This design comes from an exercise in tuning for small area on the open sky130 flow, not from production work. At most, simulation tests tie the RTL to the original design; equivalence was not proved. Not every run is shown, and edits may drop behaviour that the tests do not exercise. Function not checked in run 3: the RTL went through the layout flow alone. The clock cells of runs 5 to 7 come from the design's own scripts or RTL, not from TritonCTS. The clock input has no modelled driver; a real chip could not lean on it and would need a root buffer or a full tree. Power is estimated from default activity; no workload was simulated.

==> flow/design.v <==
module top(
    input clk,
    input push_switch1,
    input push_switch2,
    input push_switch3,
    input push_switch4,
    input push_switch5,
    input push_switch6,
    output [6:0] segment1,
    output [6:0] segment2,
    output [6:0] segment3,
    output [6:0] segment4,
    output [6:0] segment5,
    output [6:0] segment6,
	 input dip_switch1,
    input dip_switch2,
    input dip_switch3,
    input dip_switch4,
    input dip_switch5,
    input dip_switch6,
    input dip_switch7,
    input dip_switch8,
    input dip_switch9,
    input dip_switch10,
    output led1_red,
    output led2_yellow,	
    output led3_green,
    output led4_red,
    output led5_yellow,
    output led6_green
);
	 modeControl m1(
	 .mode(push_switch1),
    .clkBoard(clk),
	 .reset(push_switch6),
    .set(push_switch2),
    .up(push_switch3),
    .down(push_switch4),
    .d1(segment1),
    .d2(segment2),
    .d3(segment3),
    .d4(segment4),
    .d5(segment5),
    .d6(segment6),
	 .led1(led1_red),
	 .led2(led2_yellow),
	 .led3(led3_green),
	 .led4(led4_red),
	 .led5(led5_yellow),
	 .led6(led6_green)
	 );
endmodule
`timescale 1ns / 1ps
module modeControl(
	 input mode,
    input clkBoard,
	 input reset,
    input set,
    input up,
    input down,
    output reg [6:0] d1,
    output reg [6:0] d2,
    output reg [6:0] d3,
    output reg [6:0] d4,
    output reg [6:0] d5,
    output reg [6:0] d6,
	 output reg led1,
	 output reg led2,
	 output reg led3,
	 output reg led4,
	 output reg led5,
	 output reg led6
    );
	 reg [2:0] isUsing;  
	 wire is12;  
	 wire is12changed;
	 wire [5:0] sec;
	 wire [5:0] m;
	 wire [5:0] h;
	 wire alarmon;
	 wire alarmoff;
	 wire [6:0] clockd1;
	 wire [6:0] clockd2;
	 wire [6:0] clockd3;
	 wire [6:0] clockd4;
	 wire [6:0] clockd5;
	 wire [6:0] clockd6;
	 wire [6:0] calendard1;
	 wire [6:0] calendard2;
	 wire [6:0] calendard3;
	 wire [6:0] calendard4;
	 wire [6:0] calendard5;
	 wire [6:0] calendard6;
	 wire calendarled1,calendarled2,calendarled3,calendarled4,calendarled5,calendarled6;
	 wire [6:0] ad1;
	 wire [6:0] ad2;
	 wire [6:0] ad3;
	 wire [6:0] ad4;
	 wire [6:0] ad5;
	 wire [6:0] ad6;
	 wire [6:0] dcd1;
	 wire [6:0] dcd2;
	 wire [6:0] dcd3;
	 wire [6:0] dcd4;
	 wire [6:0] dcd5;
	 wire [6:0] dcd6;
	 clock c1( .alarmon(alarmon), .isUsing(isUsing), .clkBoard(clkBoard), .reset(reset), .set(set), .up(up), .down(down), .is12in(is12changed),
	 .is12out(is12),
    .d1(clockd1),
    .d2(clockd2),
    .d3(clockd3),
    .d4(clockd4),
    .d5(clockd5),
    .d6(clockd6),
	 .secout(sec),
	 .mout(m),
	 .hout(h),
	 .alarmoff(alarmoff)
	 );
	 displayControl dc1(.is12in(is12), .isUsing(isUsing), .clkBoard(clkBoard), .reset(reset), .set(set), .up(up), .down(down),
	 .is12out(is12changed),
	 .d1(dcd1),
    .d2(dcd2),
    .d3(dcd3),
    .d4(dcd4),
    .d5(dcd5),
    .d6(dcd6));
	 alarm a1(
	 .alarmoff(alarmoff),
	 .sec(sec),
	 .m(m),
	 .h(h),
	 .is12(is12changed),
	 .isUsing(isUsing),
    .clkBoard(clkBoard),
	 .reset(reset),
    .set(set),
    .up(up),
    .down(down),
    .d1(ad1),
    .d2(ad2),
    .d3(ad3),
    .d4(ad4),
    .d5(ad5),
    .d6(ad6),
	 .alarmonout(alarmon)	 
	 );
	 parameter buttonfreq = 70;
	 reg [6:0] modecounter;
	 reg [2:0] isUsingNext;
	 always @ (posedge clkBoard)
	 begin
	 isUsingNext = isUsing;
	 if(reset)
	 begin
		isUsingNext = 0;
		modecounter = 0;
	 end
		if( modecounter < buttonfreq )
		begin
				modecounter = modecounter + 1;
		end		
		else 
		begin
			modecounter = 0;
			if(mode==1)
				begin
					if(isUsingNext < 4)
						isUsingNext = isUsingNext + 2;
					else
						isUsingNext = 0;
				end
			else begin end	
		end
		case(isUsingNext)
		0:
		begin
			d1 = clockd1;
			d2 = clockd2;
			d3 = clockd3;
			d4 = clockd4;
			d5 = clockd5;
			d6 = clockd6;
			led1=0;
			led2=0;
			led3=0;
			led4=0;
			led5=0;
			led6=0;
		end
		2:
		begin
			d1 = ad1;
			d2 = ad2;
			d3 = ad3;
			d4 = ad4;
			d5 = ad5;
			d6 = ad6;
			led1=0;
			led2=0;
			led3=0;
			led4=0;
			led5=0;
			led6=0;
		end
		4:
		begin
			d1 = dcd1;
			d2 = dcd2;
			d3 = dcd3;
			d4 = dcd4;
			d5 = dcd5;
			d6 = dcd6;
			led1=0;
			led2=0;
			led3=0;
			led4=0;
			led5=0;
			led6=0;
		end
		default :
		begin
			d1 = 0;
			d2 = 0;
			d3 = 0;
			d4 = 0;
			d5 = 0;
			d6 = 0;
			led1=0;
			led2=0;
			led3=0;
			led4=0;
			led5=0;
			led6=0;
		end
		endcase
	 isUsing <= isUsingNext;
	 end
endmodule
`timescale 1ns / 1ps
module clock(
	 input alarmon,
	 input [2:0] isUsing,
    input clkBoard,
	 input reset,
    input set,
    input up,
    input down,
	 input is12in,
	 output reg is12out,
    output reg [6:0] d1,
    output reg [6:0] d2,
    output reg [6:0] d3,
    output reg [6:0] d4,
    output reg [6:0] d5,
    output reg [6:0] d6,
	 output reg [5:0] secout,
	 output reg [5:0] mout,
	 output reg [5:0] hout,
	 output reg alarmoff
    );
	 reg [5:0] blinkcounter;
	 reg blink;
	 reg[2:0] sec1;
	 reg[3:0] sec2;
	 reg[2:0] m1;
	 reg[3:0] m2;
	 reg[5:0] sec;
	 reg[5:0] m;
	 reg[5:0] h;
	 reg [8:0] counter1;  
	 reg [6:0] setcounter;
	 parameter secfreq = 500;	 
	 parameter buttonfreq = 70;
	 reg is12;
	 reg [1:0] setStatus;  
	 always @ (posedge clkBoard)
	 begin
	 if((alarmon==1)&&(up==1))
	 begin
		alarmoff<=1;
	 end
	 else
	 begin
		alarmoff<=0;
	 end
	 is12 = is12in;
	 is12out <= is12;
	 secout<=sec;
	 mout<=m;
	 hout<=h;	 
	 if(reset)
	 begin
		setcounter = 0;
		counter1 = 0;
		h=0;
		m=0;
		sec=0;
		setStatus=0;
		blinkcounter=0;
		blink=0;
	 end
	 else begin end
	 case(setStatus)
	 0:	 
	 begin
		if( setcounter < buttonfreq )
		begin
				setcounter = setcounter + 1;
		end		
		else 
		begin
				setcounter = 0;
				if( (set==1)&&(isUsing==0) )
				begin
						counter1 = 0;
						sec = 0;
						setStatus = 1;				
				end
				else begin end	
		end
		if( counter1 < secfreq )  
		begin
			counter1 = counter1 + 1;
		end
		else  
		begin
			sec = sec+1;
			counter1 = 0;
		end
	 end  
	 1:    
	 begin
	 	 if( setcounter < buttonfreq )
		 begin
					setcounter = setcounter + 1;
		 end		
		 else 
		 begin
				setcounter = 0;				
				if((set==1)&&(isUsing==0))
				begin
					setStatus = 2;
				end
				else begin end		
		 end
		 if(	counter1 < buttonfreq ) 
		 begin  
				counter1 = counter1 + 1;
		 end
		 else
		 begin
			 counter1 = 0;					  
			 if(up)
			 begin
				if(is12==0)  
				begin
					if(h<23)
						h=h+1;
					else
						h=0;
				end
				else	 
				begin 
					if( h > 11)
					begin
						h = h-12;
					end
					else
					begin
						h = h+12;
					end
				end
			 end 
			 else
			 begin
			 end	 
			 if(down)
			 begin
				if(is12==0)  
				begin
					if (h > 0) 
					begin
						h = h-1;
					end 
					else 
					begin
						h = 23;
					end
				end	 
				else	 
				begin
					if( h > 11)
					begin
						h = h-12;
					end
					else
					begin
						h = h+12;
					end		
				end	 
			 end	 
			 else begin end
		end
	 end  
	 2:    
	 begin
		 if( setcounter < buttonfreq )
			begin
					setcounter = setcounter + 1;
			end		
		 else 
		 begin
				setcounter = 0;
				if(set)
					begin
					if(isUsing==0)
					begin
							if(is12==0)  
								setStatus = 0;
							else
								setStatus = 3;  
					end
					else begin end
					end
				else begin end	
		 end			
		 if(	counter1 < buttonfreq ) 
		 begin  
				counter1 = counter1 + 1;
		 end
		 else
		 begin
			 counter1 = 0;				
			 if(up)
			 begin
				if(is12==0)  
				begin
					if(m<59)
						m=m+1;
					else
						m=0;
				end
				else	 
				begin 
					if(h<23)
						h=h+1;
					else
						h=0;
				end
			 end  
			 else
			 begin
			 end
			 if(down)
			 begin
				if(is12==0)  
				begin
					if(m>0)
					begin
						m=m-1;
					end
					else
					begin
						m=59;
					end
				end	 
				else	 
				begin
					if(h>0)
					begin
						h=h-1;
					end
					else
					begin
						h=23;
					end
				end	 
			 end	 
			 else begin end
		 end 
		 end
	 3:   
	 begin
				 if( setcounter < buttonfreq )
					begin
							setcounter = setcounter + 1;
					end		
				 else 
				 begin
						setcounter = 0;
						if(set)
							begin
							if(isUsing==0)
							begin
								setStatus = 0;
							end
							else begin end
							end
						else begin end	
				 end
		 if(	counter1 < buttonfreq ) 
		 begin  
				counter1 = counter1 + 1;
		 end
		 else
		 begin
			 counter1 = 0;				
			 if(up)	
			 begin
				if( m<59 )
					m=m+1;
				else
					m=0;
			 end
			 else
			 begin
			 end	 
			 if(down)	
			 begin
				if(m>0)
					m=m-1;
				else
					m=59;
			 end
			 else
			 begin
			 end	
		end
	 end  
	 endcase  
	 if (sec > 59) 
	 begin 
       sec = 0;
       m = m + 1;
    end 
	 else begin end
    if (m > 59) 
	 begin 
       m = 0;
       h = h + 1;
    end
	 else begin end
    if (h > 23) 
	 begin 
       h = 0;
    end
	 else begin end
	 if(m>49)
	 begin
		m1 = 5;
		m2 = m-50;
	 end
	 else if(m>39)
	 begin
		m1 = 4;
		m2 = m-40;
	 end
	 else if(m>29)
	 begin
		m1 = 3;
		m2 = m-30;
	 end
	 else if(m>19)
	 begin
		m1 = 2;
		m2 = m-20;
	 end
	 else if(m>9)
	 begin
		m1 = 1;
		m2 = m-10;
	 end
	 else  
	 begin
		m1 = 0;
		m2 = m;
	 end
	 if(sec>49)
	 begin
		sec1 = 5;
		sec2 = sec-50;
	 end
	 else if(sec>39)
	 begin
		sec1 = 4;
		sec2 = sec-40;
	 end
	 else if(sec>29)
	 begin
		sec1 = 3;
		sec2 = sec-30;
	 end
	 else if(sec>19)
	 begin
		sec1 = 2;
		sec2 = sec-20;
	 end
	 else if(sec>9)
	 begin
		sec1 = 1;
		sec2 = sec-10;
	 end
	 else  
	 begin
		sec1 = 0;
		sec2 = sec;
	 end
	 if( blinkcounter < (secfreq/10) )
	 begin
			blinkcounter = blinkcounter+1;
	 end
	 else
	 begin
			blinkcounter = 0;
			blink = ~blink;
	 end
	 if( ((setStatus==1) && (isUsing==0) && (blink==1))|| ((alarmon==1)&& (blink==1))	)
	 begin		
			d1<=0;
	 end
	 else 
	 begin
		 if(is12==0)  
		 begin
			  if(h<10)
			  begin
					d1 <= 7'b1111110;
			  end
			  else if(h<20)
			  begin
					d1 <= 7'b0110000;
			  end
			  else
			  begin
					d1 <= 7'b1101101;
			  end
		 end
		 else  
		 begin
			 if(h<12)  
			 begin
				d1<=7'b1110111;
			 end
			 else  
			 begin
			 d1<=7'b1100111;
			 end 
		 end
	 end
	 if( ((setStatus==1) && (isUsing==0) && (blink==1))  ||  ((alarmon==1)&& (blink==1)) )
	 begin		
			d2<=0;
	 end
	 else 
	 begin
	 if(is12==0)  
	 begin
		  if(h<10)
		  begin
			case(h)
				 4'b0000: d2<=7'b1111110;
				 4'b0001: d2<=7'b0110000;
				 4'b0010: d2<=7'b1101101;
				 4'b0011: d2<=7'b1111001;
				 4'b0100: d2<=7'b0110011;
				 4'b0101: d2<=7'b1011011;
				 4'b0110: d2<=7'b1011111;
				 4'b0111: d2<=7'b1110000;
				 4'b1000: d2<=7'b1111111;
				 4'b1001: d2<=7'b1111011; 
				 default: d2<=7'b0000000;
			 endcase
		  end
	  else if(h<20)
	  begin
		case(h-10)
          4'b0000: d2<=7'b1111110;
          4'b0001: d2<=7'b0110000;
          4'b0010: d2<=7'b1101101;
          4'b0011: d2<=7'b1111001;
          4'b0100: d2<=7'b0110011;
          4'b0101: d2<=7'b1011011;
          4'b0110: d2<=7'b1011111;
          4'b0111: d2<=7'b1110000;
          4'b1000: d2<=7'b1111111;
          4'b1001: d2<=7'b1111011; 
			 default: d2<=7'b0000000;
       endcase
	  end
	  else
	  begin
	  case(h-20)
          4'b0000: d2<=7'b1111110;
          4'b0001: d2<=7'b0110000;
          4'b0010: d2<=7'b1101101;
          4'b0011: d2<=7'b1111001;
			 default: d2<=7'b0000000;
       endcase
	  end 
	 end  
	 else  
	 begin 
	 d2<=0;
	 end 
	 end
	 if( ((setStatus==2) && (isUsing==0) && (blink==1))	|| ((alarmon==1)&& (blink==1))  )
	 begin		
			d3<=0;
	 end
	 else 
	 begin
	 if(is12==0)  
	 begin
      case(m1)
          4'b0000: d3<=7'b1111110;
          4'b0001: d3<=7'b0110000;
          4'b0010: d3<=7'b1101101;
          4'b0011: d3<=7'b1111001;
          4'b0100: d3<=7'b0110011;
          4'b0101: d3<=7'b1011011; 
			 default: d3<=7'b0000000;
        endcase
	 end
	 else  
	 begin
		if(h<12)
		begin
			if(h<10)
				d3 <= 7'b1111110;
			else
				d3 <= 7'b0110000;
		end
		else  
		begin
			if(h-12<10)
				d3 <= 7'b1111110;
			else
				d3 <= 7'b0110000;
		end
	 end
	 end
	 if( ((setStatus==2) && (isUsing==0) && (blink==1) )|| ((alarmon==1)&& (blink==1))	)
	 begin		
			d4<=0;
	 end
	 else 
	 begin
	 if(is12 ==0 )  
	 begin
      case(m2)
          4'b0000: d4<=7'b1111110;
          4'b0001: d4<=7'b0110000;
          4'b0010: d4<=7'b1101101;
          4'b0011: d4<=7'b1111001;
          4'b0100: d4<=7'b0110011;
          4'b0101: d4<=7'b1011011;
          4'b0110: d4<=7'b1011111;
          4'b0111: d4<=7'b1110000;
          4'b1000: d4<=7'b1111111;
          4'b1001: d4<=7'b1111011; 
			 default: d4<=7'b0000000;
        endcase
	 end
	 else  
	 begin
	 if(h<12)
	 begin
		 if(h<10)
		  begin
			case(h)
				 4'b0000: d4<=7'b1111110;
				 4'b0001: d4<=7'b0110000;
				 4'b0010: d4<=7'b1101101;
				 4'b0011: d4<=7'b1111001;
				 4'b0100: d4<=7'b0110011;
				 4'b0101: d4<=7'b1011011;
				 4'b0110: d4<=7'b1011111;
				 4'b0111: d4<=7'b1110000;
				 4'b1000: d4<=7'b1111111;
				 4'b1001: d4<=7'b1111011; 
				 default: d4<=7'b0000000;
			 endcase
		  end
		  else  
		  begin
			case(h-10)
				 4'b0000: d4<=7'b1111110;
				 4'b0001: d4<=7'b0110000; 
				 default: d4<=7'b0000000;
			 endcase
		  end
	 end
	 else	 
	 begin
		 if(h-12<10)  
		  begin
			case(h-12)
				 4'b0000: d4<=7'b1111110;
				 4'b0001: d4<=7'b0110000;
				 4'b0010: d4<=7'b1101101;
				 4'b0011: d4<=7'b1111001;
				 4'b0100: d4<=7'b0110011;
				 4'b0101: d4<=7'b1011011;
				 4'b0110: d4<=7'b1011111;
				 4'b0111: d4<=7'b1110000;
				 4'b1000: d4<=7'b1111111;
				 4'b1001: d4<=7'b1111011; 
				 default: d4<=7'b0000000;
			 endcase
		  end
		  else  
		  begin
			case(h-22)
				 4'b0000: d4<=7'b1111110;
				 4'b0001: d4<=7'b0110000; 
				 default: d4<=7'b0000000;
			 endcase
		  end
	 end
	 end
	 end
	 if( ((setStatus==3) && (isUsing==0) && (blink==1) )|| ((alarmon==1)&& (blink==1))	)
	 begin		
			d5<=0;
	 end
	 else 
	 begin
	 if(is12==0)  
	 begin
      case(sec1)
          4'b0000: d5<=7'b1111110;
          4'b0001: d5<=7'b0110000;
          4'b0010: d5<=7'b1101101;
          4'b0011: d5<=7'b1111001;
          4'b0100: d5<=7'b0110011;
          4'b0101: d5<=7'b1011011;
			 default: d5<=7'b0000000;
        endcase
	 end
	 else  
	 begin
		 case(m1)
          4'b0000: d5<=7'b1111110;
          4'b0001: d5<=7'b0110000;
          4'b0010: d5<=7'b1101101;
          4'b0011: d5<=7'b1111001;
          4'b0100: d5<=7'b0110011;
          4'b0101: d5<=7'b1011011; 
			 default: d5<=7'b0000000;
        endcase
	 end
	 end
	 if( ((setStatus==3) && (isUsing==0) && (blink==1)	)||  ((alarmon==1)&& (blink==1)) )
	 begin		
			d6<=0;
	 end
	 else 
	 begin
	 if(is12==0)  
    begin
      case(sec2)
          4'b0000: d6<=7'b1111110;
          4'b0001: d6<=7'b0110000;
          4'b0010: d6<=7'b1101101;
          4'b0011: d6<=7'b1111001;
          4'b0100: d6<=7'b0110011;
          4'b0101: d6<=7'b1011011;
          4'b0110: d6<=7'b1011111;
          4'b0111: d6<=7'b1110000;
          4'b1000: d6<=7'b1111111;
          4'b1001: d6<=7'b1111011; 
			 default: d6<=7'b0000000;
        endcase
    end
	 else  
	 begin
		 case(m2)
          4'b0000: d6<=7'b1111110;
          4'b0001: d6<=7'b0110000;
          4'b0010: d6<=7'b1101101;
          4'b0011: d6<=7'b1111001;
          4'b0100: d6<=7'b0110011;
          4'b0101: d6<=7'b1011011;
          4'b0110: d6<=7'b1011111;
          4'b0111: d6<=7'b1110000;
          4'b1000: d6<=7'b1111111;
          4'b1001: d6<=7'b1111011; 
			 default: d6<=7'b0000000;
        endcase	
	 end
	 end
	 end  
endmodule
`timescale 1ns / 1ps
module alarm(
	 input alarmoff,
	 input [5:0] sec,
	 input [5:0] m,
	 input [5:0] h,
	 input is12,
	 input [2:0] isUsing,
    input clkBoard,
	 input reset,
    input set,
    input up,
    input down,
    output reg [6:0] d1,
    output reg [6:0] d2,
    output reg [6:0] d3,
    output reg [6:0] d4,
    output reg [6:0] d5,
    output reg [6:0] d6,
	 output reg alarmonout
    );
	 reg [6:0] setcounter;
	 reg [5:0] blinkcounter;
	 reg blink;
	 reg[2:0] sec1;
	 reg[3:0] sec2;
	 reg[2:0] m1;
	 reg[3:0] m2;
	 reg [8:0] counter1;  
	 parameter secfreq = 500;	 
	 parameter buttonfreq = 70;
	 reg [1:0] setStatus;  
	 reg hasalarm;  
	 reg alarmon;  
	 reg [5:0] ah;  
	 reg [5:0] am;  
	 reg [5:0] asec;  
	 always @ (posedge clkBoard)
	 begin
		if( (hasalarm==1)&&(m==am)&&(h==ah) )
		begin
			alarmon=1;
		end
		else begin end
		if( alarmoff==1 )
		begin
			alarmon=0;
		end
		else begin end
		alarmonout <= alarmon;
		 if(reset)
		 begin
			counter1 = 0;
			setStatus = 0;
			hasalarm = 0;
			alarmon = 0;
			ah=0;
			am=0;
			asec=0;
			setcounter=0;
			blinkcounter=0;
			blink=0;
		 end
		 else begin end
		 case(setStatus)
		 0:
		 begin
		 	 if( setcounter < buttonfreq )
				begin
						setcounter = setcounter + 1;
				end		
			 else 
			 begin
					setcounter = 0;
					if(set)
						begin
						if(isUsing==2)
							begin
								counter1 = 0;
								hasalarm=1;
								setStatus = 1;
							end
						else begin end
						end
					else begin end	
			 end
			if( counter1 < secfreq ) 
				counter1 = counter1 + 1;
			else  
			begin
				counter1 = 0;
			end		
		 end  
		 1:    
			 begin
			 	 if( setcounter < buttonfreq )
					begin
							setcounter = setcounter + 1;
					end		
				 else 
				 begin
						setcounter = 0;
						if(set)
							begin
							if(isUsing==2)
							begin
								hasalarm=1;
								setStatus = 2;
							end
							else begin end
							end
						else begin end	
				 end
			 if(	counter1 < buttonfreq ) 
			 begin  
					counter1 = counter1 + 1;
			 end
			 else
			 begin
				 counter1 = 0;					  
				 if(up)
				 begin
					if(is12==0)  
					begin
						if(ah<23)
							ah=ah+1;
						else
							ah=0;
					end
					else	 
					begin 
						if( ah > 11)
						begin
							ah = ah-12;
						end
						else
						begin
							ah = ah+12;
						end
					end
				 end 
				 else
				 begin
				 end	 
				 if(down)
				 begin
					if(is12==0)  
					begin
						if (ah > 0) 
						begin
							ah = ah-1;
						end 
						else 
						begin
							ah = 23;
						end
					end	 
					else	 
					begin
						if( ah > 11)
						begin
							ah = ah-12;
						end
						else
						begin
							ah = ah+12;
						end		
					end	 
				 end	 
				 else begin end
			end			 
		 end  
		 2:    
		 begin
				 if( setcounter < buttonfreq )
					begin
							setcounter = setcounter + 1;
					end		
				 else 
				 begin
						setcounter = 0;
						if(set)
							begin
							if(isUsing==2)
							begin
									if(is12==0)  
									begin
										hasalarm = 1;
										setStatus = 0;
									end
									else begin
										setStatus = 3;  
									end
							end
							else begin end
							end
						else begin end	
				 end
		 if(	counter1 < buttonfreq ) 
		 begin  
				counter1 = counter1 + 1;
		 end
		 else
		 begin
			 counter1 = 0;				
			 if(up)
			 begin
				if(is12==0)  
				begin
					if(am<59)
						am=am+1;
					else
						am=0;
				end
				else	 
				begin 
					if(ah<23)
						ah=ah+1;
					else
						ah=0;
				end
			 end  
			 else
			 begin
			 end
			 if(down)
			 begin
				if(is12==0)  
				begin
					if(am>0)
					begin
						am=am-1;
					end
					else
					begin
						am=59;
					end
				end	 
				else	 
				begin
					if(ah>0)
					begin
						ah=ah-1;
					end
					else
					begin
						ah=23;
					end
				end	 
			 end	 
			 else begin end
		 end 
		 end
	 3:   
	 begin
		 	 if( setcounter < buttonfreq )
				begin
						setcounter = setcounter + 1;
				end		
			 else 
			 begin
					setcounter = 0;
					if(set)
						begin
						if(isUsing==2)
						begin
							hasalarm = 1;
							setStatus = 0;
						end
						else begin end
						end
					else begin end	
			 end
		 if(	counter1 < buttonfreq ) 
		 begin  
				counter1 = counter1 + 1;
		 end
		 else
		 begin
			 counter1 = 0;				
			 if(up)	
			 begin
				if( am<59 )
					am=am+1;
				else
					am=0;
			 end
			 else
			 begin
			 end	 
			 if(down)	
			 begin
				if(am>0)
					am=am-1;
				else
					am=59;
			 end
			 else
			 begin
			 end	
		end	 
		end  
		endcase
		 if (asec > 59) 
		 begin 
			 asec = 0;
		 end 
		 else begin end
		 if (am > 59) 
		 begin 
			 am = 0;			 
		 end
		 else begin end
		 if (ah > 23) 
		 begin 
			 ah = 0;
		 end
		 else begin end
	 if( (setStatus==0)&&(up==1) )
	 begin
		hasalarm = 0;
	 end
	 else begin end
	 if(am>49)
	 begin
		m1 = 5;
		m2 = am-50;
	 end
	 else if(am>39)
	 begin
		m1 = 4;
		m2 = am-40;
	 end
	 else if(am>29)
	 begin
		m1 = 3;
		m2 = am-30;
	 end
	 else if(am>19)
	 begin
		m1 = 2;
		m2 = am-20;
	 end
	 else if(am>9)
	 begin
		m1 = 1;
		m2 = am-10;
	 end
	 else  
	 begin
		m1 = 0;
		m2 = am;
	 end
	 if(asec>49)
	 begin
		sec1 = 5;
		sec2 = asec-50;
	 end
	 else if(asec>39)
	 begin
		sec1 = 4;
		sec2 = asec-40;
	 end
	 else if(asec>29)
	 begin
		sec1 = 3;
		sec2 = asec-30;
	 end
	 else if(asec>19)
	 begin
		sec1 = 2;
		sec2 = asec-20;
	 end
	 else if(asec>9)
	 begin
		sec1 = 1;
		sec2 = asec-10;
	 end
	 else  
	 begin
		sec1 = 0;
		sec2 = asec;
	 end
	 if( blinkcounter < (secfreq/10) )
	 begin
			blinkcounter = blinkcounter+1;
	 end
	 else
	 begin
			blinkcounter = 0;
			blink = ~blink;
	 end
	 if(hasalarm==1)
	 begin
		 if( (setStatus==1) && (isUsing==2) && (blink==1)	)
		 begin		
				d1<=0;
		 end
		 else 
		 begin
		 if(is12==0)  
		 begin
			  if(ah<10)
			  begin
					d1 <= 7'b1111110;
			  end
			  else if(ah<20)
			  begin
					d1 <= 7'b0110000;
			  end
			  else
			  begin
					d1 <= 7'b1101101;
			  end
		 end
		 else  
		 begin
			 if(ah<12)  
			 begin
				d1<=7'b1110111;
			 end
			 else  
			 begin
			 d1<=7'b1100111;
			 end 
		 end
		 end
	end
	else
	begin
		d1<=7'b0000001;
	end
	if(hasalarm==1)
	 begin
	 if( (setStatus==1) && (isUsing==2) && (blink==1)	)
	 begin		
			d2<=0;
	 end
	 else 
	 begin
	 if(is12==0)  
	 begin
		  if(ah<10)
		  begin
			case(ah)
				 4'b0000: d2<=7'b1111110;
				 4'b0001: d2<=7'b0110000;
				 4'b0010: d2<=7'b1101101;
				 4'b0011: d2<=7'b1111001;
				 4'b0100: d2<=7'b0110011;
				 4'b0101: d2<=7'b1011011;
				 4'b0110: d2<=7'b1011111;
				 4'b0111: d2<=7'b1110000;
				 4'b1000: d2<=7'b1111111;
				 4'b1001: d2<=7'b1111011; 
				 default: d2<=7'b0000000;
			 endcase
		  end
	  else if(ah<20)
	  begin
		case(ah-10)
          4'b0000: d2<=7'b1111110;
          4'b0001: d2<=7'b0110000;
          4'b0010: d2<=7'b1101101;
          4'b0011: d2<=7'b1111001;
          4'b0100: d2<=7'b0110011;
          4'b0101: d2<=7'b1011011;
          4'b0110: d2<=7'b1011111;
          4'b0111: d2<=7'b1110000;
          4'b1000: d2<=7'b1111111;
          4'b1001: d2<=7'b1111011; 
			 default: d2<=7'b0000000;
       endcase
	  end
	  else
	  begin
	  case(ah-20)
          4'b0000: d2<=7'b1111110;
          4'b0001: d2<=7'b0110000;
          4'b0010: d2<=7'b1101101;
          4'b0011: d2<=7'b1111001;
			 default: d2<=7'b0000000;
       endcase
	  end 
	 end  
	 else  
	 begin 
	 d2<=0;
	 end 
	 end	 
	end
	else
	begin
		d2<=7'b0000001;
	end
	if(hasalarm==1)
	 begin
	 if( (setStatus==2) && (isUsing==2) && (blink==1)	)
	 begin		
			d3<=0;
	 end
	 else 
	 begin
	 if(is12==0)  
	 begin
      case(m1)
          4'b0000: d3<=7'b1111110;
          4'b0001: d3<=7'b0110000;
          4'b0010: d3<=7'b1101101;
          4'b0011: d3<=7'b1111001;
          4'b0100: d3<=7'b0110011;
          4'b0101: d3<=7'b1011011; 
			 default: d3<=7'b0000000;
        endcase
	 end
	 else  
	 begin
		if(ah<12)
		begin
			if(ah<10)
				d3 <= 7'b1111110;
			else
				d3 <= 7'b0110000;
		end
		else  
		begin
			if(ah-12<10)
				d3 <= 7'b1111110;
			else
				d3 <= 7'b0110000;
		end
	 end
	 end
	end
	else
	begin
		d3<=7'b0000001;
	end
	if(hasalarm==1)
	 begin
	 if( (setStatus==2) && (isUsing==2) && (blink==1)	)
	 begin		
			d4<=0;
	 end
	 else 
	 begin
	 if(is12 ==0 )  
	 begin
      case(m2)
          4'b0000: d4<=7'b1111110;
          4'b0001: d4<=7'b0110000;
          4'b0010: d4<=7'b1101101;
          4'b0011: d4<=7'b1111001;
          4'b0100: d4<=7'b0110011;
          4'b0101: d4<=7'b1011011;
          4'b0110: d4<=7'b1011111;
          4'b0111: d4<=7'b1110000;
          4'b1000: d4<=7'b1111111;
          4'b1001: d4<=7'b1111011; 
			 default: d4<=7'b0000000;
        endcase
	 end
	 else  
	 begin
	 if(ah<12)
	 begin
		 if(ah<10)
		  begin
			case(ah)
				 4'b0000: d4<=7'b1111110;
				 4'b0001: d4<=7'b0110000;
				 4'b0010: d4<=7'b1101101;
				 4'b0011: d4<=7'b1111001;
				 4'b0100: d4<=7'b0110011;
				 4'b0101: d4<=7'b1011011;
				 4'b0110: d4<=7'b1011111;
				 4'b0111: d4<=7'b1110000;
				 4'b1000: d4<=7'b1111111;
				 4'b1001: d4<=7'b1111011; 
				 default: d4<=7'b0000000;
			 endcase
		  end
		  else  
		  begin
			case(ah-10)
				 4'b0000: d4<=7'b1111110;
				 4'b0001: d4<=7'b0110000; 
				 default: d4<=7'b0000000;
			 endcase
		  end
	 end
	 else	 
	 begin
		 if(ah-12<10)  
		  begin
			case(ah-12)
				 4'b0000: d4<=7'b1111110;
				 4'b0001: d4<=7'b0110000;
				 4'b0010: d4<=7'b1101101;
				 4'b0011: d4<=7'b1111001;
				 4'b0100: d4<=7'b0110011;
				 4'b0101: d4<=7'b1011011;
				 4'b0110: d4<=7'b1011111;
				 4'b0111: d4<=7'b1110000;
				 4'b1000: d4<=7'b1111111;
				 4'b1001: d4<=7'b1111011; 
				 default: d4<=7'b0000000;
			 endcase
		  end
		  else  
		  begin
			case(ah-22)
				 4'b0000: d4<=7'b1111110;
				 4'b0001: d4<=7'b0110000; 
				 default: d4<=7'b0000000;
			 endcase
		  end
	 end
	 end
	 end
	end
	else
	begin
		d4<=7'b0000001;
	end
	if(hasalarm==1)
	 begin
	 if( (setStatus==3) && (isUsing==2) && (blink==1)	)
	 begin		
			d5<=0;
	 end
	 else 
	 begin
	 if(is12==0)  
	 begin
      case(sec1)
          4'b0000: d5<=7'b1111110;
          4'b0001: d5<=7'b0110000;
          4'b0010: d5<=7'b1101101;
          4'b0011: d5<=7'b1111001;
          4'b0100: d5<=7'b0110011;
          4'b0101: d5<=7'b1011011;
			 default: d5<=7'b0000000;
        endcase
	 end
	 else  
	 begin
		 case(m1)
          4'b0000: d5<=7'b1111110;
          4'b0001: d5<=7'b0110000;
          4'b0010: d5<=7'b1101101;
          4'b0011: d5<=7'b1111001;
          4'b0100: d5<=7'b0110011;
          4'b0101: d5<=7'b1011011; 
			 default: d5<=7'b0000000;
        endcase
	 end
	 end
	end
	else
	begin
		d5<=7'b0000001;
	end
	if(hasalarm==1)
	 begin
	 if( (setStatus==3) && (isUsing==2) && (blink==1)	)
	 begin		
			d6<=0;
	 end
	 else 
	 begin
	 if(is12==0)  
    begin
      case(sec2)
          4'b0000: d6<=7'b1111110;
          4'b0001: d6<=7'b0110000;
          4'b0010: d6<=7'b1101101;
          4'b0011: d6<=7'b1111001;
          4'b0100: d6<=7'b0110011;
          4'b0101: d6<=7'b1011011;
          4'b0110: d6<=7'b1011111;
          4'b0111: d6<=7'b1110000;
          4'b1000: d6<=7'b1111111;
          4'b1001: d6<=7'b1111011; 
			 default: d6<=7'b0000000;
        endcase
    end
	 else  
	 begin
		 case(m2)
          4'b0000: d6<=7'b1111110;
          4'b0001: d6<=7'b0110000;
          4'b0010: d6<=7'b1101101;
          4'b0011: d6<=7'b1111001;
          4'b0100: d6<=7'b0110011;
          4'b0101: d6<=7'b1011011;
          4'b0110: d6<=7'b1011111;
          4'b0111: d6<=7'b1110000;
          4'b1000: d6<=7'b1111111;
          4'b1001: d6<=7'b1111011; 
			 default: d6<=7'b0000000;
        endcase	
	 end
	 end
	end
	else
	begin
		d6<=7'b0000001;
	end
	 end  
endmodule
`timescale 1ns / 1ps
module displayControl(
	 input is12in,
	 input [2:0] isUsing,
    input clkBoard,
	 input reset,
    input set,
    input up,
    input down,
	 output reg is12out,
    output reg [6:0] d1,
    output reg [6:0] d2,
    output reg [6:0] d3,
    output reg [6:0] d4,
    output reg [6:0] d5,
    output reg [6:0] d6
    );
	 reg [6:0] setcounter;
	 parameter buttonfreq = 70;
	 always @ (posedge clkBoard)
	 begin
	 if(reset)
	 begin
		setcounter = 0;
		is12out <= 0;
	 end
	 if( setcounter < buttonfreq )
		begin
				setcounter = setcounter + 1;
		end		
	 else 
	 begin
	 setcounter = 0;
		if(set)
		begin
			if(isUsing == 4)
			begin
				is12out <= ~is12in;
			end
			else
			begin
			end
		end
		else begin end	
	 end
		d1 = 7'b0111101;
		d2 = 7'b1001110;
		d3 = 7'b0000000;
		d4 = 7'b0000000;
		d5 = 7'b0000000;
		d6 = 7'b0000000;
	 end
endmodule
==> flow/run.sh <==
#!/bin/bash
# synth_recipe.tcl (not shown) runs the flow's synth.tcl, then flattens the netlist and writes it again
# the make line also repeats each setting of config.mk as NAME=value (left out here)
make -C /OpenROAD-flow-scripts/flow DESIGN_CONFIG=/design/flow/config.mk WORK_HOME=/design/flow/orfs CLKGATE_MAP_FILE= SYNTH_SCRIPT=/design/flow/synth_recipe.tcl finish
==> flow/config.mk <==
export PLATFORM = sky130hd
export DESIGN_NAME = top
export DESIGN_NICKNAME = top
export VERILOG_FILES = /design/flow/design.v
export SDC_FILE = /design/flow/constraint.sdc
export NUM_CORES = 4
export LEC_CHECK = 0
export CAP_MARGIN = 20
export CORE_MARGIN = 2
export CORE_UTILIZATION = 40
export SLEW_MARGIN = 20
==> flow/constraint.sdc <==
create_clock -name core_clock -period 15.0 [get_ports {clk}]
set_input_delay 3.0000 -clock core_clock [delete_from_list [all_inputs] [get_ports {clk}]]
set_output_delay 3.0000 -clock core_clock [all_outputs]
set_load 0.01 [all_outputs]
### PDN straps and rails, run 1

The bar under the picture is 50 um long. Pins as bars on the die edge.
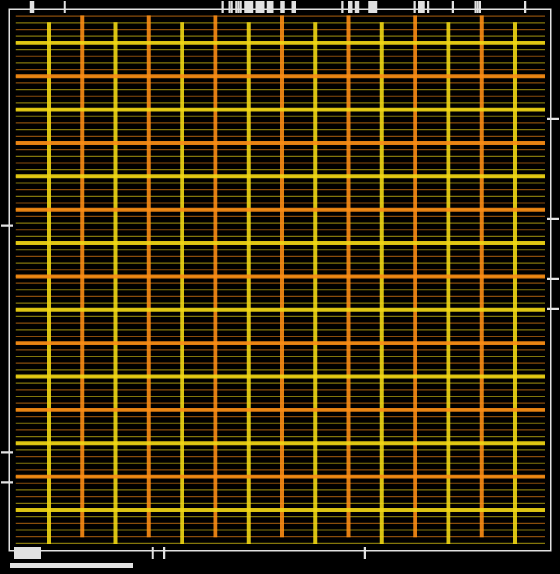
VSS -> yellow
VDD -> orange
signal pins = 65
rows = 79
met5 straps = 15
met4 straps = 15
met1 rails = 80
maximum vdd ir drop: 0.101 mV
floorplan die width: 220 um
Die Ht: 220 um

### Placement by cell class, run 1

Fill, decap, tap and diode cells in gray.
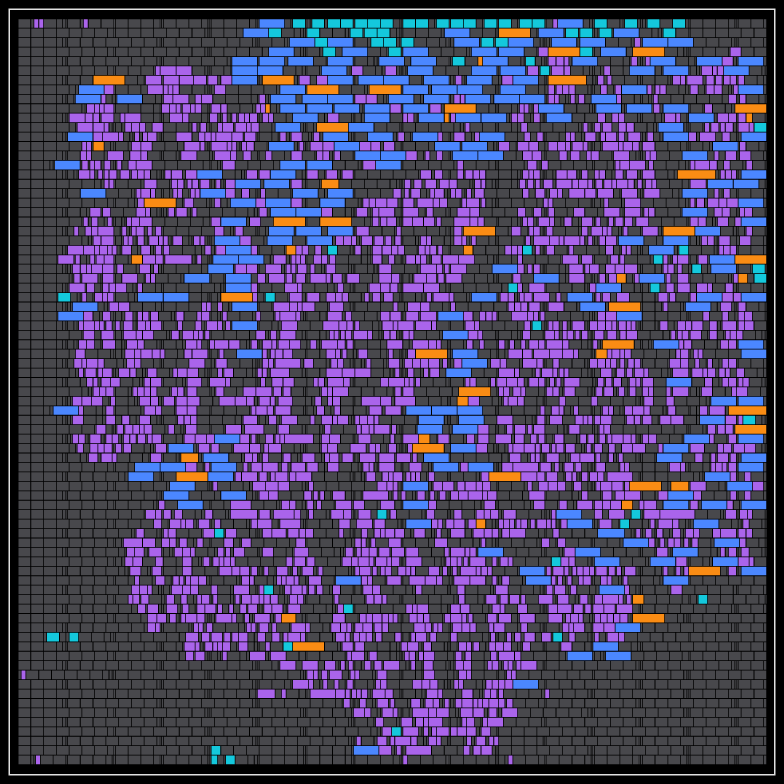
combinational and other logic -> purple  # cells 2,051, share of their area 68%
other buffers and delay cells -> cyan  # cells 71, share of their area 3.3%
clock drivers and dummy loads -> orange  # cells 52, share of their area 5.0%
flops -> blue  # cells 239, share of their area 24%

==> impl_metrics.csv, run 1 <==
group,metric,value,unit
status,outcome,"complete, no violations",
clock_network,cts.hold.buffers_added,0,
placed_design,post-dp-hpwl,44800,um
sta,timing_max_transition_violations_final,0,
grt,grt_util_met2,40.3,%
sta,worst_pin_slew,1.07,ns
worst_hold_path,hold_path_end,"m1.dc1.is12out",
grt,layer_with_the_highest_usage,"met2",
sta,hold_slack,0.400,ns
setup_path,worst_ep_required_time,15.46,ns
logic_synthesis,post-synth-top-area-fraction,25.6,%
power,sequentialPower,0.654,mW
grt,met3_track_utilization_from_global_routing,2.66,%
setup_path,worst_path_max_delay_cell,"sky130_fd_sc_hd__nand3_1",
setup_path,most_frequent_cell_on_the_critical_path,"sky130_fd_sc_hd__ha_1",
cells_and_area,finish.net_count,2542,
cells_and_area,fillerInstances,4609,
cells_and_area,nonclk_inv_count,127,
power,powerDensity,71.4,nW/um^2
clock_network,cts_made_buffers,29,
logic_synthesis,synth_area,18700,um^2
logic_synthesis,synthAdderAreaFrac,9.12,%
flow_run,cap_violations,0,
logic_synthesis,post_synth_and_or_nand_nor_area_fraction,23.5,%
cells_and_area,syn_to_final_growth,9.82,%
floorplanning,core_area,46400,um^2
clock_network,clock_sink_count,239,
grt,grt_pass1_vias,17200,
power,total_switching_power,0.364,mW
sta,setup_total_neg_slack,0,ns
power,leakage,8.54,nW
cells_and_area,most_common_cell_after_layout_fill_and_taps_aside,"sky130_fd_sc_hd__dfxtp_1",
setup_path,timing.setup.critical_path_class,"in2reg",
logic_synthesis,part_of_the_yosys_area_used_for_sequential_elements,25.6,%
logic_synthesis,synth_area_per_cell,7.73,um^2
logic_synthesis,most_used_standard_cell_by_instance_count_after_synthesis,"sky130_fd_sc_hd__dfxtp_1",
cells_and_area,seq_area,4790,um^2
logic_synthesis,synthXorXnorAreaFrac,3.83,%
grt,pin_count_of_the_biggest_net_entering_global_routing,59,
cells_and_area,multi_input_area_share,62.7,%
placed_design,gpl.final_weighted_congestion,0.941,
logic_synthesis,ys_types,119,
setup_path,critPathArrivalTime,11.07,ns
placed_design,preCtsSetupSlack,3.95,ns
detailed_routing,detail-route-antenna-nets,0,
detailed_routing,detailedRoute.firstPassIterationCount,5,
detailed_routing,detail_route.wirelength,60400,um
detailed_routing,drc_errors,0,
detailed_routing,route.layer.met1.wl,26900,um
detailed_routing,route.top_layer_used,"met5",
grt,grt_pass1_wl,94400,um
clock_network,cts-root-buf,"sky130_fd_sc_hd__clkbuf_16",
logic_synthesis,ys_seq_elements,239,
setup_path,cp-start-kind,"input port",
setup_path,critical_path_fanouts_max,43,
setup_path,worst-r2r-cell-count,29,
detailed_routing,met2_length,27500,um
placed_design,place.port_buffers,47,
sta,finalHoldViolations,0,
logic_synthesis,yosysWarningCount,4,
clock_network,worst_setup_hold_path_clk_slew,0.06,ns
### Routed clock nets over the placement, run 1

The bar under the picture is 50 um long.
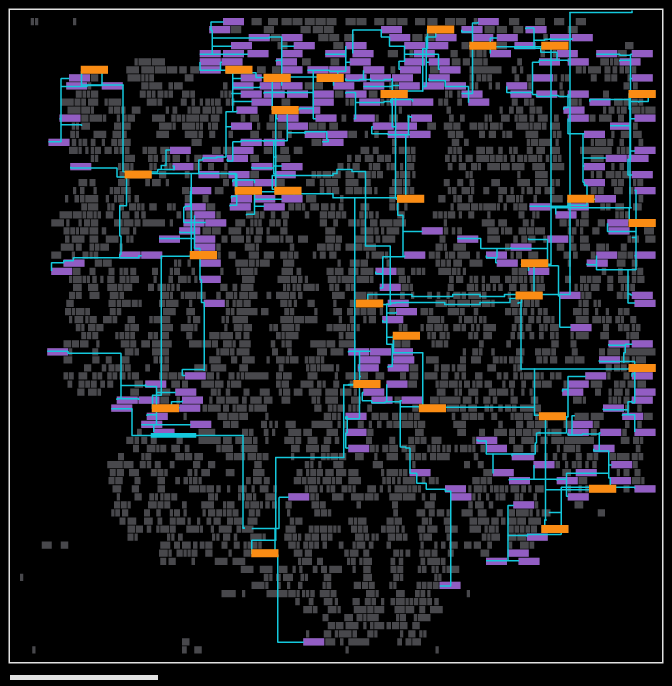
clock drivers -> orange  # count 29
clock wires -> cyan  # length 3,590 um
flip-flops -> purple  # count 239
routed clock nets = 30
Clock Skews: 0.0396 ns
clock share of power: 49.6%
Clock Latency Late Sink: 0.60 ns
power in the clock group: 0.727 mW

### Routed metal, one color a layer, run 1

Only two layers are drawn.
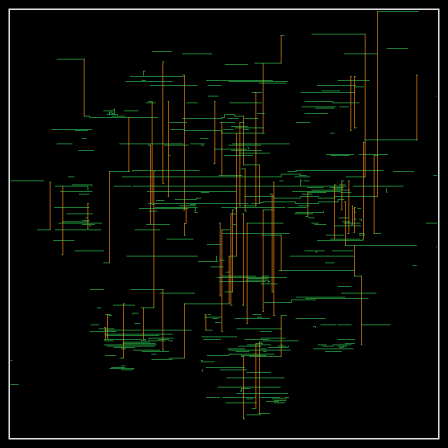

--- run 2 (changed files replaced; the others as in run 1) ---
==> flow/design.v <==
module top(
    input clk,
    input push_switch1,
    input push_switch2,
    input push_switch3,
    input push_switch4,
    input push_switch5,
    input push_switch6,
    output [6:0] segment1,
    output [6:0] segment2,
    output [6:0] segment3,
    output [6:0] segment4,
    output [6:0] segment5,
    output [6:0] segment6,
    input dip_switch1,
    input dip_switch2,
    input dip_switch3,
    input dip_switch4,
    input dip_switch5,
    input dip_switch6,
    input dip_switch7,
    input dip_switch8,
    input dip_switch9,
    input dip_switch10,
    output led1_red,
    output led2_yellow,
    output led3_green,
    output led4_red,
    output led5_yellow,
    output led6_green
);
  assign led1_red = 1'b0;
  assign led2_yellow = 1'b0;
  assign led3_green = 1'b0;
  assign led4_red = 1'b0;
  assign led5_yellow = 1'b0;
  assign led6_green = 1'b0;
  reg r_rst, r_mode, r_set, r_up, r_down;
  always @(posedge clk) begin
    r_rst  <= push_switch6;
    r_mode <= push_switch1;
    r_set  <= push_switch2;
    r_up   <= push_switch3;
    r_down <= push_switch4;
  end
  reg [6:0] c;           
  reg [1:0] iu;          
  reg       is12;        
  reg [5:0] bc;          
  reg       blink;
  reg [8:0] cnt1;        
  reg [2:0] st;          
  reg [3:0] su;          
  reg [2:0] mt;          
  reg [3:0] mu;          
  reg       pm;          
  reg [3:0] hh;          
  reg [1:0] css;         
  reg       aoff;        
  reg [1:0] ass;         
  reg       has;         
  reg       aon;         
  reg       eq;          
  reg       apm;
  reg [3:0] ahh;
  reg [2:0] amt;
  reg [3:0] amu;
  reg [1:0] iu_d;        
  reg       aon_d;
  reg       is12_d;
  wire tick  = (c == 7'd70) & ~r_rst;
  wire pre   = (c == 7'd69);
  wire s_up  = pre & r_up & ~r_down;
  wire s_dn  = pre & r_down & ~r_up;
  wire btn   = tick & r_set;
  wire c_set = btn & (iu == 2'd0);
  wire a_set = btn & (iu == 2'd1);
  wire d_set = btn & (iu == 2'd2);
  reg [1:0] iu_n;
  always @* begin
    iu_n = iu;
    if (tick & r_mode) iu_n = (iu == 2'd0) ? 2'd1 : (iu == 2'd1) ? 2'd2 : 2'd0;
    if (r_rst) iu_n = 2'd0;
  end
  function [6:0] m_inc(input [6:0] v);
    if (v[3:0] == 4'd9) m_inc = {(v[6:4] == 3'd5) ? 3'd0 : v[6:4] + 3'd1, 4'd0};
    else m_inc = {v[6:4], v[3:0] + 4'd1};
  endfunction
  function [6:0] m_dec(input [6:0] v);
    if (v[3:0] == 4'd0) m_dec = {(v[6:4] == 3'd0) ? 3'd5 : v[6:4] - 3'd1, 4'd9};
    else m_dec = {v[6:4], v[3:0] - 4'd1};
  endfunction
  function [4:0] h_inc(input [4:0] v);
    if (v[3:0] == 4'd11) h_inc = {~v[4], 4'd0};
    else h_inc = {v[4], v[3:0] + 4'd1};
  endfunction
  function [4:0] h_dec(input [4:0] v);
    if (v[3:0] == 4'd0) h_dec = {~v[4], 4'd11};
    else h_dec = {v[4], v[3:0] - 4'd1};
  endfunction
  wire c_sec   = (css == 2'd0) & ~c_set & (cnt1 == 9'd500);
  wire c_mcar  = c_sec & ({st, su} == {3'd5, 4'd9});
  wire c_hcar  = c_mcar & ({mt, mu} == {3'd5, 4'd9});
  wire c_mfld  = ((css == 2'd2) & ~is12) | (css == 2'd3);
  wire c_hfld  = ((css == 2'd1) & ~is12) | ((css == 2'd2) & is12);
  wire c_hpm   = (css == 2'd1) & is12;
  wire c_minc  = c_mcar | (s_up & c_mfld);
  wire c_mdec  = s_dn & c_mfld;
  wire c_hinc  = c_hcar | (s_up & c_hfld);
  wire c_hdec  = s_dn & c_hfld;
  wire c_htog  = (s_up | s_dn) & c_hpm;
  wire a_mfld  = ((ass == 2'd2) & ~is12) | (ass == 2'd3);
  wire a_hfld  = ((ass == 2'd1) & ~is12) | ((ass == 2'd2) & is12);
  wire a_hpm   = (ass == 2'd1) & is12;
  wire a_minc  = s_up & a_mfld;
  wire a_mdec  = s_dn & a_mfld;
  wire a_hinc  = s_up & a_hfld;
  wire a_hdec  = s_dn & a_hfld;
  wire a_htog  = (s_up | s_dn) & a_hpm;
  reg [1:0] ass_n;
  always @* begin
    ass_n = ass;
    if (a_set)
      case (ass)
        2'd0: ass_n = 2'd1;
        2'd1: ass_n = 2'd2;
        2'd2: ass_n = is12 ? 2'd3 : 2'd0;
        2'd3: ass_n = 2'd0;
      endcase
    if (r_rst) ass_n = 2'd0;
  end
  reg [4:0] ah_n;
  reg [6:0] am_n;
  always @* begin
    ah_n = {apm, ahh};
    am_n = {amt, amu};
    if (a_hinc) ah_n = h_inc({apm, ahh});
    if (a_hdec) ah_n = h_dec({apm, ahh});
    if (a_htog) ah_n = {~apm, ahh};
    if (a_minc) am_n = m_inc({amt, amu});
    if (a_mdec) am_n = m_dec({amt, amu});
    if (r_rst) begin
      ah_n = 5'd0;
      am_n = 7'd0;
    end
  end
  always @(posedge clk) begin
    c <= (r_rst) ? 7'd1 : (c == 7'd70) ? 7'd0 : c + 7'd1;
    iu <= iu_n;
    is12 <= r_rst ? 1'b0 : d_set ? ~is12 : is12;
    bc <= (r_rst) ? 6'd1 : (bc == 6'd50) ? 6'd0 : bc + 6'd1;
    blink <= r_rst ? 1'b0 : (bc == 6'd50) ? ~blink : blink;
    aoff <= aon & r_up;
    cnt1 <= (r_rst | (css != 2'd0)) ? 9'd1 : (cnt1 == 9'd500) ? 9'd0 : cnt1 + 9'd1;
    if (r_rst | c_set & (css == 2'd0)) {st, su} <= 7'd0;
    else if (c_sec) {st, su} <= m_inc({st, su});
    if (r_rst) {mt, mu} <= 7'd0;
    else if (c_minc) {mt, mu} <= m_inc({mt, mu});
    else if (c_mdec) {mt, mu} <= m_dec({mt, mu});
    if (r_rst) {pm, hh} <= 5'd0;
    else if (c_hinc) {pm, hh} <= h_inc({pm, hh});
    else if (c_hdec) {pm, hh} <= h_dec({pm, hh});
    else if (c_htog) pm <= ~pm;
    if (r_rst) css <= 2'd0;
    else if (c_set)
      case (css)
        2'd0: css <= 2'd1;
        2'd1: css <= 2'd2;
        2'd2: css <= is12 ? 2'd3 : 2'd0;
        2'd3: css <= 2'd0;
      endcase
    aon <= r_rst ? 1'b0 : (aon | (has & eq)) & ~aoff;
    ass <= ass_n;
    has <= r_rst ? 1'b0 : ((has | a_set) & ~((ass_n == 2'd0) & r_up));
    {apm, ahh} <= ah_n;
    {amt, amu} <= am_n;
    eq <= ({pm, hh} == ah_n) & ({mt, mu} == am_n);
    iu_d <= iu;
    aon_d <= aon;
    is12_d <= is12;
  end
  function [6:0] seg(input [3:0] d);    
    case (d)
      4'd0: seg = 7'b1111110;
      4'd1: seg = 7'b0110000;
      4'd2: seg = 7'b1101101;
      4'd3: seg = 7'b1111001;
      4'd4: seg = 7'b0110011;
      4'd5: seg = 7'b1011011;
      4'd6: seg = 7'b1011111;
      4'd7: seg = 7'b1110000;
      4'd8: seg = 7'b1111111;
      4'd9: seg = 7'b1111011;
      default: seg = 7'b0000000;
    endcase
  endfunction
  wire       sa = (iu_n == 2'd1);
  wire       sd = (iu_n == 2'd2);
  wire       Hp = sa ? apm : pm;
  wire [3:0] Hh = sa ? ahh : hh;
  wire [2:0] Mt = sa ? amt : mt;
  wire [3:0] Mu = sa ? amu : mu;
  wire [2:0] St = sa ? 3'd0 : st;
  wire [3:0] Su = sa ? 4'd0 : su;
  wire b1 = blink & (sa ? ((ass == 2'd1) & (iu_d == 2'd1)) : (((css == 2'd1) & (iu_d == 2'd0)) | aon_d));
  wire b2 = blink & (sa ? ((ass == 2'd2) & (iu_d == 2'd1)) : (((css == 2'd2) & (iu_d == 2'd0)) | aon_d));
  wire b3 = blink & (sa ? ((ass == 2'd3) & (iu_d == 2'd1)) : (((css == 2'd3) & (iu_d == 2'd0)) | aon_d));
  wire dash = sa & ~has;
  reg [1:0] h24t;
  reg [3:0] h24u;
  always @* begin
    if (~Hp) begin
      h24t = (Hh >= 4'd10) ? 2'd1 : 2'd0;
      h24u = (Hh >= 4'd10) ? Hh - 4'd10 : Hh;
    end else begin
      h24t = (Hh >= 4'd8) ? 2'd2 : 2'd1;
      h24u = (Hh >= 4'd8) ? Hh - 4'd8 : Hh + 4'd2;
    end
  end
  wire       h12t = (Hh >= 4'd10);
  wire [3:0] h12u = h12t ? Hh - 4'd10 : Hh;
  wire [6:0] d1 = is12_d ? (Hp ? 7'b1100111 : 7'b1110111) : seg({2'b00, h24t});
  wire [6:0] d2 = is12_d ? 7'b0000000 : seg(h24u);
  wire [6:0] d3 = seg(is12_d ? {3'b000, h12t} : {1'b0, Mt});
  wire [6:0] d4 = seg(is12_d ? h12u : Mu);
  wire [6:0] d5 = seg(is12_d ? {1'b0, Mt} : {1'b0, St});
  wire [6:0] d6 = seg(is12_d ? Mu : Su);
  function [6:0] pick(input sd, input dash, input [6:0] dc, input blank, input [6:0] d);
    pick = sd ? dc : dash ? 7'b0000001 : blank ? 7'b0000000 : d;
  endfunction
  assign segment1 = pick(sd, dash, 7'b0111101, b1, d1);
  assign segment2 = pick(sd, dash, 7'b1001110, b1, d2);
  assign segment3 = pick(sd, dash, 7'b0000000, b2, d3);
  assign segment4 = pick(sd, dash, 7'b0000000, b2, d4);
  assign segment5 = pick(sd, dash, 7'b0000000, b3, d5);
  assign segment6 = pick(sd, dash, 7'b0000000, b3, d6);
endmodule
==> flow/config.mk <==
export PLATFORM = sky130hd
export DESIGN_NAME = top
export DESIGN_NICKNAME = top
export VERILOG_FILES = /design/flow/design.v
export SDC_FILE = /design/flow/constraint.sdc
export NUM_CORES = 4
export LEC_CHECK = 0
export ABC_AREA = 1
export CAP_MARGIN = 20
export CORE_MARGIN = 2
export CORE_UTILIZATION = 40
export SLEW_MARGIN = 20
### Routed metal, one color a layer, run 2

Only two layers are drawn.
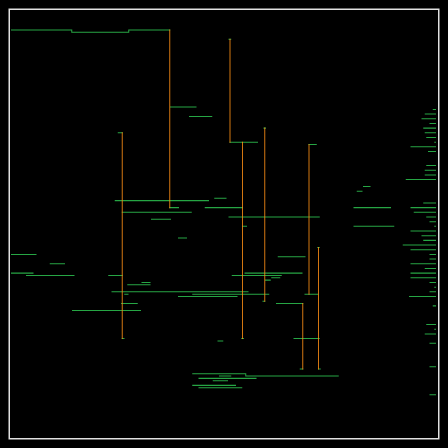
metal 4 -> orange  # wire length 347 um
metal 3 -> green  # wire length 648 um
total length of routed wires: 14,100 um
vias after detailed routing: 5,625
global-route usage over all layers: 18.3%
routed length per instance: 12.4 um

### Routing congestion, run 2

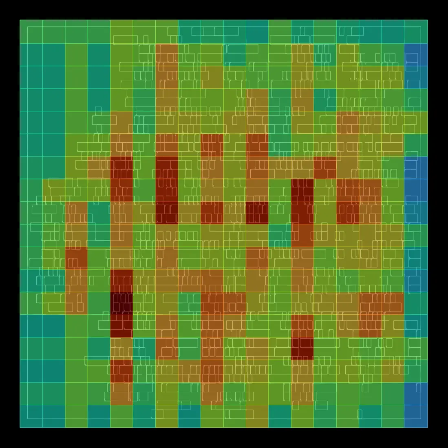
met3 track utilization from global routing: 2.41%
GR Util met2: 30.2%
layer with the highest usage: met2

==> run 2 against run 1 <==
Routed wire length fell by 77%. Register-to-register slack improved by 5.4 ns. Sequential cell count is 165 lower. Hold slack lost 0.044 ns. Sequential power fell by 69%. Die area decreased by 68%. Clock power shrank 68%. Worst setup slack gained 3.2 ns. Critical path depth is 14 lower. Cell count fell by 62%. Utilization rose by 2.6 points. Critical endpoint is now segment5[0]. Highest routed layer is now met4.
==> impl_metrics.csv, run 2 <==
group,metric,value,unit
sta,min_period_over_period,49.1,%
clock_network,worst_setup_hold_path_clk_slew,0.06,ns
power,clockPowerShare,51.6,%
worst_hold_path,hold_path_end,"iu_d[0]",
detailed_routing,drc_errors,0,
setup_path,worst_ep_required_time,12.00,ns
cells_and_area,most_common_cell_after_layout_fill_and_taps_aside,"sky130_fd_sc_hd__nand2_1",
logic_synthesis,synth_area_per_cell,6.41,um^2
floorplanning,io-pin-count,65,
cells_and_area,area_share_clock_buf_inv,4.76,%
logic_synthesis,ys_seq_elements,74,
logic_synthesis,most_used_standard_cell_by_instance_count_after_synthesis,"sky130_fd_sc_hd__nand2_1",
logic_synthesis,post_synth_and_or_nand_nor_area_fraction,33.1,%
setup_path,worst_r2r_endpoint,"eq",
clock_network,cts_tree,"yes",
clock_network,cts.hold.buffers_added,0,
flow_run,cap_violations,0,
detailed_routing,met3_wirelength,647,um
power,total_switching_power,0.0936,mW
setup_path,crit-reg2reg-launch,"c[0]",
placed_design,gpl.final_weighted_congestion,0.874,
logic_synthesis,synthAdderAreaFrac,9.27,%
grt,global_route.overflow_total,0,
placed_design,dp_cells,1122,
setup_path,worst-path-buf-inv,5,
detailed_routing,route.top_layer_used,"met4",
clock_network,cts-root-buf,"sky130_fd_sc_hd__clkbuf_16",
floorplanning,floorplan.die.height,124,um
cells_and_area,clockBufferCount,11,
cells_and_area,syn_to_final_growth,16.0,%
worst_hold_path,hold_path.startpoint,"iu[0]",
sta,timing_max_transition_violations_final,0,
setup_path,worstSetupPathDepth,16,
clock_network,clock_sink_count,74,
power,sequentialPower,0.203,mW
logic_synthesis,synth_area,5800,um^2
power,p_clk,0.232,mW
setup_path,worst_setup_path_start,"r_rst",
sta,hold_slack,0.355,ns
setup_path,worst-r2r-cell-count,15,
power,powerDensity,66.6,nW/um^2
grt,grt_pass1_vias,5019,
sta,finClkSkew,0.00712,ns
setup_path,most_frequent_cell_on_the_critical_path,"sky130_fd_sc_hd__nand2_1",
detailed_routing,detailedRoute.firstPassIterationCount,7,
cells_and_area,nonclk_inv_count,153,
power,leakage,3.13,nW
placed_design,place.port_buffers,47,
cells_and_area,post_route_cells_drive_above_1_share,8.60,%
placed_design,preCtsSetupSlack,8.01,ns
setup_path,critical_path_fanouts_max,29,
cells_and_area,fillerInstances,1502,
clock_network,post_cts_resize_count,0,
clock_network,cts_made_buffers,9,
cells_and_area,seq_area,1480,um^2
placed_design,post-dp-hpwl,11200,um
setup_path,cp-start-kind,"flop",
logic_synthesis,count_of_flip_flops_with_a_built_in_enable_after_synthesis,0,
setup_path,worst_path_max_delay_cell,"sky130_fd_sc_hd__nor2_4",
setup_path,critical_path.cell_chain,"buf_4, inv_2, nand3_2, nand2_1, nand3_2, nor2_4, nand2_1, o21ai_1, inv_1, o21ai_0, inv_1, ha_1, nand2_1, o211ai_1, a21oi_1, clkdlybuf4s50_1",
floorplanning,core_area,14400,um^2
logic_synthesis,synthXorXnorAreaFrac,1.96,%
cells_and_area,finish.net_count,1009,
cells_and_area,max_flop_register,"cnt1",
clock_network,clk-insertion-delay-late,0.34,ns
cells_and_area,seqAreaFraction,22.0,%
detailed_routing,route.layer.met1.wl,6780,um
grt,grt_pass1_wl,23600,um
cells_and_area,design_area,6730,um^2
setup_path,timing.setup.critical_path_class,"reg2out",
cells_and_area,multi_input_area_share,54.2,%
logic_synthesis,ys_types,46,
clock_network,cts_max_path_buffers,2,
logic_synthesis,part_of_the_yosys_area_used_for_sequential_elements,25.5,%
detailed_routing,met2_length,6360,um
logic_synthesis,synth_compound_area_share,18.1,%
sta,finalHoldViolations,0,
logic_synthesis,yosysWarningCount,1,
power,power_switching_share,20.9,%
grt,antenna_violations_before_repair,0,
setup_path,crit_path_max_incr_delay,0.62,ns
logic_synthesis,yosys_most_used_dff,"sky130_fd_sc_hd__dfxtp_1",
status,outcome,"complete, no violations",
power,internal_power,0.355,mW
power,vdd.ir_drop.worst,0.0421,mV
setup_path,worst_setup_path_endpoint,"segment5[0]",
cells_and_area,layout.sequential_cells,74,
logic_synthesis,post_synth_inst_count,906,
setup_path,critPathArrivalTime,4.36,ns
logic_synthesis,synthTopCellsByCount,"177 x sky130_fd_sc_hd__nand2_1, 139 x sky130_fd_sc_hd__inv_1, 109 x sky130_fd_sc_hd__nor2_1",
cells_and_area,finish.utilization,46.8,%
detailed_routing,detail-route-antenna-nets,0,
logic_synthesis,post-synth-top-area-fraction,25.5,%
setup_path,cp_top_family,"buffers and inverters",
floorplanning,fp.dieW,124,um
cells_and_area,multi_input_area,3650,um^2
sta,setup_total_neg_slack,0,ns
sta,worst_pin_slew,0.770,ns
grt,pin_count_of_the_biggest_net_entering_global_routing,30,
### PDN straps and rails, run 2

The bar under the picture is 20 um long. Pins as bars on the die edge.
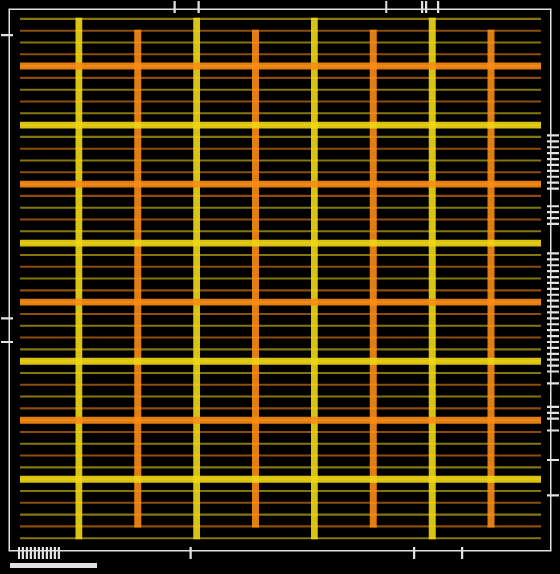

==> run 3: a larger rewrite; changed files in full <==
removed: flow/run.sh
==> flow/design.v <==
module top(
    input clk,
    input push_switch1,
    input push_switch2,
    input push_switch3,
    input push_switch4,
    input push_switch5,
    input push_switch6,
    output [6:0] segment1,
    output [6:0] segment2,
    output [6:0] segment3,
    output [6:0] segment4,
    output [6:0] segment5,
    output [6:0] segment6,
    input dip_switch1,
    input dip_switch2,
    input dip_switch3,
    input dip_switch4,
    input dip_switch5,
    input dip_switch6,
    input dip_switch7,
    input dip_switch8,
    input dip_switch9,
    input dip_switch10,
    output led1_red,
    output led2_yellow,
    output led3_green,
    output led4_red,
    output led5_yellow,
    output led6_green
);
  assign led1_red = 1'b0;
  assign led2_yellow = 1'b0;
  assign led3_green = 1'b0;
  assign led4_red = 1'b0;
  assign led5_yellow = 1'b0;
  assign led6_green = 1'b0;
  wire rst = push_switch6;
  reg r_mode, r_set, r_up, r_down;
  always @(posedge clk) begin
    r_mode <= push_switch1;
    r_set  <= push_switch2;
    r_up   <= push_switch3;
    r_down <= push_switch4;
  end
  reg [6:0] c;           
  reg [1:0] iu;          
  reg       is12;        
  reg [5:0] bc;          
  reg       blink;
  reg [8:0] cnt1;        
  reg [2:0] st;          
  reg [3:0] su;          
  reg [2:0] mt;          
  reg [3:0] mu;          
  reg       pm;          
  reg [3:0] hh;          
  reg [1:0] css;         
  reg       aoff;        
  reg [1:0] ass;         
  reg       has;         
  reg       aon;         
  reg       eq;          
  reg       apm;
  reg [3:0] ahh;
  reg [2:0] amt;
  reg [3:0] amu;
  reg [1:0] iu_d;        
  reg       aon_d;
  reg       is12_d;
  wire tick  = (c == 7'b1110110);           
  wire pre   = (c == 7'b0111011);           
  wire bterm = (bc == 6'b010011);           
  wire sterm = (cnt1 == 9'b001000011);      
  wire s_up  = pre & r_up & ~r_down;
  wire s_dn  = pre & r_down & ~r_up;
  wire btn   = tick & r_set;
  wire c_set = btn & (iu == 2'd0);
  wire a_set = btn & (iu == 2'd1);
  wire d_set = btn & (iu == 2'd2);
  reg [1:0] iu_n;
  always @* begin
    iu_n = iu;
    if (tick & r_mode) iu_n = {iu == 2'd1, iu == 2'd0};
  end
  function [2:0] t_inc(input [2:0] t);
    t_inc = {(t[1] & t[0]) | (t[2] & ~t[0]), (t[1] ^ t[0]) & ~t[2], ~t[0]};
  endfunction
  function [2:0] t_dec(input [2:0] t);
    t_dec = {~t[1] & ~(t[0] ^ t[2]), (t[1] & t[0]) | (t[2] & ~t[0]), ~t[0]};
  endfunction
  function [3:0] u_inc(input [3:0] u);
    u_inc = {(u[3] & ~u[0]) | (u[2] & u[1] & u[0]), u[2] ^ (u[1] & u[0]),
             u[1] ^ (u[0] & ~u[3]), ~u[0]};
  endfunction
  function [3:0] u_dec(input [3:0] u);
    u_dec = {(~u[3] & ~u[2] & ~u[1] & ~u[0]) | (u[3] & u[0]),
             (u[2] & (u[1] | u[0])) | (u[3] & ~u[0]),
             (u[1] & u[0]) | (u[2] & ~u[1] & ~u[0]) | (u[3] & ~u[0]),
             ~u[0]};
  endfunction
  function [6:0] m_inc(input [6:0] v);
    m_inc = {(v[3] & v[0]) ? t_inc(v[6:4]) : v[6:4], u_inc(v[3:0])};
  endfunction
  function [6:0] m_dec(input [6:0] v);
    m_dec = {(v[3:0] == 4'd0) ? t_dec(v[6:4]) : v[6:4], u_dec(v[3:0])};
  endfunction
  function [4:0] h_inc(input [4:0] v);
    if (v[3] & v[1] & v[0]) h_inc = {~v[4], 4'd0};
    else h_inc = {v[4], v[3] ^ (v[2] & v[1] & v[0]), v[2] ^ (v[1] & v[0]), v[1] ^ v[0], ~v[0]};
  endfunction
  function [4:0] h_dec(input [4:0] v);
    if (v[3:0] == 4'd0) h_dec = {~v[4], 4'd11};
    else h_dec = {v[4], v[3] & (v[2] | v[1] | v[0]), v[2] ^ (~v[1] & ~v[0]), ~(v[1] ^ v[0]), ~v[0]};
  endfunction
  wire c_sec   = (css == 2'd0) & ~c_set & sterm;
  wire c_mcar  = c_sec & st[2] & st[0] & su[3] & su[0];
  wire c_hcar  = c_mcar & mt[2] & mt[0] & mu[3] & mu[0];
  wire c_mfld  = ((css == 2'd2) & ~is12) | (css == 2'd3);
  wire c_hfld  = ((css == 2'd1) & ~is12) | ((css == 2'd2) & is12);
  wire c_hpm   = (css == 2'd1) & is12;
  wire c_minc  = c_mcar | (s_up & c_mfld);
  wire c_mdec  = s_dn & c_mfld;
  wire c_hinc  = c_hcar | (s_up & c_hfld);
  wire c_hdec  = s_dn & c_hfld;
  wire c_htog  = (s_up | s_dn) & c_hpm;
  wire a_mfld  = ((ass == 2'd2) & ~is12) | (ass == 2'd3);
  wire a_hfld  = ((ass == 2'd1) & ~is12) | ((ass == 2'd2) & is12);
  wire a_hpm   = (ass == 2'd1) & is12;
  wire a_minc  = s_up & a_mfld;
  wire a_mdec  = s_dn & a_mfld;
  wire a_hinc  = s_up & a_hfld;
  wire a_hdec  = s_dn & a_hfld;
  wire a_htog  = (s_up | s_dn) & a_hpm;
  reg [1:0] ass_n;
  always @* begin
    ass_n = ass;
    if (a_set)
      case (ass)
        2'd0: ass_n = 2'd1;
        2'd1: ass_n = 2'd2;
        2'd2: ass_n = is12 ? 2'd3 : 2'd0;
        2'd3: ass_n = 2'd0;
      endcase
  end
  reg [4:0] ah_n;
  reg [6:0] am_n;
  always @* begin
    ah_n = {apm, ahh};
    am_n = {amt, amu};
    if (a_hinc) ah_n = h_inc({apm, ahh});
    if (a_hdec) ah_n = h_dec({apm, ahh});
    if (a_htog) ah_n = {~apm, ahh};
    if (a_minc) am_n = m_inc({amt, amu});
    if (a_mdec) am_n = m_dec({amt, amu});
  end
  always @(posedge clk) begin
    c <= (rst | tick) ? 7'd0 : {c[5:0], ~(c[6] ^ c[5])};
    bc <= (rst | bterm) ? 6'd0 : {bc[4:0], ~(bc[5] ^ bc[4])};
    blink <= rst ? 1'b0 : blink ^ bterm;
    iu <= rst ? 2'd0 : iu_n;
    is12 <= rst ? 1'b0 : is12 ^ d_set;
    aoff <= aon & r_up;
    if (rst) cnt1 <= 9'd0;
    else if (css != 2'd0) cnt1 <= 9'd1;
    else if (sterm) cnt1 <= 9'd0;
    else cnt1 <= {cnt1[7:0], ~(cnt1[8] ^ cnt1[4])};
    if (rst | c_set & (css == 2'd0)) {st, su} <= 7'd0;
    else if (c_sec) {st, su} <= m_inc({st, su});
    if (rst) {mt, mu} <= 7'd0;
    else if (c_minc) {mt, mu} <= m_inc({mt, mu});
    else if (c_mdec) {mt, mu} <= m_dec({mt, mu});
    if (rst) {pm, hh} <= 5'd0;
    else if (c_hinc) {pm, hh} <= h_inc({pm, hh});
    else if (c_hdec) {pm, hh} <= h_dec({pm, hh});
    else if (c_htog) pm <= ~pm;
    if (rst) css <= 2'd0;
    else if (c_set)
      case (css)
        2'd0: css <= 2'd1;
        2'd1: css <= 2'd2;
        2'd2: css <= is12 ? 2'd3 : 2'd0;
        2'd3: css <= 2'd0;
      endcase
    aon <= rst ? 1'b0 : (aon | (has & eq)) & ~aoff;
    ass <= rst ? 2'd0 : ass_n;
    has <= rst ? 1'b0 : ((has | a_set) & ~((ass_n == 2'd0) & r_up));
    {apm, ahh} <= rst ? 5'd0 : ah_n;
    {amt, amu} <= rst ? 7'd0 : am_n;
    eq <= ({pm, hh} == ah_n) & ({mt, mu} == am_n);
    iu_d <= rst ? 2'd0 : iu;
    aon_d <= rst ? 1'b0 : aon;
    is12_d <= rst ? 1'b0 : is12;
  end
  function [6:0] seg(input [3:0] d);
    seg = {d[3] | d[1] | ~(d[2] ^ d[0]),
           ~d[2] | ~(d[1] ^ d[0]),
           d[2] | ~d[1] | d[0],
           d[3] | (~d[2] & ~d[0]) | (d[1] & ~d[0]) | (~d[2] & d[1]) | (d[2] & ~d[1] & d[0]),
           ~d[0] & (~d[2] | d[1]),
           d[3] | (~d[1] & ~d[0]) | (d[2] & ~d[1]) | (d[2] & ~d[0]),
           d[3] | (d[2] ^ d[1]) | (d[1] & ~d[0])};
  endfunction
  wire       sa = (iu_n == 2'd1);
  wire       sd = (iu_n == 2'd2);
  wire       Hp = sa ? apm : pm;
  wire [3:0] Hh = sa ? ahh : hh;
  wire [2:0] Mt = sa ? amt : mt;
  wire [3:0] Mu = sa ? amu : mu;
  wire [2:0] St = sa ? 3'd0 : st;
  wire [3:0] Su = sa ? 4'd0 : su;
  wire b1 = blink & (sa ? ((ass == 2'd1) & (iu_d == 2'd1)) : (((css == 2'd1) & (iu_d == 2'd0)) | aon_d));
  wire b2 = blink & (sa ? ((ass == 2'd2) & (iu_d == 2'd1)) : (((css == 2'd2) & (iu_d == 2'd0)) | aon_d));
  wire b3 = blink & (sa ? ((ass == 2'd3) & (iu_d == 2'd1)) : (((css == 2'd3) & (iu_d == 2'd0)) | aon_d));
  wire dash = sa & ~has;
  reg [1:0] h24t;
  reg [3:0] h24u;
  always @* begin
    case ({Hp, Hh})
      5'd0:  {h24t, h24u} = {2'd0, 4'd0};
      5'd1:  {h24t, h24u} = {2'd0, 4'd1};
      5'd2:  {h24t, h24u} = {2'd0, 4'd2};
      5'd3:  {h24t, h24u} = {2'd0, 4'd3};
      5'd4:  {h24t, h24u} = {2'd0, 4'd4};
      5'd5:  {h24t, h24u} = {2'd0, 4'd5};
      5'd6:  {h24t, h24u} = {2'd0, 4'd6};
      5'd7:  {h24t, h24u} = {2'd0, 4'd7};
      5'd8:  {h24t, h24u} = {2'd0, 4'd8};
      5'd9:  {h24t, h24u} = {2'd0, 4'd9};
      5'd10: {h24t, h24u} = {2'd1, 4'd0};
      5'd11: {h24t, h24u} = {2'd1, 4'd1};
      5'd16: {h24t, h24u} = {2'd1, 4'd2};
      5'd17: {h24t, h24u} = {2'd1, 4'd3};
      5'd18: {h24t, h24u} = {2'd1, 4'd4};
      5'd19: {h24t, h24u} = {2'd1, 4'd5};
      5'd20: {h24t, h24u} = {2'd1, 4'd6};
      5'd21: {h24t, h24u} = {2'd1, 4'd7};
      5'd22: {h24t, h24u} = {2'd1, 4'd8};
      5'd23: {h24t, h24u} = {2'd1, 4'd9};
      5'd24: {h24t, h24u} = {2'd2, 4'd0};
      5'd25: {h24t, h24u} = {2'd2, 4'd1};
      5'd26: {h24t, h24u} = {2'd2, 4'd2};
      5'd27: {h24t, h24u} = {2'd2, 4'd3};
      default: {h24t, h24u} = {2'd0, 4'd0};
    endcase
  end
  wire       h12t = Hh[3] & Hh[1];
  wire [3:0] h12u = {Hh[3] & ~Hh[1], Hh[2], Hh[1] & ~Hh[3], Hh[0]};
  wire [6:0] d1 = is12_d ? (Hp ? 7'b1100111 : 7'b1110111) : seg({2'b00, h24t});
  wire [6:0] d2 = is12_d ? 7'b0000000 : seg(h24u);
  wire [6:0] d3 = seg(is12_d ? {3'b000, h12t} : {1'b0, Mt});
  wire [6:0] d4 = seg(is12_d ? h12u : Mu);
  wire [6:0] d5 = seg(is12_d ? {1'b0, Mt} : {1'b0, St});
  wire [6:0] d6 = seg(is12_d ? Mu : Su);
  function [6:0] pick(input sd, input dash, input [6:0] dc, input blank, input [6:0] d);
    pick = sd ? dc : dash ? 7'b0000001 : blank ? 7'b0000000 : d;
  endfunction
  assign segment1 = pick(sd, dash, 7'b0111101, b1, d1);
  assign segment2 = pick(sd, dash, 7'b1001110, b1, d2);
  assign segment3 = pick(sd, dash, 7'b0000000, b2, d3);
  assign segment4 = pick(sd, dash, 7'b0000000, b2, d4);
  assign segment5 = pick(sd, dash, 7'b0000000, b3, d5);
  assign segment6 = pick(sd, dash, 7'b0000000, b3, d6);
endmodule
==> flow/flow/run.sh <==
#!/bin/bash
# Own layout flow: the standard ORFS flow (standard.sh) with
#  - synthesis from flow/synth.tcl (standard synthesis, no adder cells, area abc script),
#  - port buffers of the smallest buffer cell,
#  - a clock tree of clkbuf_8 cells without dummy loads.
# make's full output goes to flow_make.log; ORFS keeps each step's log under orfs/logs.
set -euo pipefail
W=$(pwd)
export FLOW_WORK_DIR=$W
export FLOW_FLOW_DIR=$W/flow
bash standard.sh \
  SYNTH_SCRIPT=$W/flow/synth.tcl \
  ABC_AREA=1 \
  "BUFFER_PORTS_ARGS=-buffer_cell sky130_fd_sc_hd__buf_1" \
  "CTS_ARGS=-sink_clustering_enable -repair_clock_nets -dont_use_dummy_load -buf_list sky130_fd_sc_hd__clkbuf_8 -root_buf sky130_fd_sc_hd__clkbuf_8 -sink_clustering_size 40 -sink_clustering_max_diameter 100" \
  finish > $W/flow_make.log 2>&1
==> flow/flow/area.abc <==
strash
&get -n
&deepsyn -T 60
&put
dch -f
amap
topo
dnsize -c
==> flow/flow/synth.tcl <==
# The standard synthesis (synth_recipe.tcl, sourced below) with two changes:
#  - no adder-cell extraction (ADDER_MAP_FILE empty), so abc sees all the logic;
#  - abc runs the area script flow/area.abc instead of ORFS's.
# Registers, their names and cell types are those of the standard synthesis.
set ::env(ADDER_MAP_FILE) ""
proc abc {args} {
  set i [lsearch -exact $args -script]
  if {$i >= 0} {
    set args [lreplace $args [expr {$i + 1}] [expr {$i + 1}] $::env(FLOW_FLOW_DIR)/area.abc]
  }
  yosys abc {*}$args
}
source $::env(FLOW_WORK_DIR)/synth_recipe.tcl
==> flow/standard.sh <==
#!/bin/bash
# synth_recipe.tcl (not shown) runs the flow's synth.tcl, then flattens the netlist and writes it again
# the make line also repeats each setting of config.mk as NAME=value (left out here)
make -C /OpenROAD-flow-scripts/flow DESIGN_CONFIG=/design/flow/config.mk WORK_HOME=/design/flow/orfs CLKGATE_MAP_FILE= SYNTH_SCRIPT=/design/flow/synth_recipe.tcl "${@:-finish}"
### PDN straps and rails, run 3

The bar under the picture is 20 um long. Pins as bars on the die edge.
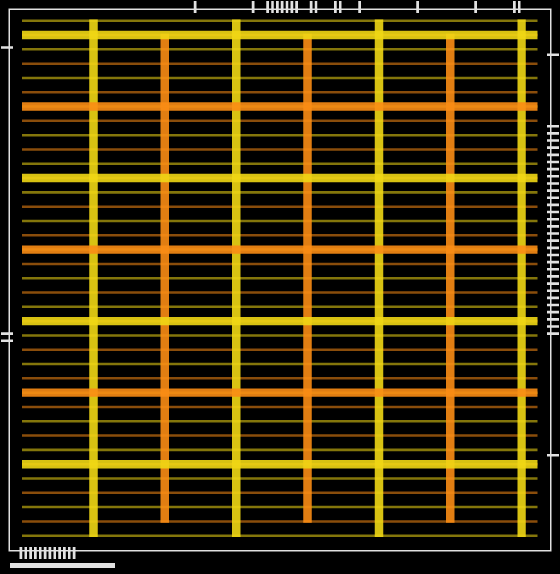
VSS -> yellow
VDD -> orange
met5 straps = 7
met1 rails = 37

==> run 3 against run 2 <==
Routed wire length decreased by 26%. Cell count down 33%. Critical path depth increased by 2. Non-clock buffer count stayed put. Sequential power shrank 3%. Combinational power fell by about 40%. Still clean. Synthesized cell count fell by 37%. Worst setup slack worse by 0.84 ns. Sequential share of layout area increased by 12 points. First-iteration DRC count fell by 44%. Register-to-register slack got worse by 1.3 ns.
==> impl_metrics.csv, run 3 <==
group,metric,value,unit
grt,grt_pass1_wl,17100,um
logic_synthesis,ys_types,39,
setup_path,worst_r2r_endpoint,"mt[1]",
cells_and_area,most_common_cell_after_layout_fill_and_taps_aside,"sky130_fd_sc_hd__nor2_1",
grt,met3_track_utilization_from_global_routing,3.59,%
detailed_routing,route.layer.met1.wl,4980,um
setup_path,cp_top_family,"simple AND/OR/NAND/NOR gates",
logic_synthesis,synthAdderAreaFrac,0,%
clock_network,post_cts_resize_count,0,
detailed_routing,route.top_layer_used,"met4",
setup_path,timing.setup.critical_path_class,"reg2out",
setup_path,crit_path_max_incr_delay,0.67,ns
floorplanning,fp.dieW,103,um
logic_synthesis,synth_area,3890,um^2
power,total_switching_power,0.0689,mW
placed_design,gpl.final_weighted_congestion,0.865,
logic_synthesis,post_synth_and_or_nand_nor_area_fraction,26.1,%
power,sequentialPower,0.197,mW
detailed_routing,detail-route-antenna-nets,0,
power,power_switching_share,21.5,%
cells_and_area,seq_area,1460,um^2
cells_and_area,post_route_cells_drive_above_1_share,1.75,%
cells_and_area,area_share_clock_buf_inv,2.85,%
logic_synthesis,count_of_flip_flops_with_a_built_in_enable_after_synthesis,0,
logic_synthesis,synthXorXnorAreaFrac,0,%
power,internal_power,0.252,mW
clock_network,cts.hold.buffers_added,0,
power,clockPowerShare,35.9,%
setup_path,critical_path_fanouts_max,18,
clock_network,clock_sink_count,73,
sta,worst_pin_slew,0.922,ns
logic_synthesis,yosys_most_used_dff,"sky130_fd_sc_hd__dfxtp_1",
logic_synthesis,post-synth-top-area-fraction,37.5,%
setup_path,crit-reg2reg-launch,"cnt1[4]",
logic_synthesis,synth_area_per_cell,6.81,um^2
grt,grt_pass1_vias,3606,
setup_path,worst-r2r-cell-count,20,
status,outcome,"complete, no violations",
cells_and_area,max_flop_register,"cnt1",
placed_design,post-dp-hpwl,8120,um
cells_and_area,syn_to_final_growth,11.6,%
grt,grt_util_met2,33.7,%
power,vdd.ir_drop.worst,0.0525,mV
grt,antenna_violations_before_repair,0,
cells_and_area,multi_input_area,2050,um^2
cells_and_area,fillerInstances,1004,
setup_path,critPathArrivalTime,5.20,ns
logic_synthesis,synthTopCellsByCount,"135 x sky130_fd_sc_hd__nor2_1, 97 x sky130_fd_sc_hd__clkinv_1, 73 x sky130_fd_sc_hd__dfxtp_1",
logic_synthesis,part_of_the_yosys_area_used_for_sequential_elements,37.5,%
detailed_routing,met3_wirelength,559,um
cells_and_area,seqAreaFraction,33.6,%
placed_design,preCtsSetupSlack,6.70,ns
setup_path,worstSetupPathDepth,18,
worst_hold_path,hold_path.startpoint,"aoff",
setup_path,worst-path-buf-inv,4,
setup_path,worst_path_max_delay_cell,"sky130_fd_sc_hd__clkinv_1",
clock_network,clk-insertion-delay-late,0.34,ns
setup_path,cp-start-kind,"flop",
clock_network,cts_max_path_buffers,2,
grt,layer_with_the_highest_usage,"met2",
cells_and_area,multi_input_area_share,47.1,%
sta,finalHoldViolations,0,
cells_and_area,design_area,4350,um^2
power,p_clk,0.115,mW
detailed_routing,met2_length,4840,um
logic_synthesis,most_used_standard_cell_by_instance_count_after_synthesis,"sky130_fd_sc_hd__nor2_1",
detailed_routing,drc_errors,0,
setup_path,worst_setup_path_endpoint,"segment2[5]",
flow_run,cap_violations,0,
cells_and_area,clockBufferCount,9,
power,leakage,1.47,nW
sta,setup_total_neg_slack,0,ns
floorplanning,core_area,9590,um^2
### Routed metal, one color a layer, run 3

Only two layers are drawn.
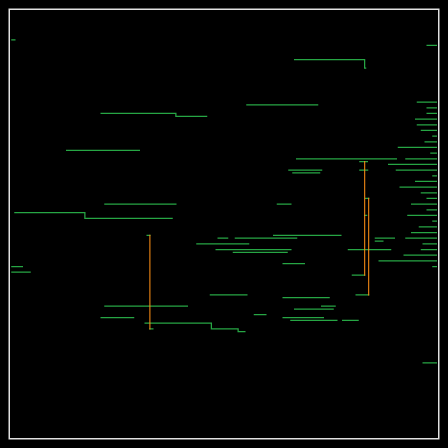
metal 3 -> green  # wire length 559 um
metal 4 -> orange  # wire length 72.8 um
routed length per instance: 13.7 um
vias after detailed routing: 4,046
global-route usage over all layers: 20.7%
total length of routed wires: 10,500 um

==> run 3 -> run 4 <==
--- a/flow/design.v
+++ b/flow/design.v
@@ -85,15 +85,15 @@
   end
   function [2:0] t_inc(input [2:0] t);
-    t_inc = {(t[1] & t[0]) | (t[2] & ~t[0]), (t[1] ^ t[0]) & ~t[2], ~t[0]};
+    t_inc = {t[1], t[0], ~t[2]};
   endfunction
   function [2:0] t_dec(input [2:0] t);
-    t_dec = {~t[1] & ~(t[0] ^ t[2]), (t[1] & t[0]) | (t[2] & ~t[0]), ~t[0]};
+    t_dec = {~t[0], t[2], t[1]};
   endfunction
   function [3:0] u_inc(input [3:0] u);
-    u_inc = {(u[3] & ~u[0]) | (u[2] & u[1] & u[0]), u[2] ^ (u[1] & u[0]),
+    u_inc = {u[3] ^ (u[0] & (u[3] | (u[2] & u[1]))), u[2] ^ (u[1] & u[0]),
              u[1] ^ (u[0] & ~u[3]), ~u[0]};
   endfunction
   function [3:0] u_dec(input [3:0] u);
-    u_dec = {(~u[3] & ~u[2] & ~u[1] & ~u[0]) | (u[3] & u[0]),
+    u_dec = {u[3] ^ (~u[2] & ~u[1] & ~u[0]),
              (u[2] & (u[1] | u[0])) | (u[3] & ~u[0]),
              (u[1] & u[0]) | (u[2] & ~u[1] & ~u[0]) | (u[3] & ~u[0]),
@@ -115,6 +115,6 @@
   endfunction
   wire c_sec   = (css == 2'd0) & ~c_set & sterm;
-  wire c_mcar  = c_sec & st[2] & st[0] & su[3] & su[0];
-  wire c_hcar  = c_mcar & mt[2] & mt[0] & mu[3] & mu[0];
+  wire c_mcar  = c_sec & st[2] & ~st[1] & su[3] & su[0];
+  wire c_hcar  = c_mcar & mt[2] & ~mt[1] & mu[3] & mu[0];
   wire c_mfld  = ((css == 2'd2) & ~is12) | (css == 2'd3);
   wire c_hfld  = ((css == 2'd1) & ~is12) | ((css == 2'd2) & is12);
@@ -202,4 +202,8 @@
            d[3] | (d[2] ^ d[1]) | (d[1] & ~d[0])};
   endfunction
+  function [6:0] segt(input [2:0] t);
+    segt = {~(t[1] ^ t[0]), ~t[2] | t[1], t[2] | ~t[1], ~(t[1] ^ t[0]),
+            ~t[2] & ~(t[1] ^ t[0]), ~t[0], t[1] | t[2]};
+  endfunction
   wire       sa = (iu_n == 2'd1);
   wire       sd = (iu_n == 2'd2);
@@ -249,7 +253,7 @@
   wire [6:0] d1 = is12_d ? (Hp ? 7'b1100111 : 7'b1110111) : seg({2'b00, h24t});
   wire [6:0] d2 = is12_d ? 7'b0000000 : seg(h24u);
-  wire [6:0] d3 = seg(is12_d ? {3'b000, h12t} : {1'b0, Mt});
+  wire [6:0] d3 = segt(is12_d ? {2'b00, h12t} : Mt);
   wire [6:0] d4 = seg(is12_d ? h12u : Mu);
-  wire [6:0] d5 = seg(is12_d ? {1'b0, Mt} : {1'b0, St});
+  wire [6:0] d5 = segt(is12_d ? Mt : St);
   wire [6:0] d6 = seg(is12_d ? Mu : Su);
   function [6:0] pick(input sd, input dash, input [6:0] dc, input blank, input [6:0] d);
### Routing congestion, run 4

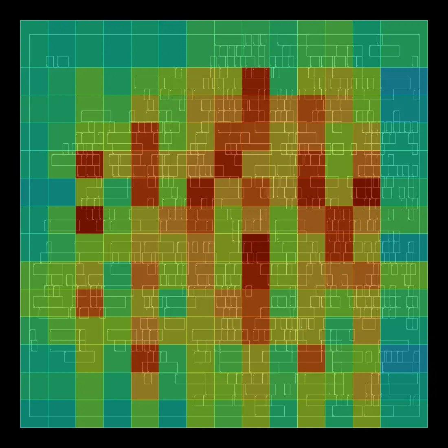
GR Util met2: 32.0%
final standard cell utilization of the core: 45.8%
met3 track utilization from global routing: 4.76%
routed length per instance: 13.8 um
global-route usage over all layers: 20.5%

==> run 4 against run 3 <==
Routed wire length shrank 3.5%. Global-route usage shrank 0.23 points. Sequential share of layout area grew 0.90 points. Combinational power shrank 2%. Clock skew shrank 0.0036 ns.
==> impl_metrics.csv, run 4 <==
group,metric,value,unit
worst_hold_path,hold_path.startpoint,"aoff",
clock_network,worst_setup_hold_path_clk_slew,0.08,ns
logic_synthesis,synthXorXnorAreaFrac,0,%
setup_path,worst-path-buf-inv,7,
grt,antenna_violations_before_repair,0,
placed_design,post-dp-hpwl,7710,um
logic_synthesis,ys_seq_elements,73,
setup_path,worst_setup_path_start,"c[4]",
worst_hold_path,hold_path_end,"aon",
clock_network,cts_made_buffers,9,
logic_synthesis,synthAdderAreaFrac,0,%
logic_synthesis,yosys_most_used_dff,"sky130_fd_sc_hd__dfxtp_1",
detailed_routing,detail_route.wirelength,10100,um
power,clockPowerShare,36.6,%
logic_synthesis,most_used_standard_cell_by_instance_count_after_synthesis,"sky130_fd_sc_hd__nor2_1",
status,outcome,"complete, no violations",
placed_design,place.port_buffers,47,
grt,layer_with_the_highest_usage,"met2",
logic_synthesis,ys_types,37,
logic_synthesis,post-synth-top-area-fraction,38.5,%
logic_synthesis,post_synth_and_or_nand_nor_area_fraction,28.4,%
floorplanning,io-pin-count,65,
detailed_routing,detailedRoute.firstPassIterationCount,5,
sta,setup_total_neg_slack,0,ns
clock_network,clk-insertion-delay-late,0.35,ns
detailed_routing,met3_wirelength,569,um
floorplanning,fp.dieW,101,um
setup_path,worst_ep_required_time,12.00,ns
setup_path,worst_setup_path_endpoint,"segment4[0]",
setup_path,worst-r2r-cell-count,12,
setup_path,cp-start-kind,"flop",
grt,grt_pass1_wl,16700,um
placed_design,dp_cells,724,
power,p_clk,0.119,mW
flow_run,cap_violations,0,
placed_design,gpl.final_weighted_congestion,0.855,
power,internal_power,0.252,mW
clock_network,post_cts_resize_count,0,
logic_synthesis,synth_area,3790,um^2
power,leakage,1.44,nW
power,sequentialPower,0.198,mW
sta,min_period_over_period,54.2,%
logic_synthesis,count_of_flip_flops_with_a_built_in_enable_after_synthesis,0,
power,vdd.ir_drop.worst,0.0391,mV
clock_network,cts_tree,"yes",
grt,global_route.overflow_total,0,
power,power_switching_share,22.4,%
detailed_routing,route.layer.met1.wl,4970,um
setup_path,worstSetupPathDepth,18,
detailed_routing,met2_length,4250,um
cells_and_area,nonclk_inv_count,77,
cells_and_area,clockBufferCount,9,
### Placement by cell class, run 4

Fill, decap, tap and diode cells in gray.
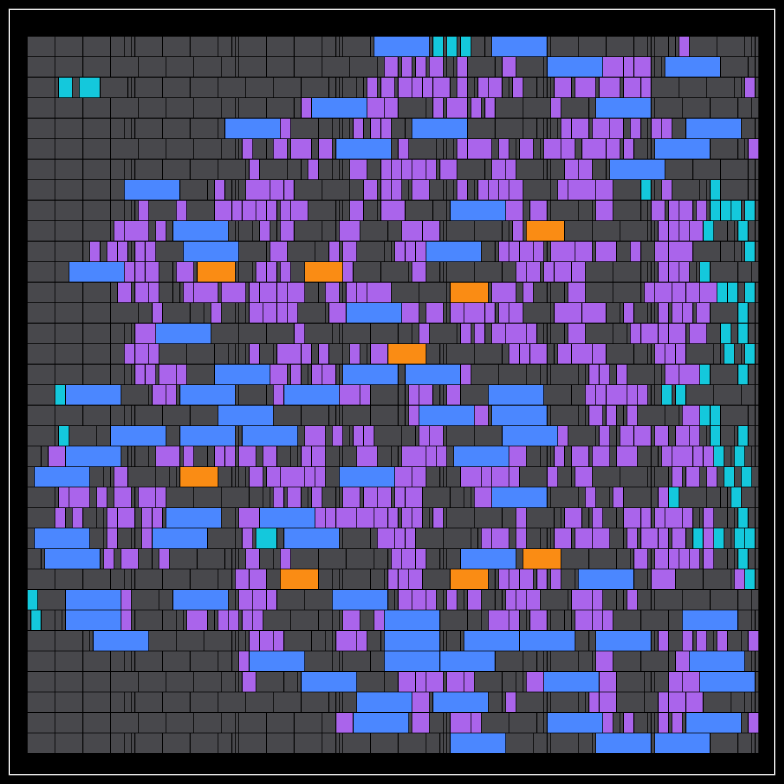
flops -> blue  # cells 73, share of their area 36%
clock drivers -> orange  # cells 9, share of their area 3.0%
combinational and other logic -> purple  # cells 473, share of their area 56%
other buffers and delay cells -> cyan  # cells 49, share of their area 4.7%

==> run 4 -> run 5 <==
==> flow/flow/run.sh (replaced) <==
#!/bin/bash
# Own layout flow: the standard ORFS flow (standard.sh) with
#  - synthesis from flow/synth.tcl (standard synthesis, no adder cells, area abc script),
#  - port buffers of the smallest buffer cell,
#  - a one-level clock tree built by flow/manual_cts.tcl (ORFS's PRE_CTS_TCL hook):
#    the clock port drives FLOW_CTS_LEAVES buffers, each driving one group of flip-flops.
# make's full output goes to flow_make.log; ORFS keeps each step's log under orfs/logs.
set -euo pipefail
W=$(pwd)
export FLOW_WORK_DIR=$W
export FLOW_FLOW_DIR=$W/flow
export FLOW_CTS_LEAVES=4
export FLOW_CTS_BUF=sky130_fd_sc_hd__clkbuf_8
bash standard.sh \
  SYNTH_SCRIPT=$W/flow/synth.tcl \
  ABC_AREA=1 \
  "BUFFER_PORTS_ARGS=-buffer_cell sky130_fd_sc_hd__buf_1" \
  PRE_CTS_TCL=$W/flow/manual_cts.tcl \
  finish > $W/flow_make.log 2>&1
==> flow/flow/manual_cts.tcl (new file) <==
set block [ord::get_db_block]
set db [ord::get_db]
set nleaf $::env(FLOW_CTS_LEAVES)
set master [$db findMaster $::env(FLOW_CTS_BUF)]
set clk [$block findNet clk]
set sinks {}
foreach it [$clk getITerms] {
  set inst [$it getInst]
  set bb [$inst getBBox]
  set x [expr {([$bb xMin] + [$bb xMax]) / 2}]
  set y [expr {([$bb yMin] + [$bb yMax]) / 2}]
  lappend sinks [list $it $x $y]
}
set n [llength $sinks]
puts "manual CTS: $n sinks, $nleaf leaf buffers of [$master getName]"
# split into nleaf groups of nearly equal size: recursively halve the largest
# group along its longer side (by position)
proc split_groups {sinks k} {
  if {$k <= 1} { return [list $sinks] }
  set xs [lmap s $sinks {lindex $s 1}]; set ys [lmap s $sinks {lindex $s 2}]
  set dx [expr {[tcl::mathfunc::max {*}$xs] - [tcl::mathfunc::min {*}$xs]}]
  set dy [expr {[tcl::mathfunc::max {*}$ys] - [tcl::mathfunc::min {*}$ys]}]
  set idx [expr {$dx >= $dy ? 1 : 2}]
  set sorted [lsort -integer -index $idx $sinks]
  set k1 [expr {$k / 2}]; set k2 [expr {$k - $k1}]
  set n [llength $sorted]
  set cut [expr {($n * $k1) / $k}]
  return [concat [split_groups [lrange $sorted 0 [expr {$cut - 1}]] $k1] \
                 [split_groups [lrange $sorted $cut end] $k2]]
}
set groups [split_groups $sinks $nleaf]
for {set g 0} {$g < $nleaf} {incr g} {
  set grp [lindex $groups $g]
  set sx 0; set sy 0
  foreach s $grp { incr sx [lindex $s 1]; incr sy [lindex $s 2] }
  set cx [expr {$sx / [llength $grp]}]
  set cy [expr {$sy / [llength $grp]}]
  set buf [odb::dbInst_create $block $master "clkbuf_leaf_$g"]
  set net [odb::dbNet_create $block "clk_leaf_$g"]
  $net setSigType CLOCK
  foreach s $grp {
    set it [lindex $s 0]
    $it disconnect
    $it connect $net
  }
  foreach it [$buf getITerms] {
    set m [$it getMTerm]
    if {[$m getSigType] eq "POWER" || [$m getSigType] eq "GROUND"} { continue }
    if {[$m getIoType] eq "INPUT"} { $it connect $clk }
    if {[$m getIoType] eq "OUTPUT"} { $it connect $net }
  }
  $buf setLocation $cx $cy
  $buf setPlacementStatus PLACED
  puts "  leaf $g: [llength $grp] sinks at ($cx, $cy)"
}
proc clock_tree_synthesis {args} { puts "clock_tree_synthesis skipped: manual clock tree" }
set_propagated_clock [all_clocks]
--- a/flow/config.mk
+++ b/flow/config.mk
@@ -9,4 +9,4 @@
 export CAP_MARGIN = 20
 export CORE_MARGIN = 2
-export CORE_UTILIZATION = 40
+export CORE_UTILIZATION = 65
 export SLEW_MARGIN = 20
### Routed clock nets over the placement, run 5

The bar under the picture is 20 um long.
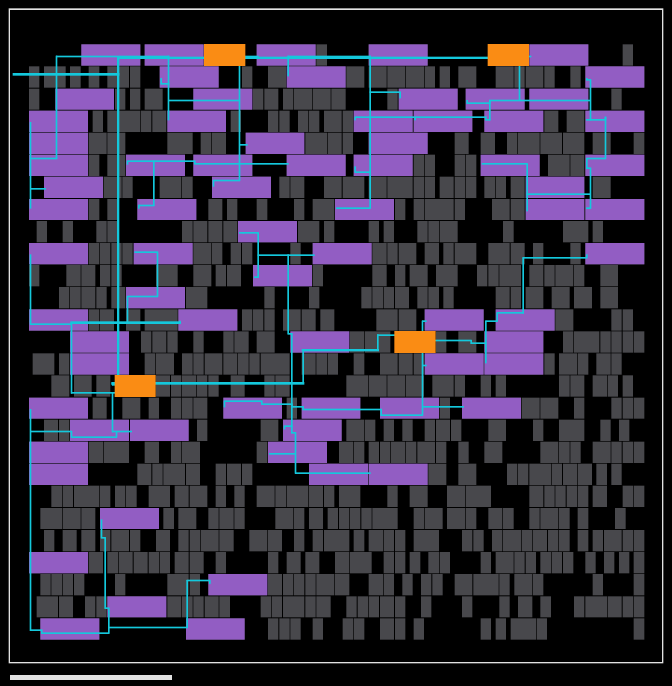
clock wires -> cyan  # length 663 um
flip-flops -> purple  # count 73
clock drivers -> orange  # count 4
flops lie = spread over the die
routed clock nets = 5
clock share of power: 25.7%
Clock Latency Late Sink: 0.16 ns
Clock Skews: 0.0108 ns
power in the clock group: 0.0712 mW

==> run 5 against run 4 <==
Still clean on timing, DRC and antenna. Cell area decreased by 3.3%. Cell count decreased by 8.5%. Die area fell by 37%. Maximum frequency rose by 12%.
==> impl_metrics.csv, run 5 <==
group,metric,value,unit
logic_synthesis,synth_area,3790,um^2
power,internal_power,0.223,mW
setup_path,timing.setup.critical_path_class,"reg2out",
grt,layer_with_the_highest_usage,"met2",
floorplanning,initial_utilization,68.0,%
floorplanning,core_area,5570,um^2
floorplanning,floorplan.tapcells,72,
setup_path,critical_path_fanouts_max,19,
floorplanning,io-pin-count,65,
detailed_routing,route.layer.met1.wl,4180,um
power,vdd.ir_drop.worst,0.0679,mV
cells_and_area,finish.utilization,73.4,%
grt,pin_count_of_the_biggest_net_entering_global_routing,39,
cells_and_area,post_route_cells_drive_above_1_share,1.17,%
cells_and_area,max_flop_register,"cnt1",
setup_path,worst-path-buf-inv,5,
placed_design,dp_cells,667,
detailed_routing,routed-via-count,3953,
worst_hold_path,hold_path.startpoint,"aoff",
grt,grt_util_met2,52.3,%
sta,worst_pin_slew,0.857,ns
power,power_switching_share,19.5,%
logic_synthesis,post-synth-top-area-fraction,38.6,%
grt,grt_pass1_wl,15800,um
detailed_routing,met3_wirelength,707,um
sta,grt_setup_unrepaired,"no",
grt,global_route.overflow_total,0,
setup_path,crit-reg2reg-launch,"r_up",
detailed_routing,detailedRoute.firstPassIterationCount,6,
detailed_routing,detail_route.wirelength,9550,um
placed_design,post-dp-hpwl,7360,um
sta,min_period_over_period,48.5,%
detailed_routing,route.top_layer_used,"met4",
logic_synthesis,yosysWarningCount,1,
clock_network,cts.hold.buffers_added,0,
grt,antenna_violations_before_repair,0,
logic_synthesis,count_of_flip_flops_with_a_built_in_enable_after_synthesis,0,
grt,grt_pass1_vias,3541,
power,sequentialPower,0.198,mW
setup_path,critPathArrivalTime,4.28,ns
setup_path,worst_r2r_endpoint,"eq",
logic_synthesis,synthAdderAreaFrac,0,%
clock_network,post_cts_resize_count,0,
setup_path,worst_setup_path_start,"c[4]",
cells_and_area,multi_input_area,1990,um^2
cells_and_area,multi_input_area_share,48.6,%
power,pwr-share-comb,2.9,%
cells_and_area,finish.net_count,618,
placed_design,gpl.final_weighted_congestion,0.855,
cells_and_area,seqAreaFraction,35.7,%
cells_and_area,nonclk_inv_count,79,
cells_and_area,final_cell_mix,"126 x sky130_fd_sc_hd__nor2_1, 79 x sky130_fd_sc_hd__clkinv_1, 73 x sky130_fd_sc_hd__dfxtp_1",
cells_and_area,fillerInstances,478,
power,total_switching_power,0.0539,mW
cells_and_area,most_common_cell_after_layout_fill_and_taps_aside,"sky130_fd_sc_hd__nor2_1",
logic_synthesis,yosys_most_used_dff,"sky130_fd_sc_hd__dfxtp_1",
cells_and_area,seq_area,1460,um^2
logic_synthesis,ys_types,39,
setup_path,worst_setup_path_endpoint,"segment2[5]",
logic_synthesis,synth_compound_area_share,24.5,%
floorplanning,floorplan.die.height,80.3,um
setup_path,worst_ep_required_time,12.00,ns
logic_synthesis,cell_types_occupying_the_most_area_after_synthesis,"sky130_fd_sc_hd__dfxtp_1 39%, sky130_fd_sc_hd__nor2_1 12%, sky130_fd_sc_hd__clkinv_1 7.8%",
cells_and_area,syn_to_final_growth,7.99,%
detailed_routing,detail-route-antenna-nets,0,
grt,met3_track_utilization_from_global_routing,4.04,%
placed_design,place.port_buffers,47,
logic_synthesis,ys_seq_elements,73,
sta,finalHoldViolations,0,
logic_synthesis,synthXorXnorAreaFrac,0.231,%
detailed_routing,drc_errors,0,
setup_path,most_frequent_cell_on_the_critical_path,"sky130_fd_sc_hd__nor2_1",
setup_path,critical_path.cell_chain,"clkinv_1, nor4_1, nand2_1, nor2_1, a21oi_1, nor2_1, buf_4, clkinv_1, and3_1, nor2_1, o21ai_0, nor2_1, nand2_1, nor2_1, nand3_1, o21ai_0, clkinv_1, o21a_1, buf_1",
logic_synthesis,part_of_the_yosys_area_used_for_sequential_elements,38.6,%
logic_synthesis,dominant_combinational_cell_family_by_area_after_synthesis,"simple AND/OR/NAND/NOR gates",
worst_hold_path,hold_path_end,"aon",
sta,timing_max_transition_violations_final,0,
setup_path,cp_top_family,"simple AND/OR/NAND/NOR gates",
power,powerDensity,67.7,nW/um^2
power,leakage,1.40,nW
setup_path,crit_path_max_incr_delay,0.49,ns
logic_synthesis,post_synth_and_or_nand_nor_area_fraction,27.2,%
detailed_routing,routedWlPerCell,14.2,um
logic_synthesis,post_synth_inst_count,548,
clock_network,worst_setup_hold_path_clk_slew,0.11,ns
logic_synthesis,most_used_standard_cell_by_instance_count_after_synthesis,"sky130_fd_sc_hd__nor2_1",
cells_and_area,layout.sequential_cells,73,
setup_path,worst_path_max_delay_cell,"sky130_fd_sc_hd__clkinv_1",
sta,setup_total_neg_slack,0,ns
grt,grt_usage,30.1,%
placed_design,preCtsSetupSlack,7.96,ns
detailed_routing,routed_via_density,5.89,
setup_path,worstSetupPathDepth,19,
logic_synthesis,synthTopCellsByCount,"126 x sky130_fd_sc_hd__nor2_1, 79 x sky130_fd_sc_hd__clkinv_1, 73 x sky130_fd_sc_hd__dfxtp_1",
flow_run,cap_violations,0,
cells_and_area,design_area,4090,um^2
setup_path,cp-start-kind,"flop",
setup_path,worst-r2r-cell-count,13,
floorplanning,fp.dieW,80.3,um
status,outcome,"complete, no violations",
### Placement by cell class, run 5

Fill, decap, tap and diode cells in gray.
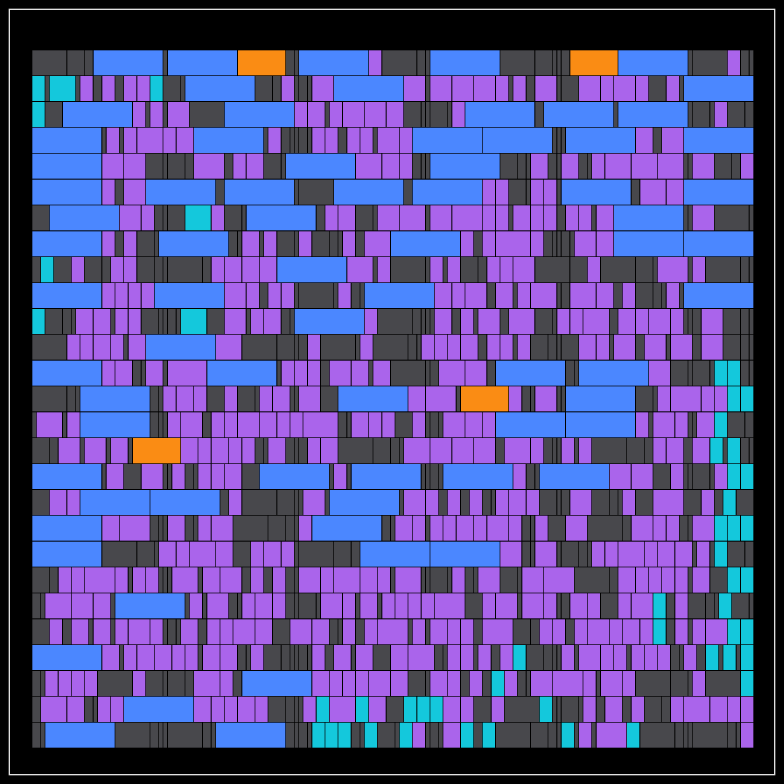
combinational and other logic -> purple  # cells 472, share of their area 57%
clock drivers -> orange  # cells 4, share of their area 1.4%
other buffers and delay cells -> cyan  # cells 50, share of their area 5.0%
flops -> blue  # cells 73, share of their area 37%

### PDN straps and rails, run 5

The bar under the picture is 20 um long. Pins as bars on the die edge.
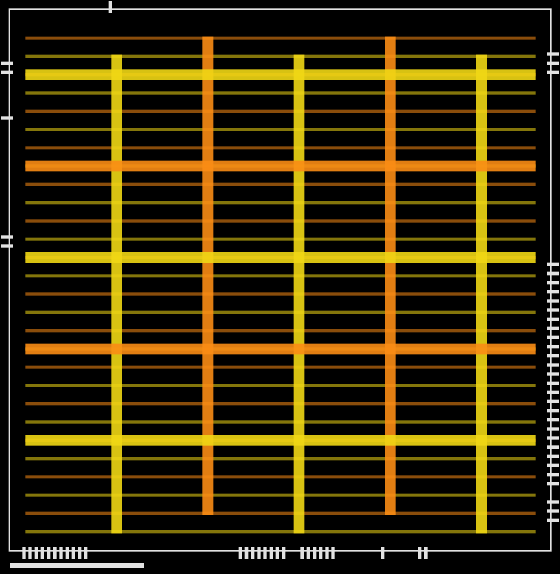

==> run 5 -> run 6 <==
--- a/flow/flow/run.sh
+++ b/flow/flow/run.sh
@@ -10,6 +10,6 @@
 export FLOW_WORK_DIR=$W
 export FLOW_FLOW_DIR=$W/flow
-export FLOW_CTS_LEAVES=4
-export FLOW_CTS_BUF=sky130_fd_sc_hd__clkbuf_8
+export FLOW_CTS_LEAVES=3
+export FLOW_CTS_BUF=sky130_fd_sc_hd__clkbuf_16
 bash standard.sh \
   SYNTH_SCRIPT=$W/flow/synth.tcl \
--- a/flow/config.mk
+++ b/flow/config.mk
@@ -9,4 +9,4 @@
 export CAP_MARGIN = 20
 export CORE_MARGIN = 2
-export CORE_UTILIZATION = 65
+export CORE_UTILIZATION = 40
 export SLEW_MARGIN = 20
### PDN straps and rails, run 6

The bar under the picture is 20 um long. Pins as bars on the die edge.
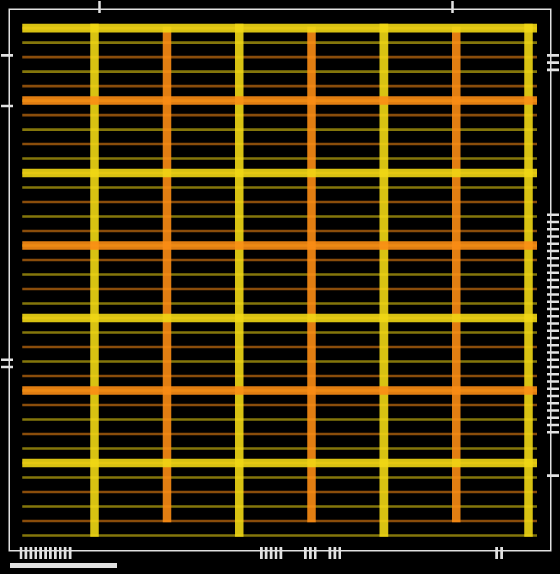
VDD -> orange
VSS -> yellow
rows = 35
met5 straps = 7
maximum vdd ir drop: 0.0738 mV
Die Ht: 101 um
core area: 9200 um^2

==> run 6 against run 5 <==
Combinational power up 1%. Hold slack worse by 0.0026 ns. Sequential power about the same. Clock power up 21%. Critical endpoint unchanged.
==> impl_metrics.csv, run 6 <==
group,metric,value,unit
status,outcome,"complete, no violations",
sta,finalHoldViolations,0,
setup_path,cp_top_family,"buffers and inverters",
cells_and_area,syn_to_final_growth,10.0,%
sta,grt_setup_unrepaired,"no",
setup_path,worst_path_max_delay_cell,"sky130_fd_sc_hd__o22ai_1",
setup_path,worst_setup_path_endpoint,"segment2[5]",
detailed_routing,routed_via_density,5.50,
setup_path,worst_ep_required_time,12.00,ns
sta,finClkSkew,0.0166,ns
logic_synthesis,most_used_standard_cell_by_instance_count_after_synthesis,"sky130_fd_sc_hd__nor2_1",
sta,hold_slack,0.400,ns
clock_network,clk-insertion-delay-late,0.16,ns
setup_path,crit_path_max_incr_delay,0.69,ns
logic_synthesis,ys_seq_elements,73,
power,pwr-share-comb,2.8,%
logic_synthesis,synth_compound_area_share,24.5,%
power,powerDensity,70.0,nW/um^2
placed_design,place.port_buffers,47,
logic_synthesis,post_synth_inst_count,548,
logic_synthesis,synthTopCellsByCount,"126 x sky130_fd_sc_hd__nor2_1, 79 x sky130_fd_sc_hd__clkinv_1, 73 x sky130_fd_sc_hd__dfxtp_1",
logic_synthesis,part_of_the_yosys_area_used_for_sequential_elements,38.6,%
setup_path,crit-reg2reg-launch,"r_up",
cells_and_area,nonclk_inv_count,79,
detailed_routing,detail_route.wirelength,10100,um
cells_and_area,seq_area,1460,um^2
cells_and_area,post_route_cells_drive_above_1_share,1.17,%
floorplanning,floorplan.tapcells,111,
detailed_routing,met2_length,4520,um
logic_synthesis,synth_area_per_cell,6.91,um^2
flow_run,cap_violations,0,
detailed_routing,detail-route-antenna-nets,0,
power,internal_power,0.235,mW
logic_synthesis,count_of_flip_flops_with_a_built_in_enable_after_synthesis,0,
cells_and_area,final_cell_mix,"126 x sky130_fd_sc_hd__nor2_1, 79 x sky130_fd_sc_hd__clkinv_1, 73 x sky130_fd_sc_hd__dfxtp_1",
clock_network,worst_setup_hold_path_clk_slew,0.10,ns
setup_path,critPathArrivalTime,4.43,ns
grt,grt_pass1_wl,16600,um
detailed_routing,met3_wirelength,534,um
floorplanning,initial_utilization,41.2,%
power,sequentialPower,0.198,mW
worst_hold_path,hold_path_end,"aon",
sta,worst_pin_slew,0.692,ns
power,clockPowerShare,29.5,%
grt,grt_pass1_vias,3525,
grt,grt_usage,19.6,%
logic_synthesis,cell_types_occupying_the_most_area_after_synthesis,"sky130_fd_sc_hd__dfxtp_1 39%, sky130_fd_sc_hd__nor2_1 12%, sky130_fd_sc_hd__clkinv_1 7.8%",
power,leakage,1.41,nW
grt,grt_util_met2,31.9,%
setup_path,worst_setup_path_start,"c[4]",
cells_and_area,fillerInstances,970,
power,total_switching_power,0.0567,mW
logic_synthesis,yosysWarningCount,1,
detailed_routing,detailedRoute.firstPassIterationCount,5,
placed_design,gpl.final_weighted_congestion,0.910,
clock_network,post_cts_resize_count,0,
setup_path,timing.setup.critical_path_class,"reg2out",
detailed_routing,routed-via-count,3908,
logic_synthesis,ys_types,39,
setup_path,worst_r2r_endpoint,"eq",
floorplanning,fp.dieW,101,um
logic_synthesis,dominant_combinational_cell_family_by_area_after_synthesis,"simple AND/OR/NAND/NOR gates",
clock_network,cts.hold.buffers_added,0,
sta,timing_max_transition_violations_final,0,
logic_synthesis,post-synth-top-area-fraction,38.6,%
setup_path,critical_path.cell_chain,"clkinv_1, nor4_1, nand2_1, nor2_1, a21oi_1, nor2_1, buf_4, clkinv_1, o22ai_1, clkinv_1, nor2_1, a32oi_1, o21a_1, nor2_1, o21ai_0, clkinv_1, o21a_1, buf_1",
cells_and_area,multi_input_area,1990,um^2
logic_synthesis,yosys_most_used_dff,"sky130_fd_sc_hd__dfxtp_1",
logic_synthesis,synth_area,3790,um^2
grt,antenna_violations_before_repair,0,
cells_and_area,multi_input_area_share,47.7,%
placed_design,post-dp-hpwl,7820,um
setup_path,worst-r2r-cell-count,13,
cells_and_area,seqAreaFraction,35.1,%
setup_path,cp-start-kind,"flop",
detailed_routing,route.layer.met1.wl,4700,um
### Routed metal, one color a layer, run 6

Only two layers are drawn.
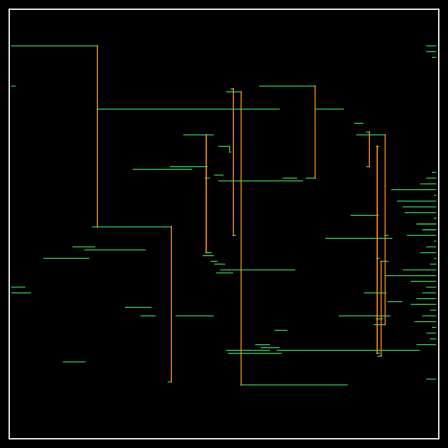
metal 3 -> green  # wire length 534 um
metal 4 -> orange  # wire length 358 um

==> run 6 -> run 7 <==
--- a/flow/design.v
+++ b/flow/design.v
@@ -66,6 +66,6 @@
   reg [2:0] amt;
   reg [3:0] amu;
-  reg [1:0] iu_d;        
-  reg       aon_d;
+  reg       iu_chg;      
+  reg       aon_d;       
   reg       is12_d;
   wire tick  = (c == 7'b1110110);           
@@ -189,5 +189,5 @@
     {amt, amu} <= rst ? 7'd0 : am_n;
     eq <= ({pm, hh} == ah_n) & ({mt, mu} == am_n);
-    iu_d <= rst ? 2'd0 : iu;
+    iu_chg <= ~rst & tick & r_mode;
     aon_d <= rst ? 1'b0 : aon;
     is12_d <= rst ? 1'b0 : is12;
@@ -214,7 +214,9 @@
   wire [2:0] St = sa ? 3'd0 : st;
   wire [3:0] Su = sa ? 4'd0 : su;
-  wire b1 = blink & (sa ? ((ass == 2'd1) & (iu_d == 2'd1)) : (((css == 2'd1) & (iu_d == 2'd0)) | aon_d));
-  wire b2 = blink & (sa ? ((ass == 2'd2) & (iu_d == 2'd1)) : (((css == 2'd2) & (iu_d == 2'd0)) | aon_d));
-  wire b3 = blink & (sa ? ((ass == 2'd3) & (iu_d == 2'd1)) : (((css == 2'd3) & (iu_d == 2'd0)) | aon_d));
+  wire iu_d0 = iu_chg ? (iu == 2'd1) : (iu == 2'd0);
+  wire iu_d1 = iu_chg ? (iu == 2'd2) : (iu == 2'd1);
+  wire b1 = blink & (sa ? ((ass == 2'd1) & iu_d1) : (((css == 2'd1) & iu_d0) | aon_d));
+  wire b2 = blink & (sa ? ((ass == 2'd2) & iu_d1) : (((css == 2'd2) & iu_d0) | aon_d));
+  wire b3 = blink & (sa ? ((ass == 2'd3) & iu_d1) : (((css == 2'd3) & iu_d0) | aon_d));
   wire dash = sa & ~has;
   reg [1:0] h24t;
--- a/flow/flow/run.sh
+++ b/flow/flow/run.sh
@@ -10,6 +10,6 @@
 export FLOW_WORK_DIR=$W
 export FLOW_FLOW_DIR=$W/flow
-export FLOW_CTS_LEAVES=3
-export FLOW_CTS_BUF=sky130_fd_sc_hd__clkbuf_16
+export FLOW_CTS_LEAVES=4
+export FLOW_CTS_BUF=sky130_fd_sc_hd__clkbuf_8
 bash standard.sh \
   SYNTH_SCRIPT=$W/flow/synth.tcl \
@@ -17,3 +17,4 @@
   "BUFFER_PORTS_ARGS=-buffer_cell sky130_fd_sc_hd__buf_1" \
   PRE_CTS_TCL=$W/flow/manual_cts.tcl \
+  SKIP_REPAIR_TIE_FANOUT=1 \
   finish > $W/flow_make.log 2>&1
--- a/flow/config.mk
+++ b/flow/config.mk
@@ -9,4 +9,4 @@
 export CAP_MARGIN = 20
 export CORE_MARGIN = 2
-export CORE_UTILIZATION = 40
+export CORE_UTILIZATION = 65
 export SLEW_MARGIN = 20
### Routed clock nets over the placement, run 7

The bar under the picture is 20 um long.
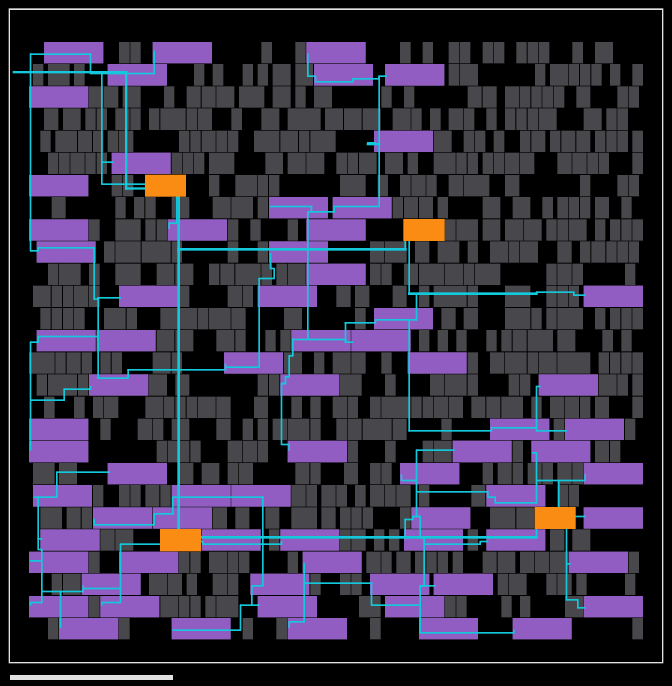
flip-flops -> purple  # count 72
clock wires -> cyan  # length 764 um
clock drivers -> orange  # count 4
routed clock nets = 5
flops lie = spread over the die
clock share of power: 26.8%
power in the clock group: 0.0741 mW
Clock Skews: 0.0144 ns
Clock Latency Late Sink: 0.17 ns

==> run 7 against run 6 <==
Largest power group unchanged. Routed wire length fell by 9.7%. Sequential power barely moved. Still clean. Critical path depth shrank 1. Synthesized cell count fell by 0.73%. Worst setup slack lost 0.22 ns. Critical endpoint is now segment4[1].
==> impl_metrics.csv, run 7 <==
group,metric,value,unit
clock_network,worst_setup_hold_path_clk_slew,0.12,ns
cells_and_area,layout.sequential_cells,72,
logic_synthesis,yosysWarningCount,1,
logic_synthesis,dominant_combinational_cell_family_by_area_after_synthesis,"simple AND/OR/NAND/NOR gates",
cells_and_area,multi_input_area,1920,um^2
flow_run,cap_violations,0,
power,internal_power,0.221,mW
grt,antenna_violations_before_repair,0,
setup_path,critical_path.cell_chain,"nand4_1, nor2_1, nand2_1, o21ai_0, clkinv_1, nand2_1, clkinv_1, o22ai_1, clkinv_1, o32ai_1, clkinv_1, nand2_1, nor2_1, nor2_1, nand2_1, a31oi_1, buf_1",
floorplanning,floorplan.die.height,80.0,um
grt,pin_count_of_the_biggest_net_entering_global_routing,40,
floorplanning,fp.dieW,80.0,um
cells_and_area,multi_input_area_share,47.7,%
sta,setup_total_neg_slack,0,ns
cells_and_area,most_common_cell_after_layout_fill_and_taps_aside,"sky130_fd_sc_hd__nor2_1",
grt,grt_pass1_vias,3430,
setup_path,worst_path_max_delay_cell,"sky130_fd_sc_hd__o32ai_1",
logic_synthesis,ys_seq_elements,72,
cells_and_area,seq_area,1440,um^2
logic_synthesis,synthTopCellsByCount,"127 x sky130_fd_sc_hd__nor2_1, 89 x sky130_fd_sc_hd__clkinv_1, 72 x sky130_fd_sc_hd__dfxtp_1",
floorplanning,io-pin-count,65,
sta,timing_max_transition_violations_final,0,
placed_design,post-dp-hpwl,7140,um
setup_path,crit-reg2reg-launch,"c[5]",
sta,worst_pin_slew,0.640,ns
detailed_routing,met2_length,4230,um
cells_and_area,max_flop_register,"cnt1",
setup_path,critPathArrivalTime,4.65,ns
detailed_routing,detail-route-antenna-nets,0,
setup_path,cp-start-kind,"flop",
setup_path,worst_ep_required_time,12.00,ns
logic_synthesis,post_synth_and_or_nand_nor_area_fraction,25.7,%
logic_synthesis,post_synth_inst_count,544,
worst_hold_path,hold_path_end,"aon",
power,sequentialPower,0.195,mW
logic_synthesis,synthXorXnorAreaFrac,0,%
detailed_routing,route.top_layer_used,"met4",
placed_design,preCtsSetupSlack,7.67,ns
logic_synthesis,synth_area,3760,um^2
placed_design,place.port_buffers,47,
grt,grt_pass1_wl,15200,um
cells_and_area,syn_to_final_growth,7.16,%
detailed_routing,detail_route.wirelength,9130,um
sta,finalHoldViolations,0,
setup_path,worst_r2r_endpoint,"eq",
status,outcome,"complete, no violations",
sta,grt_setup_unrepaired,"no",
logic_synthesis,yosys_most_used_dff,"sky130_fd_sc_hd__dfxtp_1",
grt,layer_with_the_highest_usage,"met2",
grt,global_route.overflow_total,0,
sta,min_period_over_period,51.0,%
floorplanning,core_area,5540,um^2
logic_synthesis,synth_compound_area_share,25.4,%
floorplanning,floorplan.tapcells,72,
cells_and_area,seqAreaFraction,35.8,%
detailed_routing,routedWlPerCell,13.8,um
cells_and_area,design_area,4030,um^2
power,pwr-share-comb,2.8,%
cells_and_area,post_route_cells_drive_above_1_share,0.850,%
placed_design,gpl.final_weighted_congestion,0.948,
cells_and_area,final_cell_mix,"127 x sky130_fd_sc_hd__nor2_1, 89 x sky130_fd_sc_hd__clkinv_1, 72 x sky130_fd_sc_hd__dfxtp_1",
setup_path,timing.setup.critical_path_class,"reg2out",
power,leakage,1.38,nW
clock_network,cts.hold.buffers_added,0,
power,power_switching_share,20.2,%
logic_synthesis,post-synth-top-area-fraction,38.3,%
setup_path,worst-path-buf-inv,5,
setup_path,crit_path_max_incr_delay,0.53,ns
detailed_routing,drc_errors,0,
detailed_routing,detailedRoute.firstPassIterationCount,5,
worst_hold_path,hold_path.startpoint,"aoff",
clock_network,post_cts_resize_count,0,
grt,met3_track_utilization_from_global_routing,2.38,%
setup_path,worst-r2r-cell-count,14,
setup_path,critical_path_fanouts_max,18,
detailed_routing,met3_wirelength,542,um
power,powerDensity,68.6,nW/um^2
power,vdd.ir_drop.worst,0.0826,mV
setup_path,worst_setup_path_start,"c[6]",
logic_synthesis,synthAdderAreaFrac,0,%
sta,hold_slack,0.407,ns
cells_and_area,finish.net_count,607,
### Placement by cell class, run 7

Fill, decap, tap and diode cells in gray.
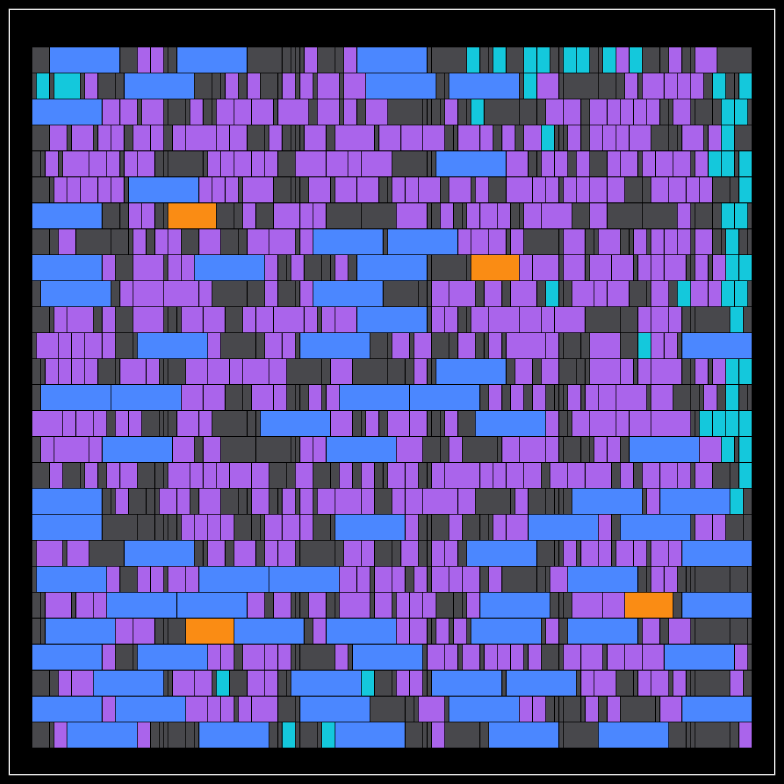
combinational and other logic -> purple  # cells 464, share of their area 57%
flops -> blue  # cells 72, share of their area 37%
other buffers and delay cells -> cyan  # cells 48, share of their area 4.7%
clock drivers -> orange  # cells 4, share of their area 1.4%


## Gallery

Routed metal, one color a layer.
Only two layers are drawn.
panel A
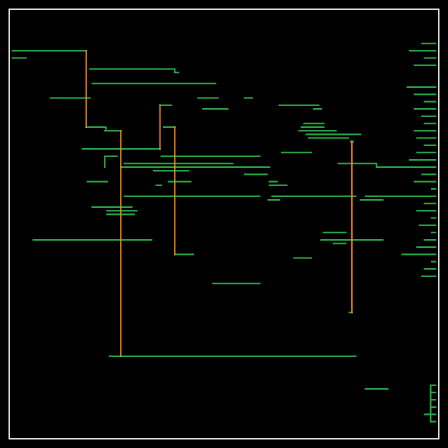
panel B
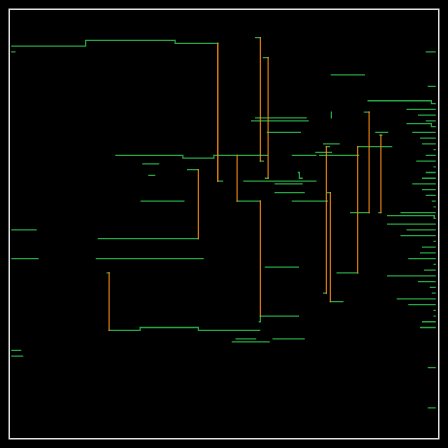
panel C
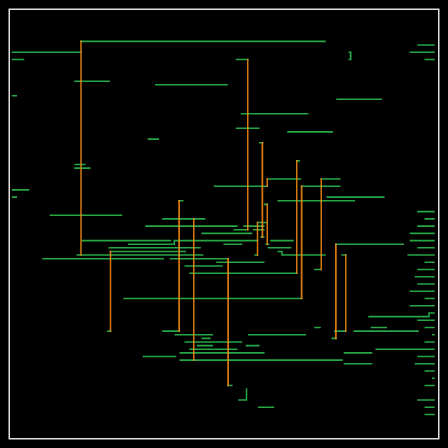
Panel B is run 4.
Panel A is run 7.
Panel C is run 5.


==> screenshots <==
Placement by cell class.
Fill, decap, tap and diode cells in gray.
(a)
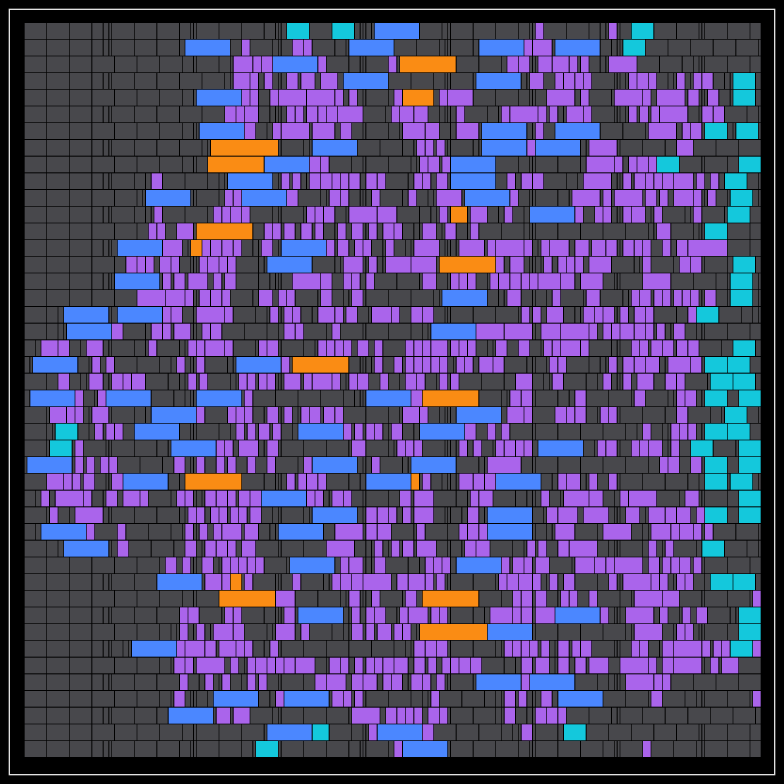
(b)
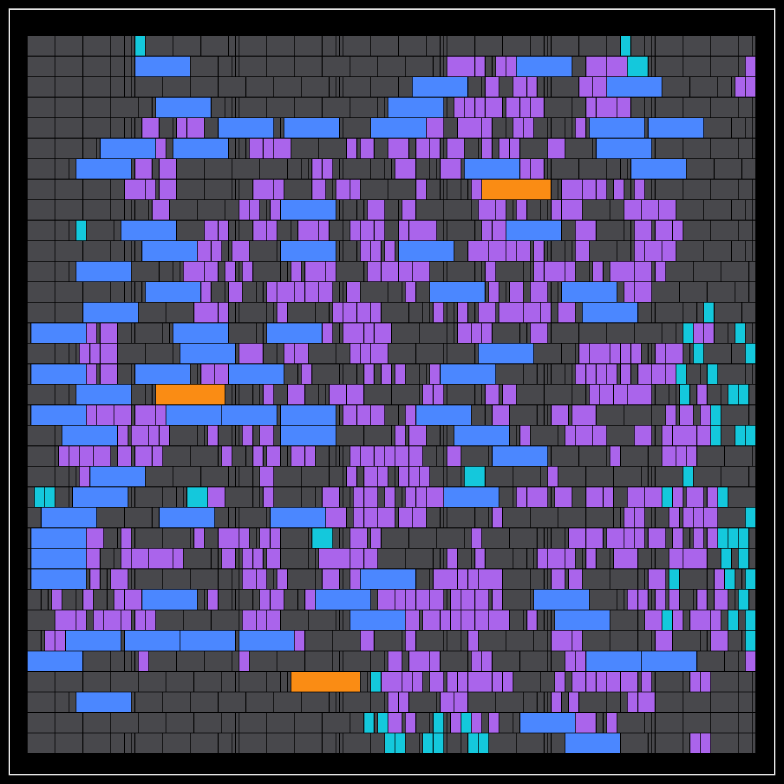
(c)
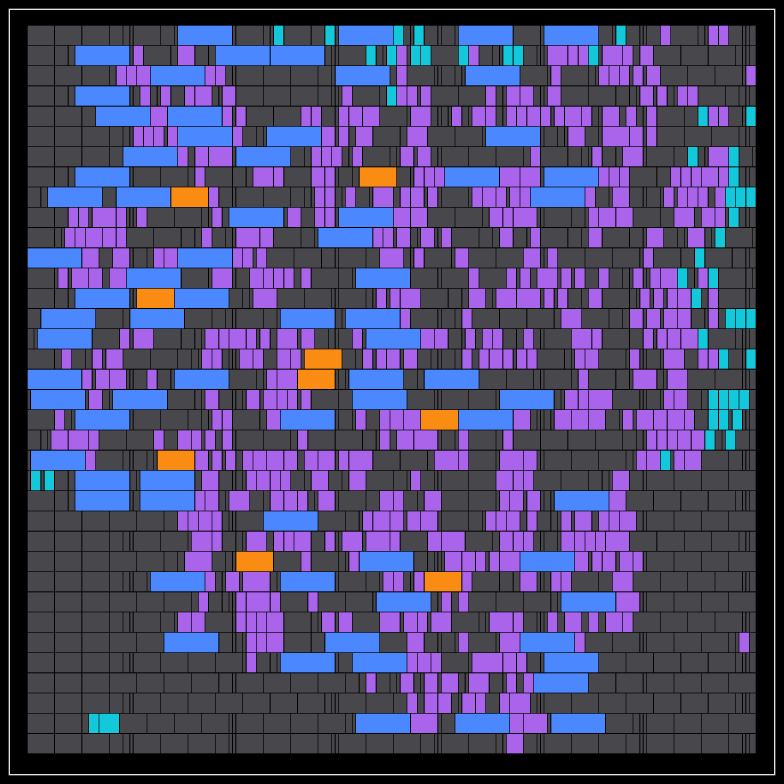
run 2: (a)
run 3: (c)
run 6: (b)
The one with the most cells is (a).

Key to (b):
other buffers and delay cells -> cyan  # cells 51, share of their area 5.1%
flops -> blue  # cells 73, share of their area 36%
combinational and other logic -> purple  # cells 472, share of their area 57%
clock drivers -> orange  # cells 3, share of their area 1.9%

## separate check: timing with driven ports
No port has a modelled driver above. Below, the same layouts with a new extraction and two added sets of constraints.
Step 1: set_driving_cell puts a clkbuf_16 on clk and a buf_2 on each other input, an assumption about the parent block.
Step 2, shift: input delay + t, output delay - t, t = (earliest + latest rising clock arrival at the registers) / 2. This alone moves slack from input paths to output paths.
a / b / c = ideal ports / drivers / drivers and shift; a / b = the first two.
run | t (ns) | slack for setup (ns) | slew at the worst register clock pin (ns)
run 1 | 0.634 | 4.392 / 4.426 / 3.792 | 0.07 / 0.07
run 2 | 0.374 | 7.640 / 7.601 / 7.976 | 0.06 / 0.06
run 3 | 0.357 | 6.804 / 6.777 / 7.134 | 0.08 / 0.08
run 4 | 0.370 | 6.867 / 6.836 / 7.206 | 0.08 / 0.08
run 5 | 0.218 | 7.722 / 7.661 / 7.880 | 0.11 / 0.11
run 6 | 0.221 | 7.573 / 7.506 / 7.727 | 0.10 / 0.10
run 7 | 0.227 | 7.350 / 7.285 / 7.513 | 0.12 / 0.12
After both steps every run listed still meets setup and hold. The setup slack of run 1, which loses most, moves by +0.034 ns with the drivers and by -0.600 ns with both steps.
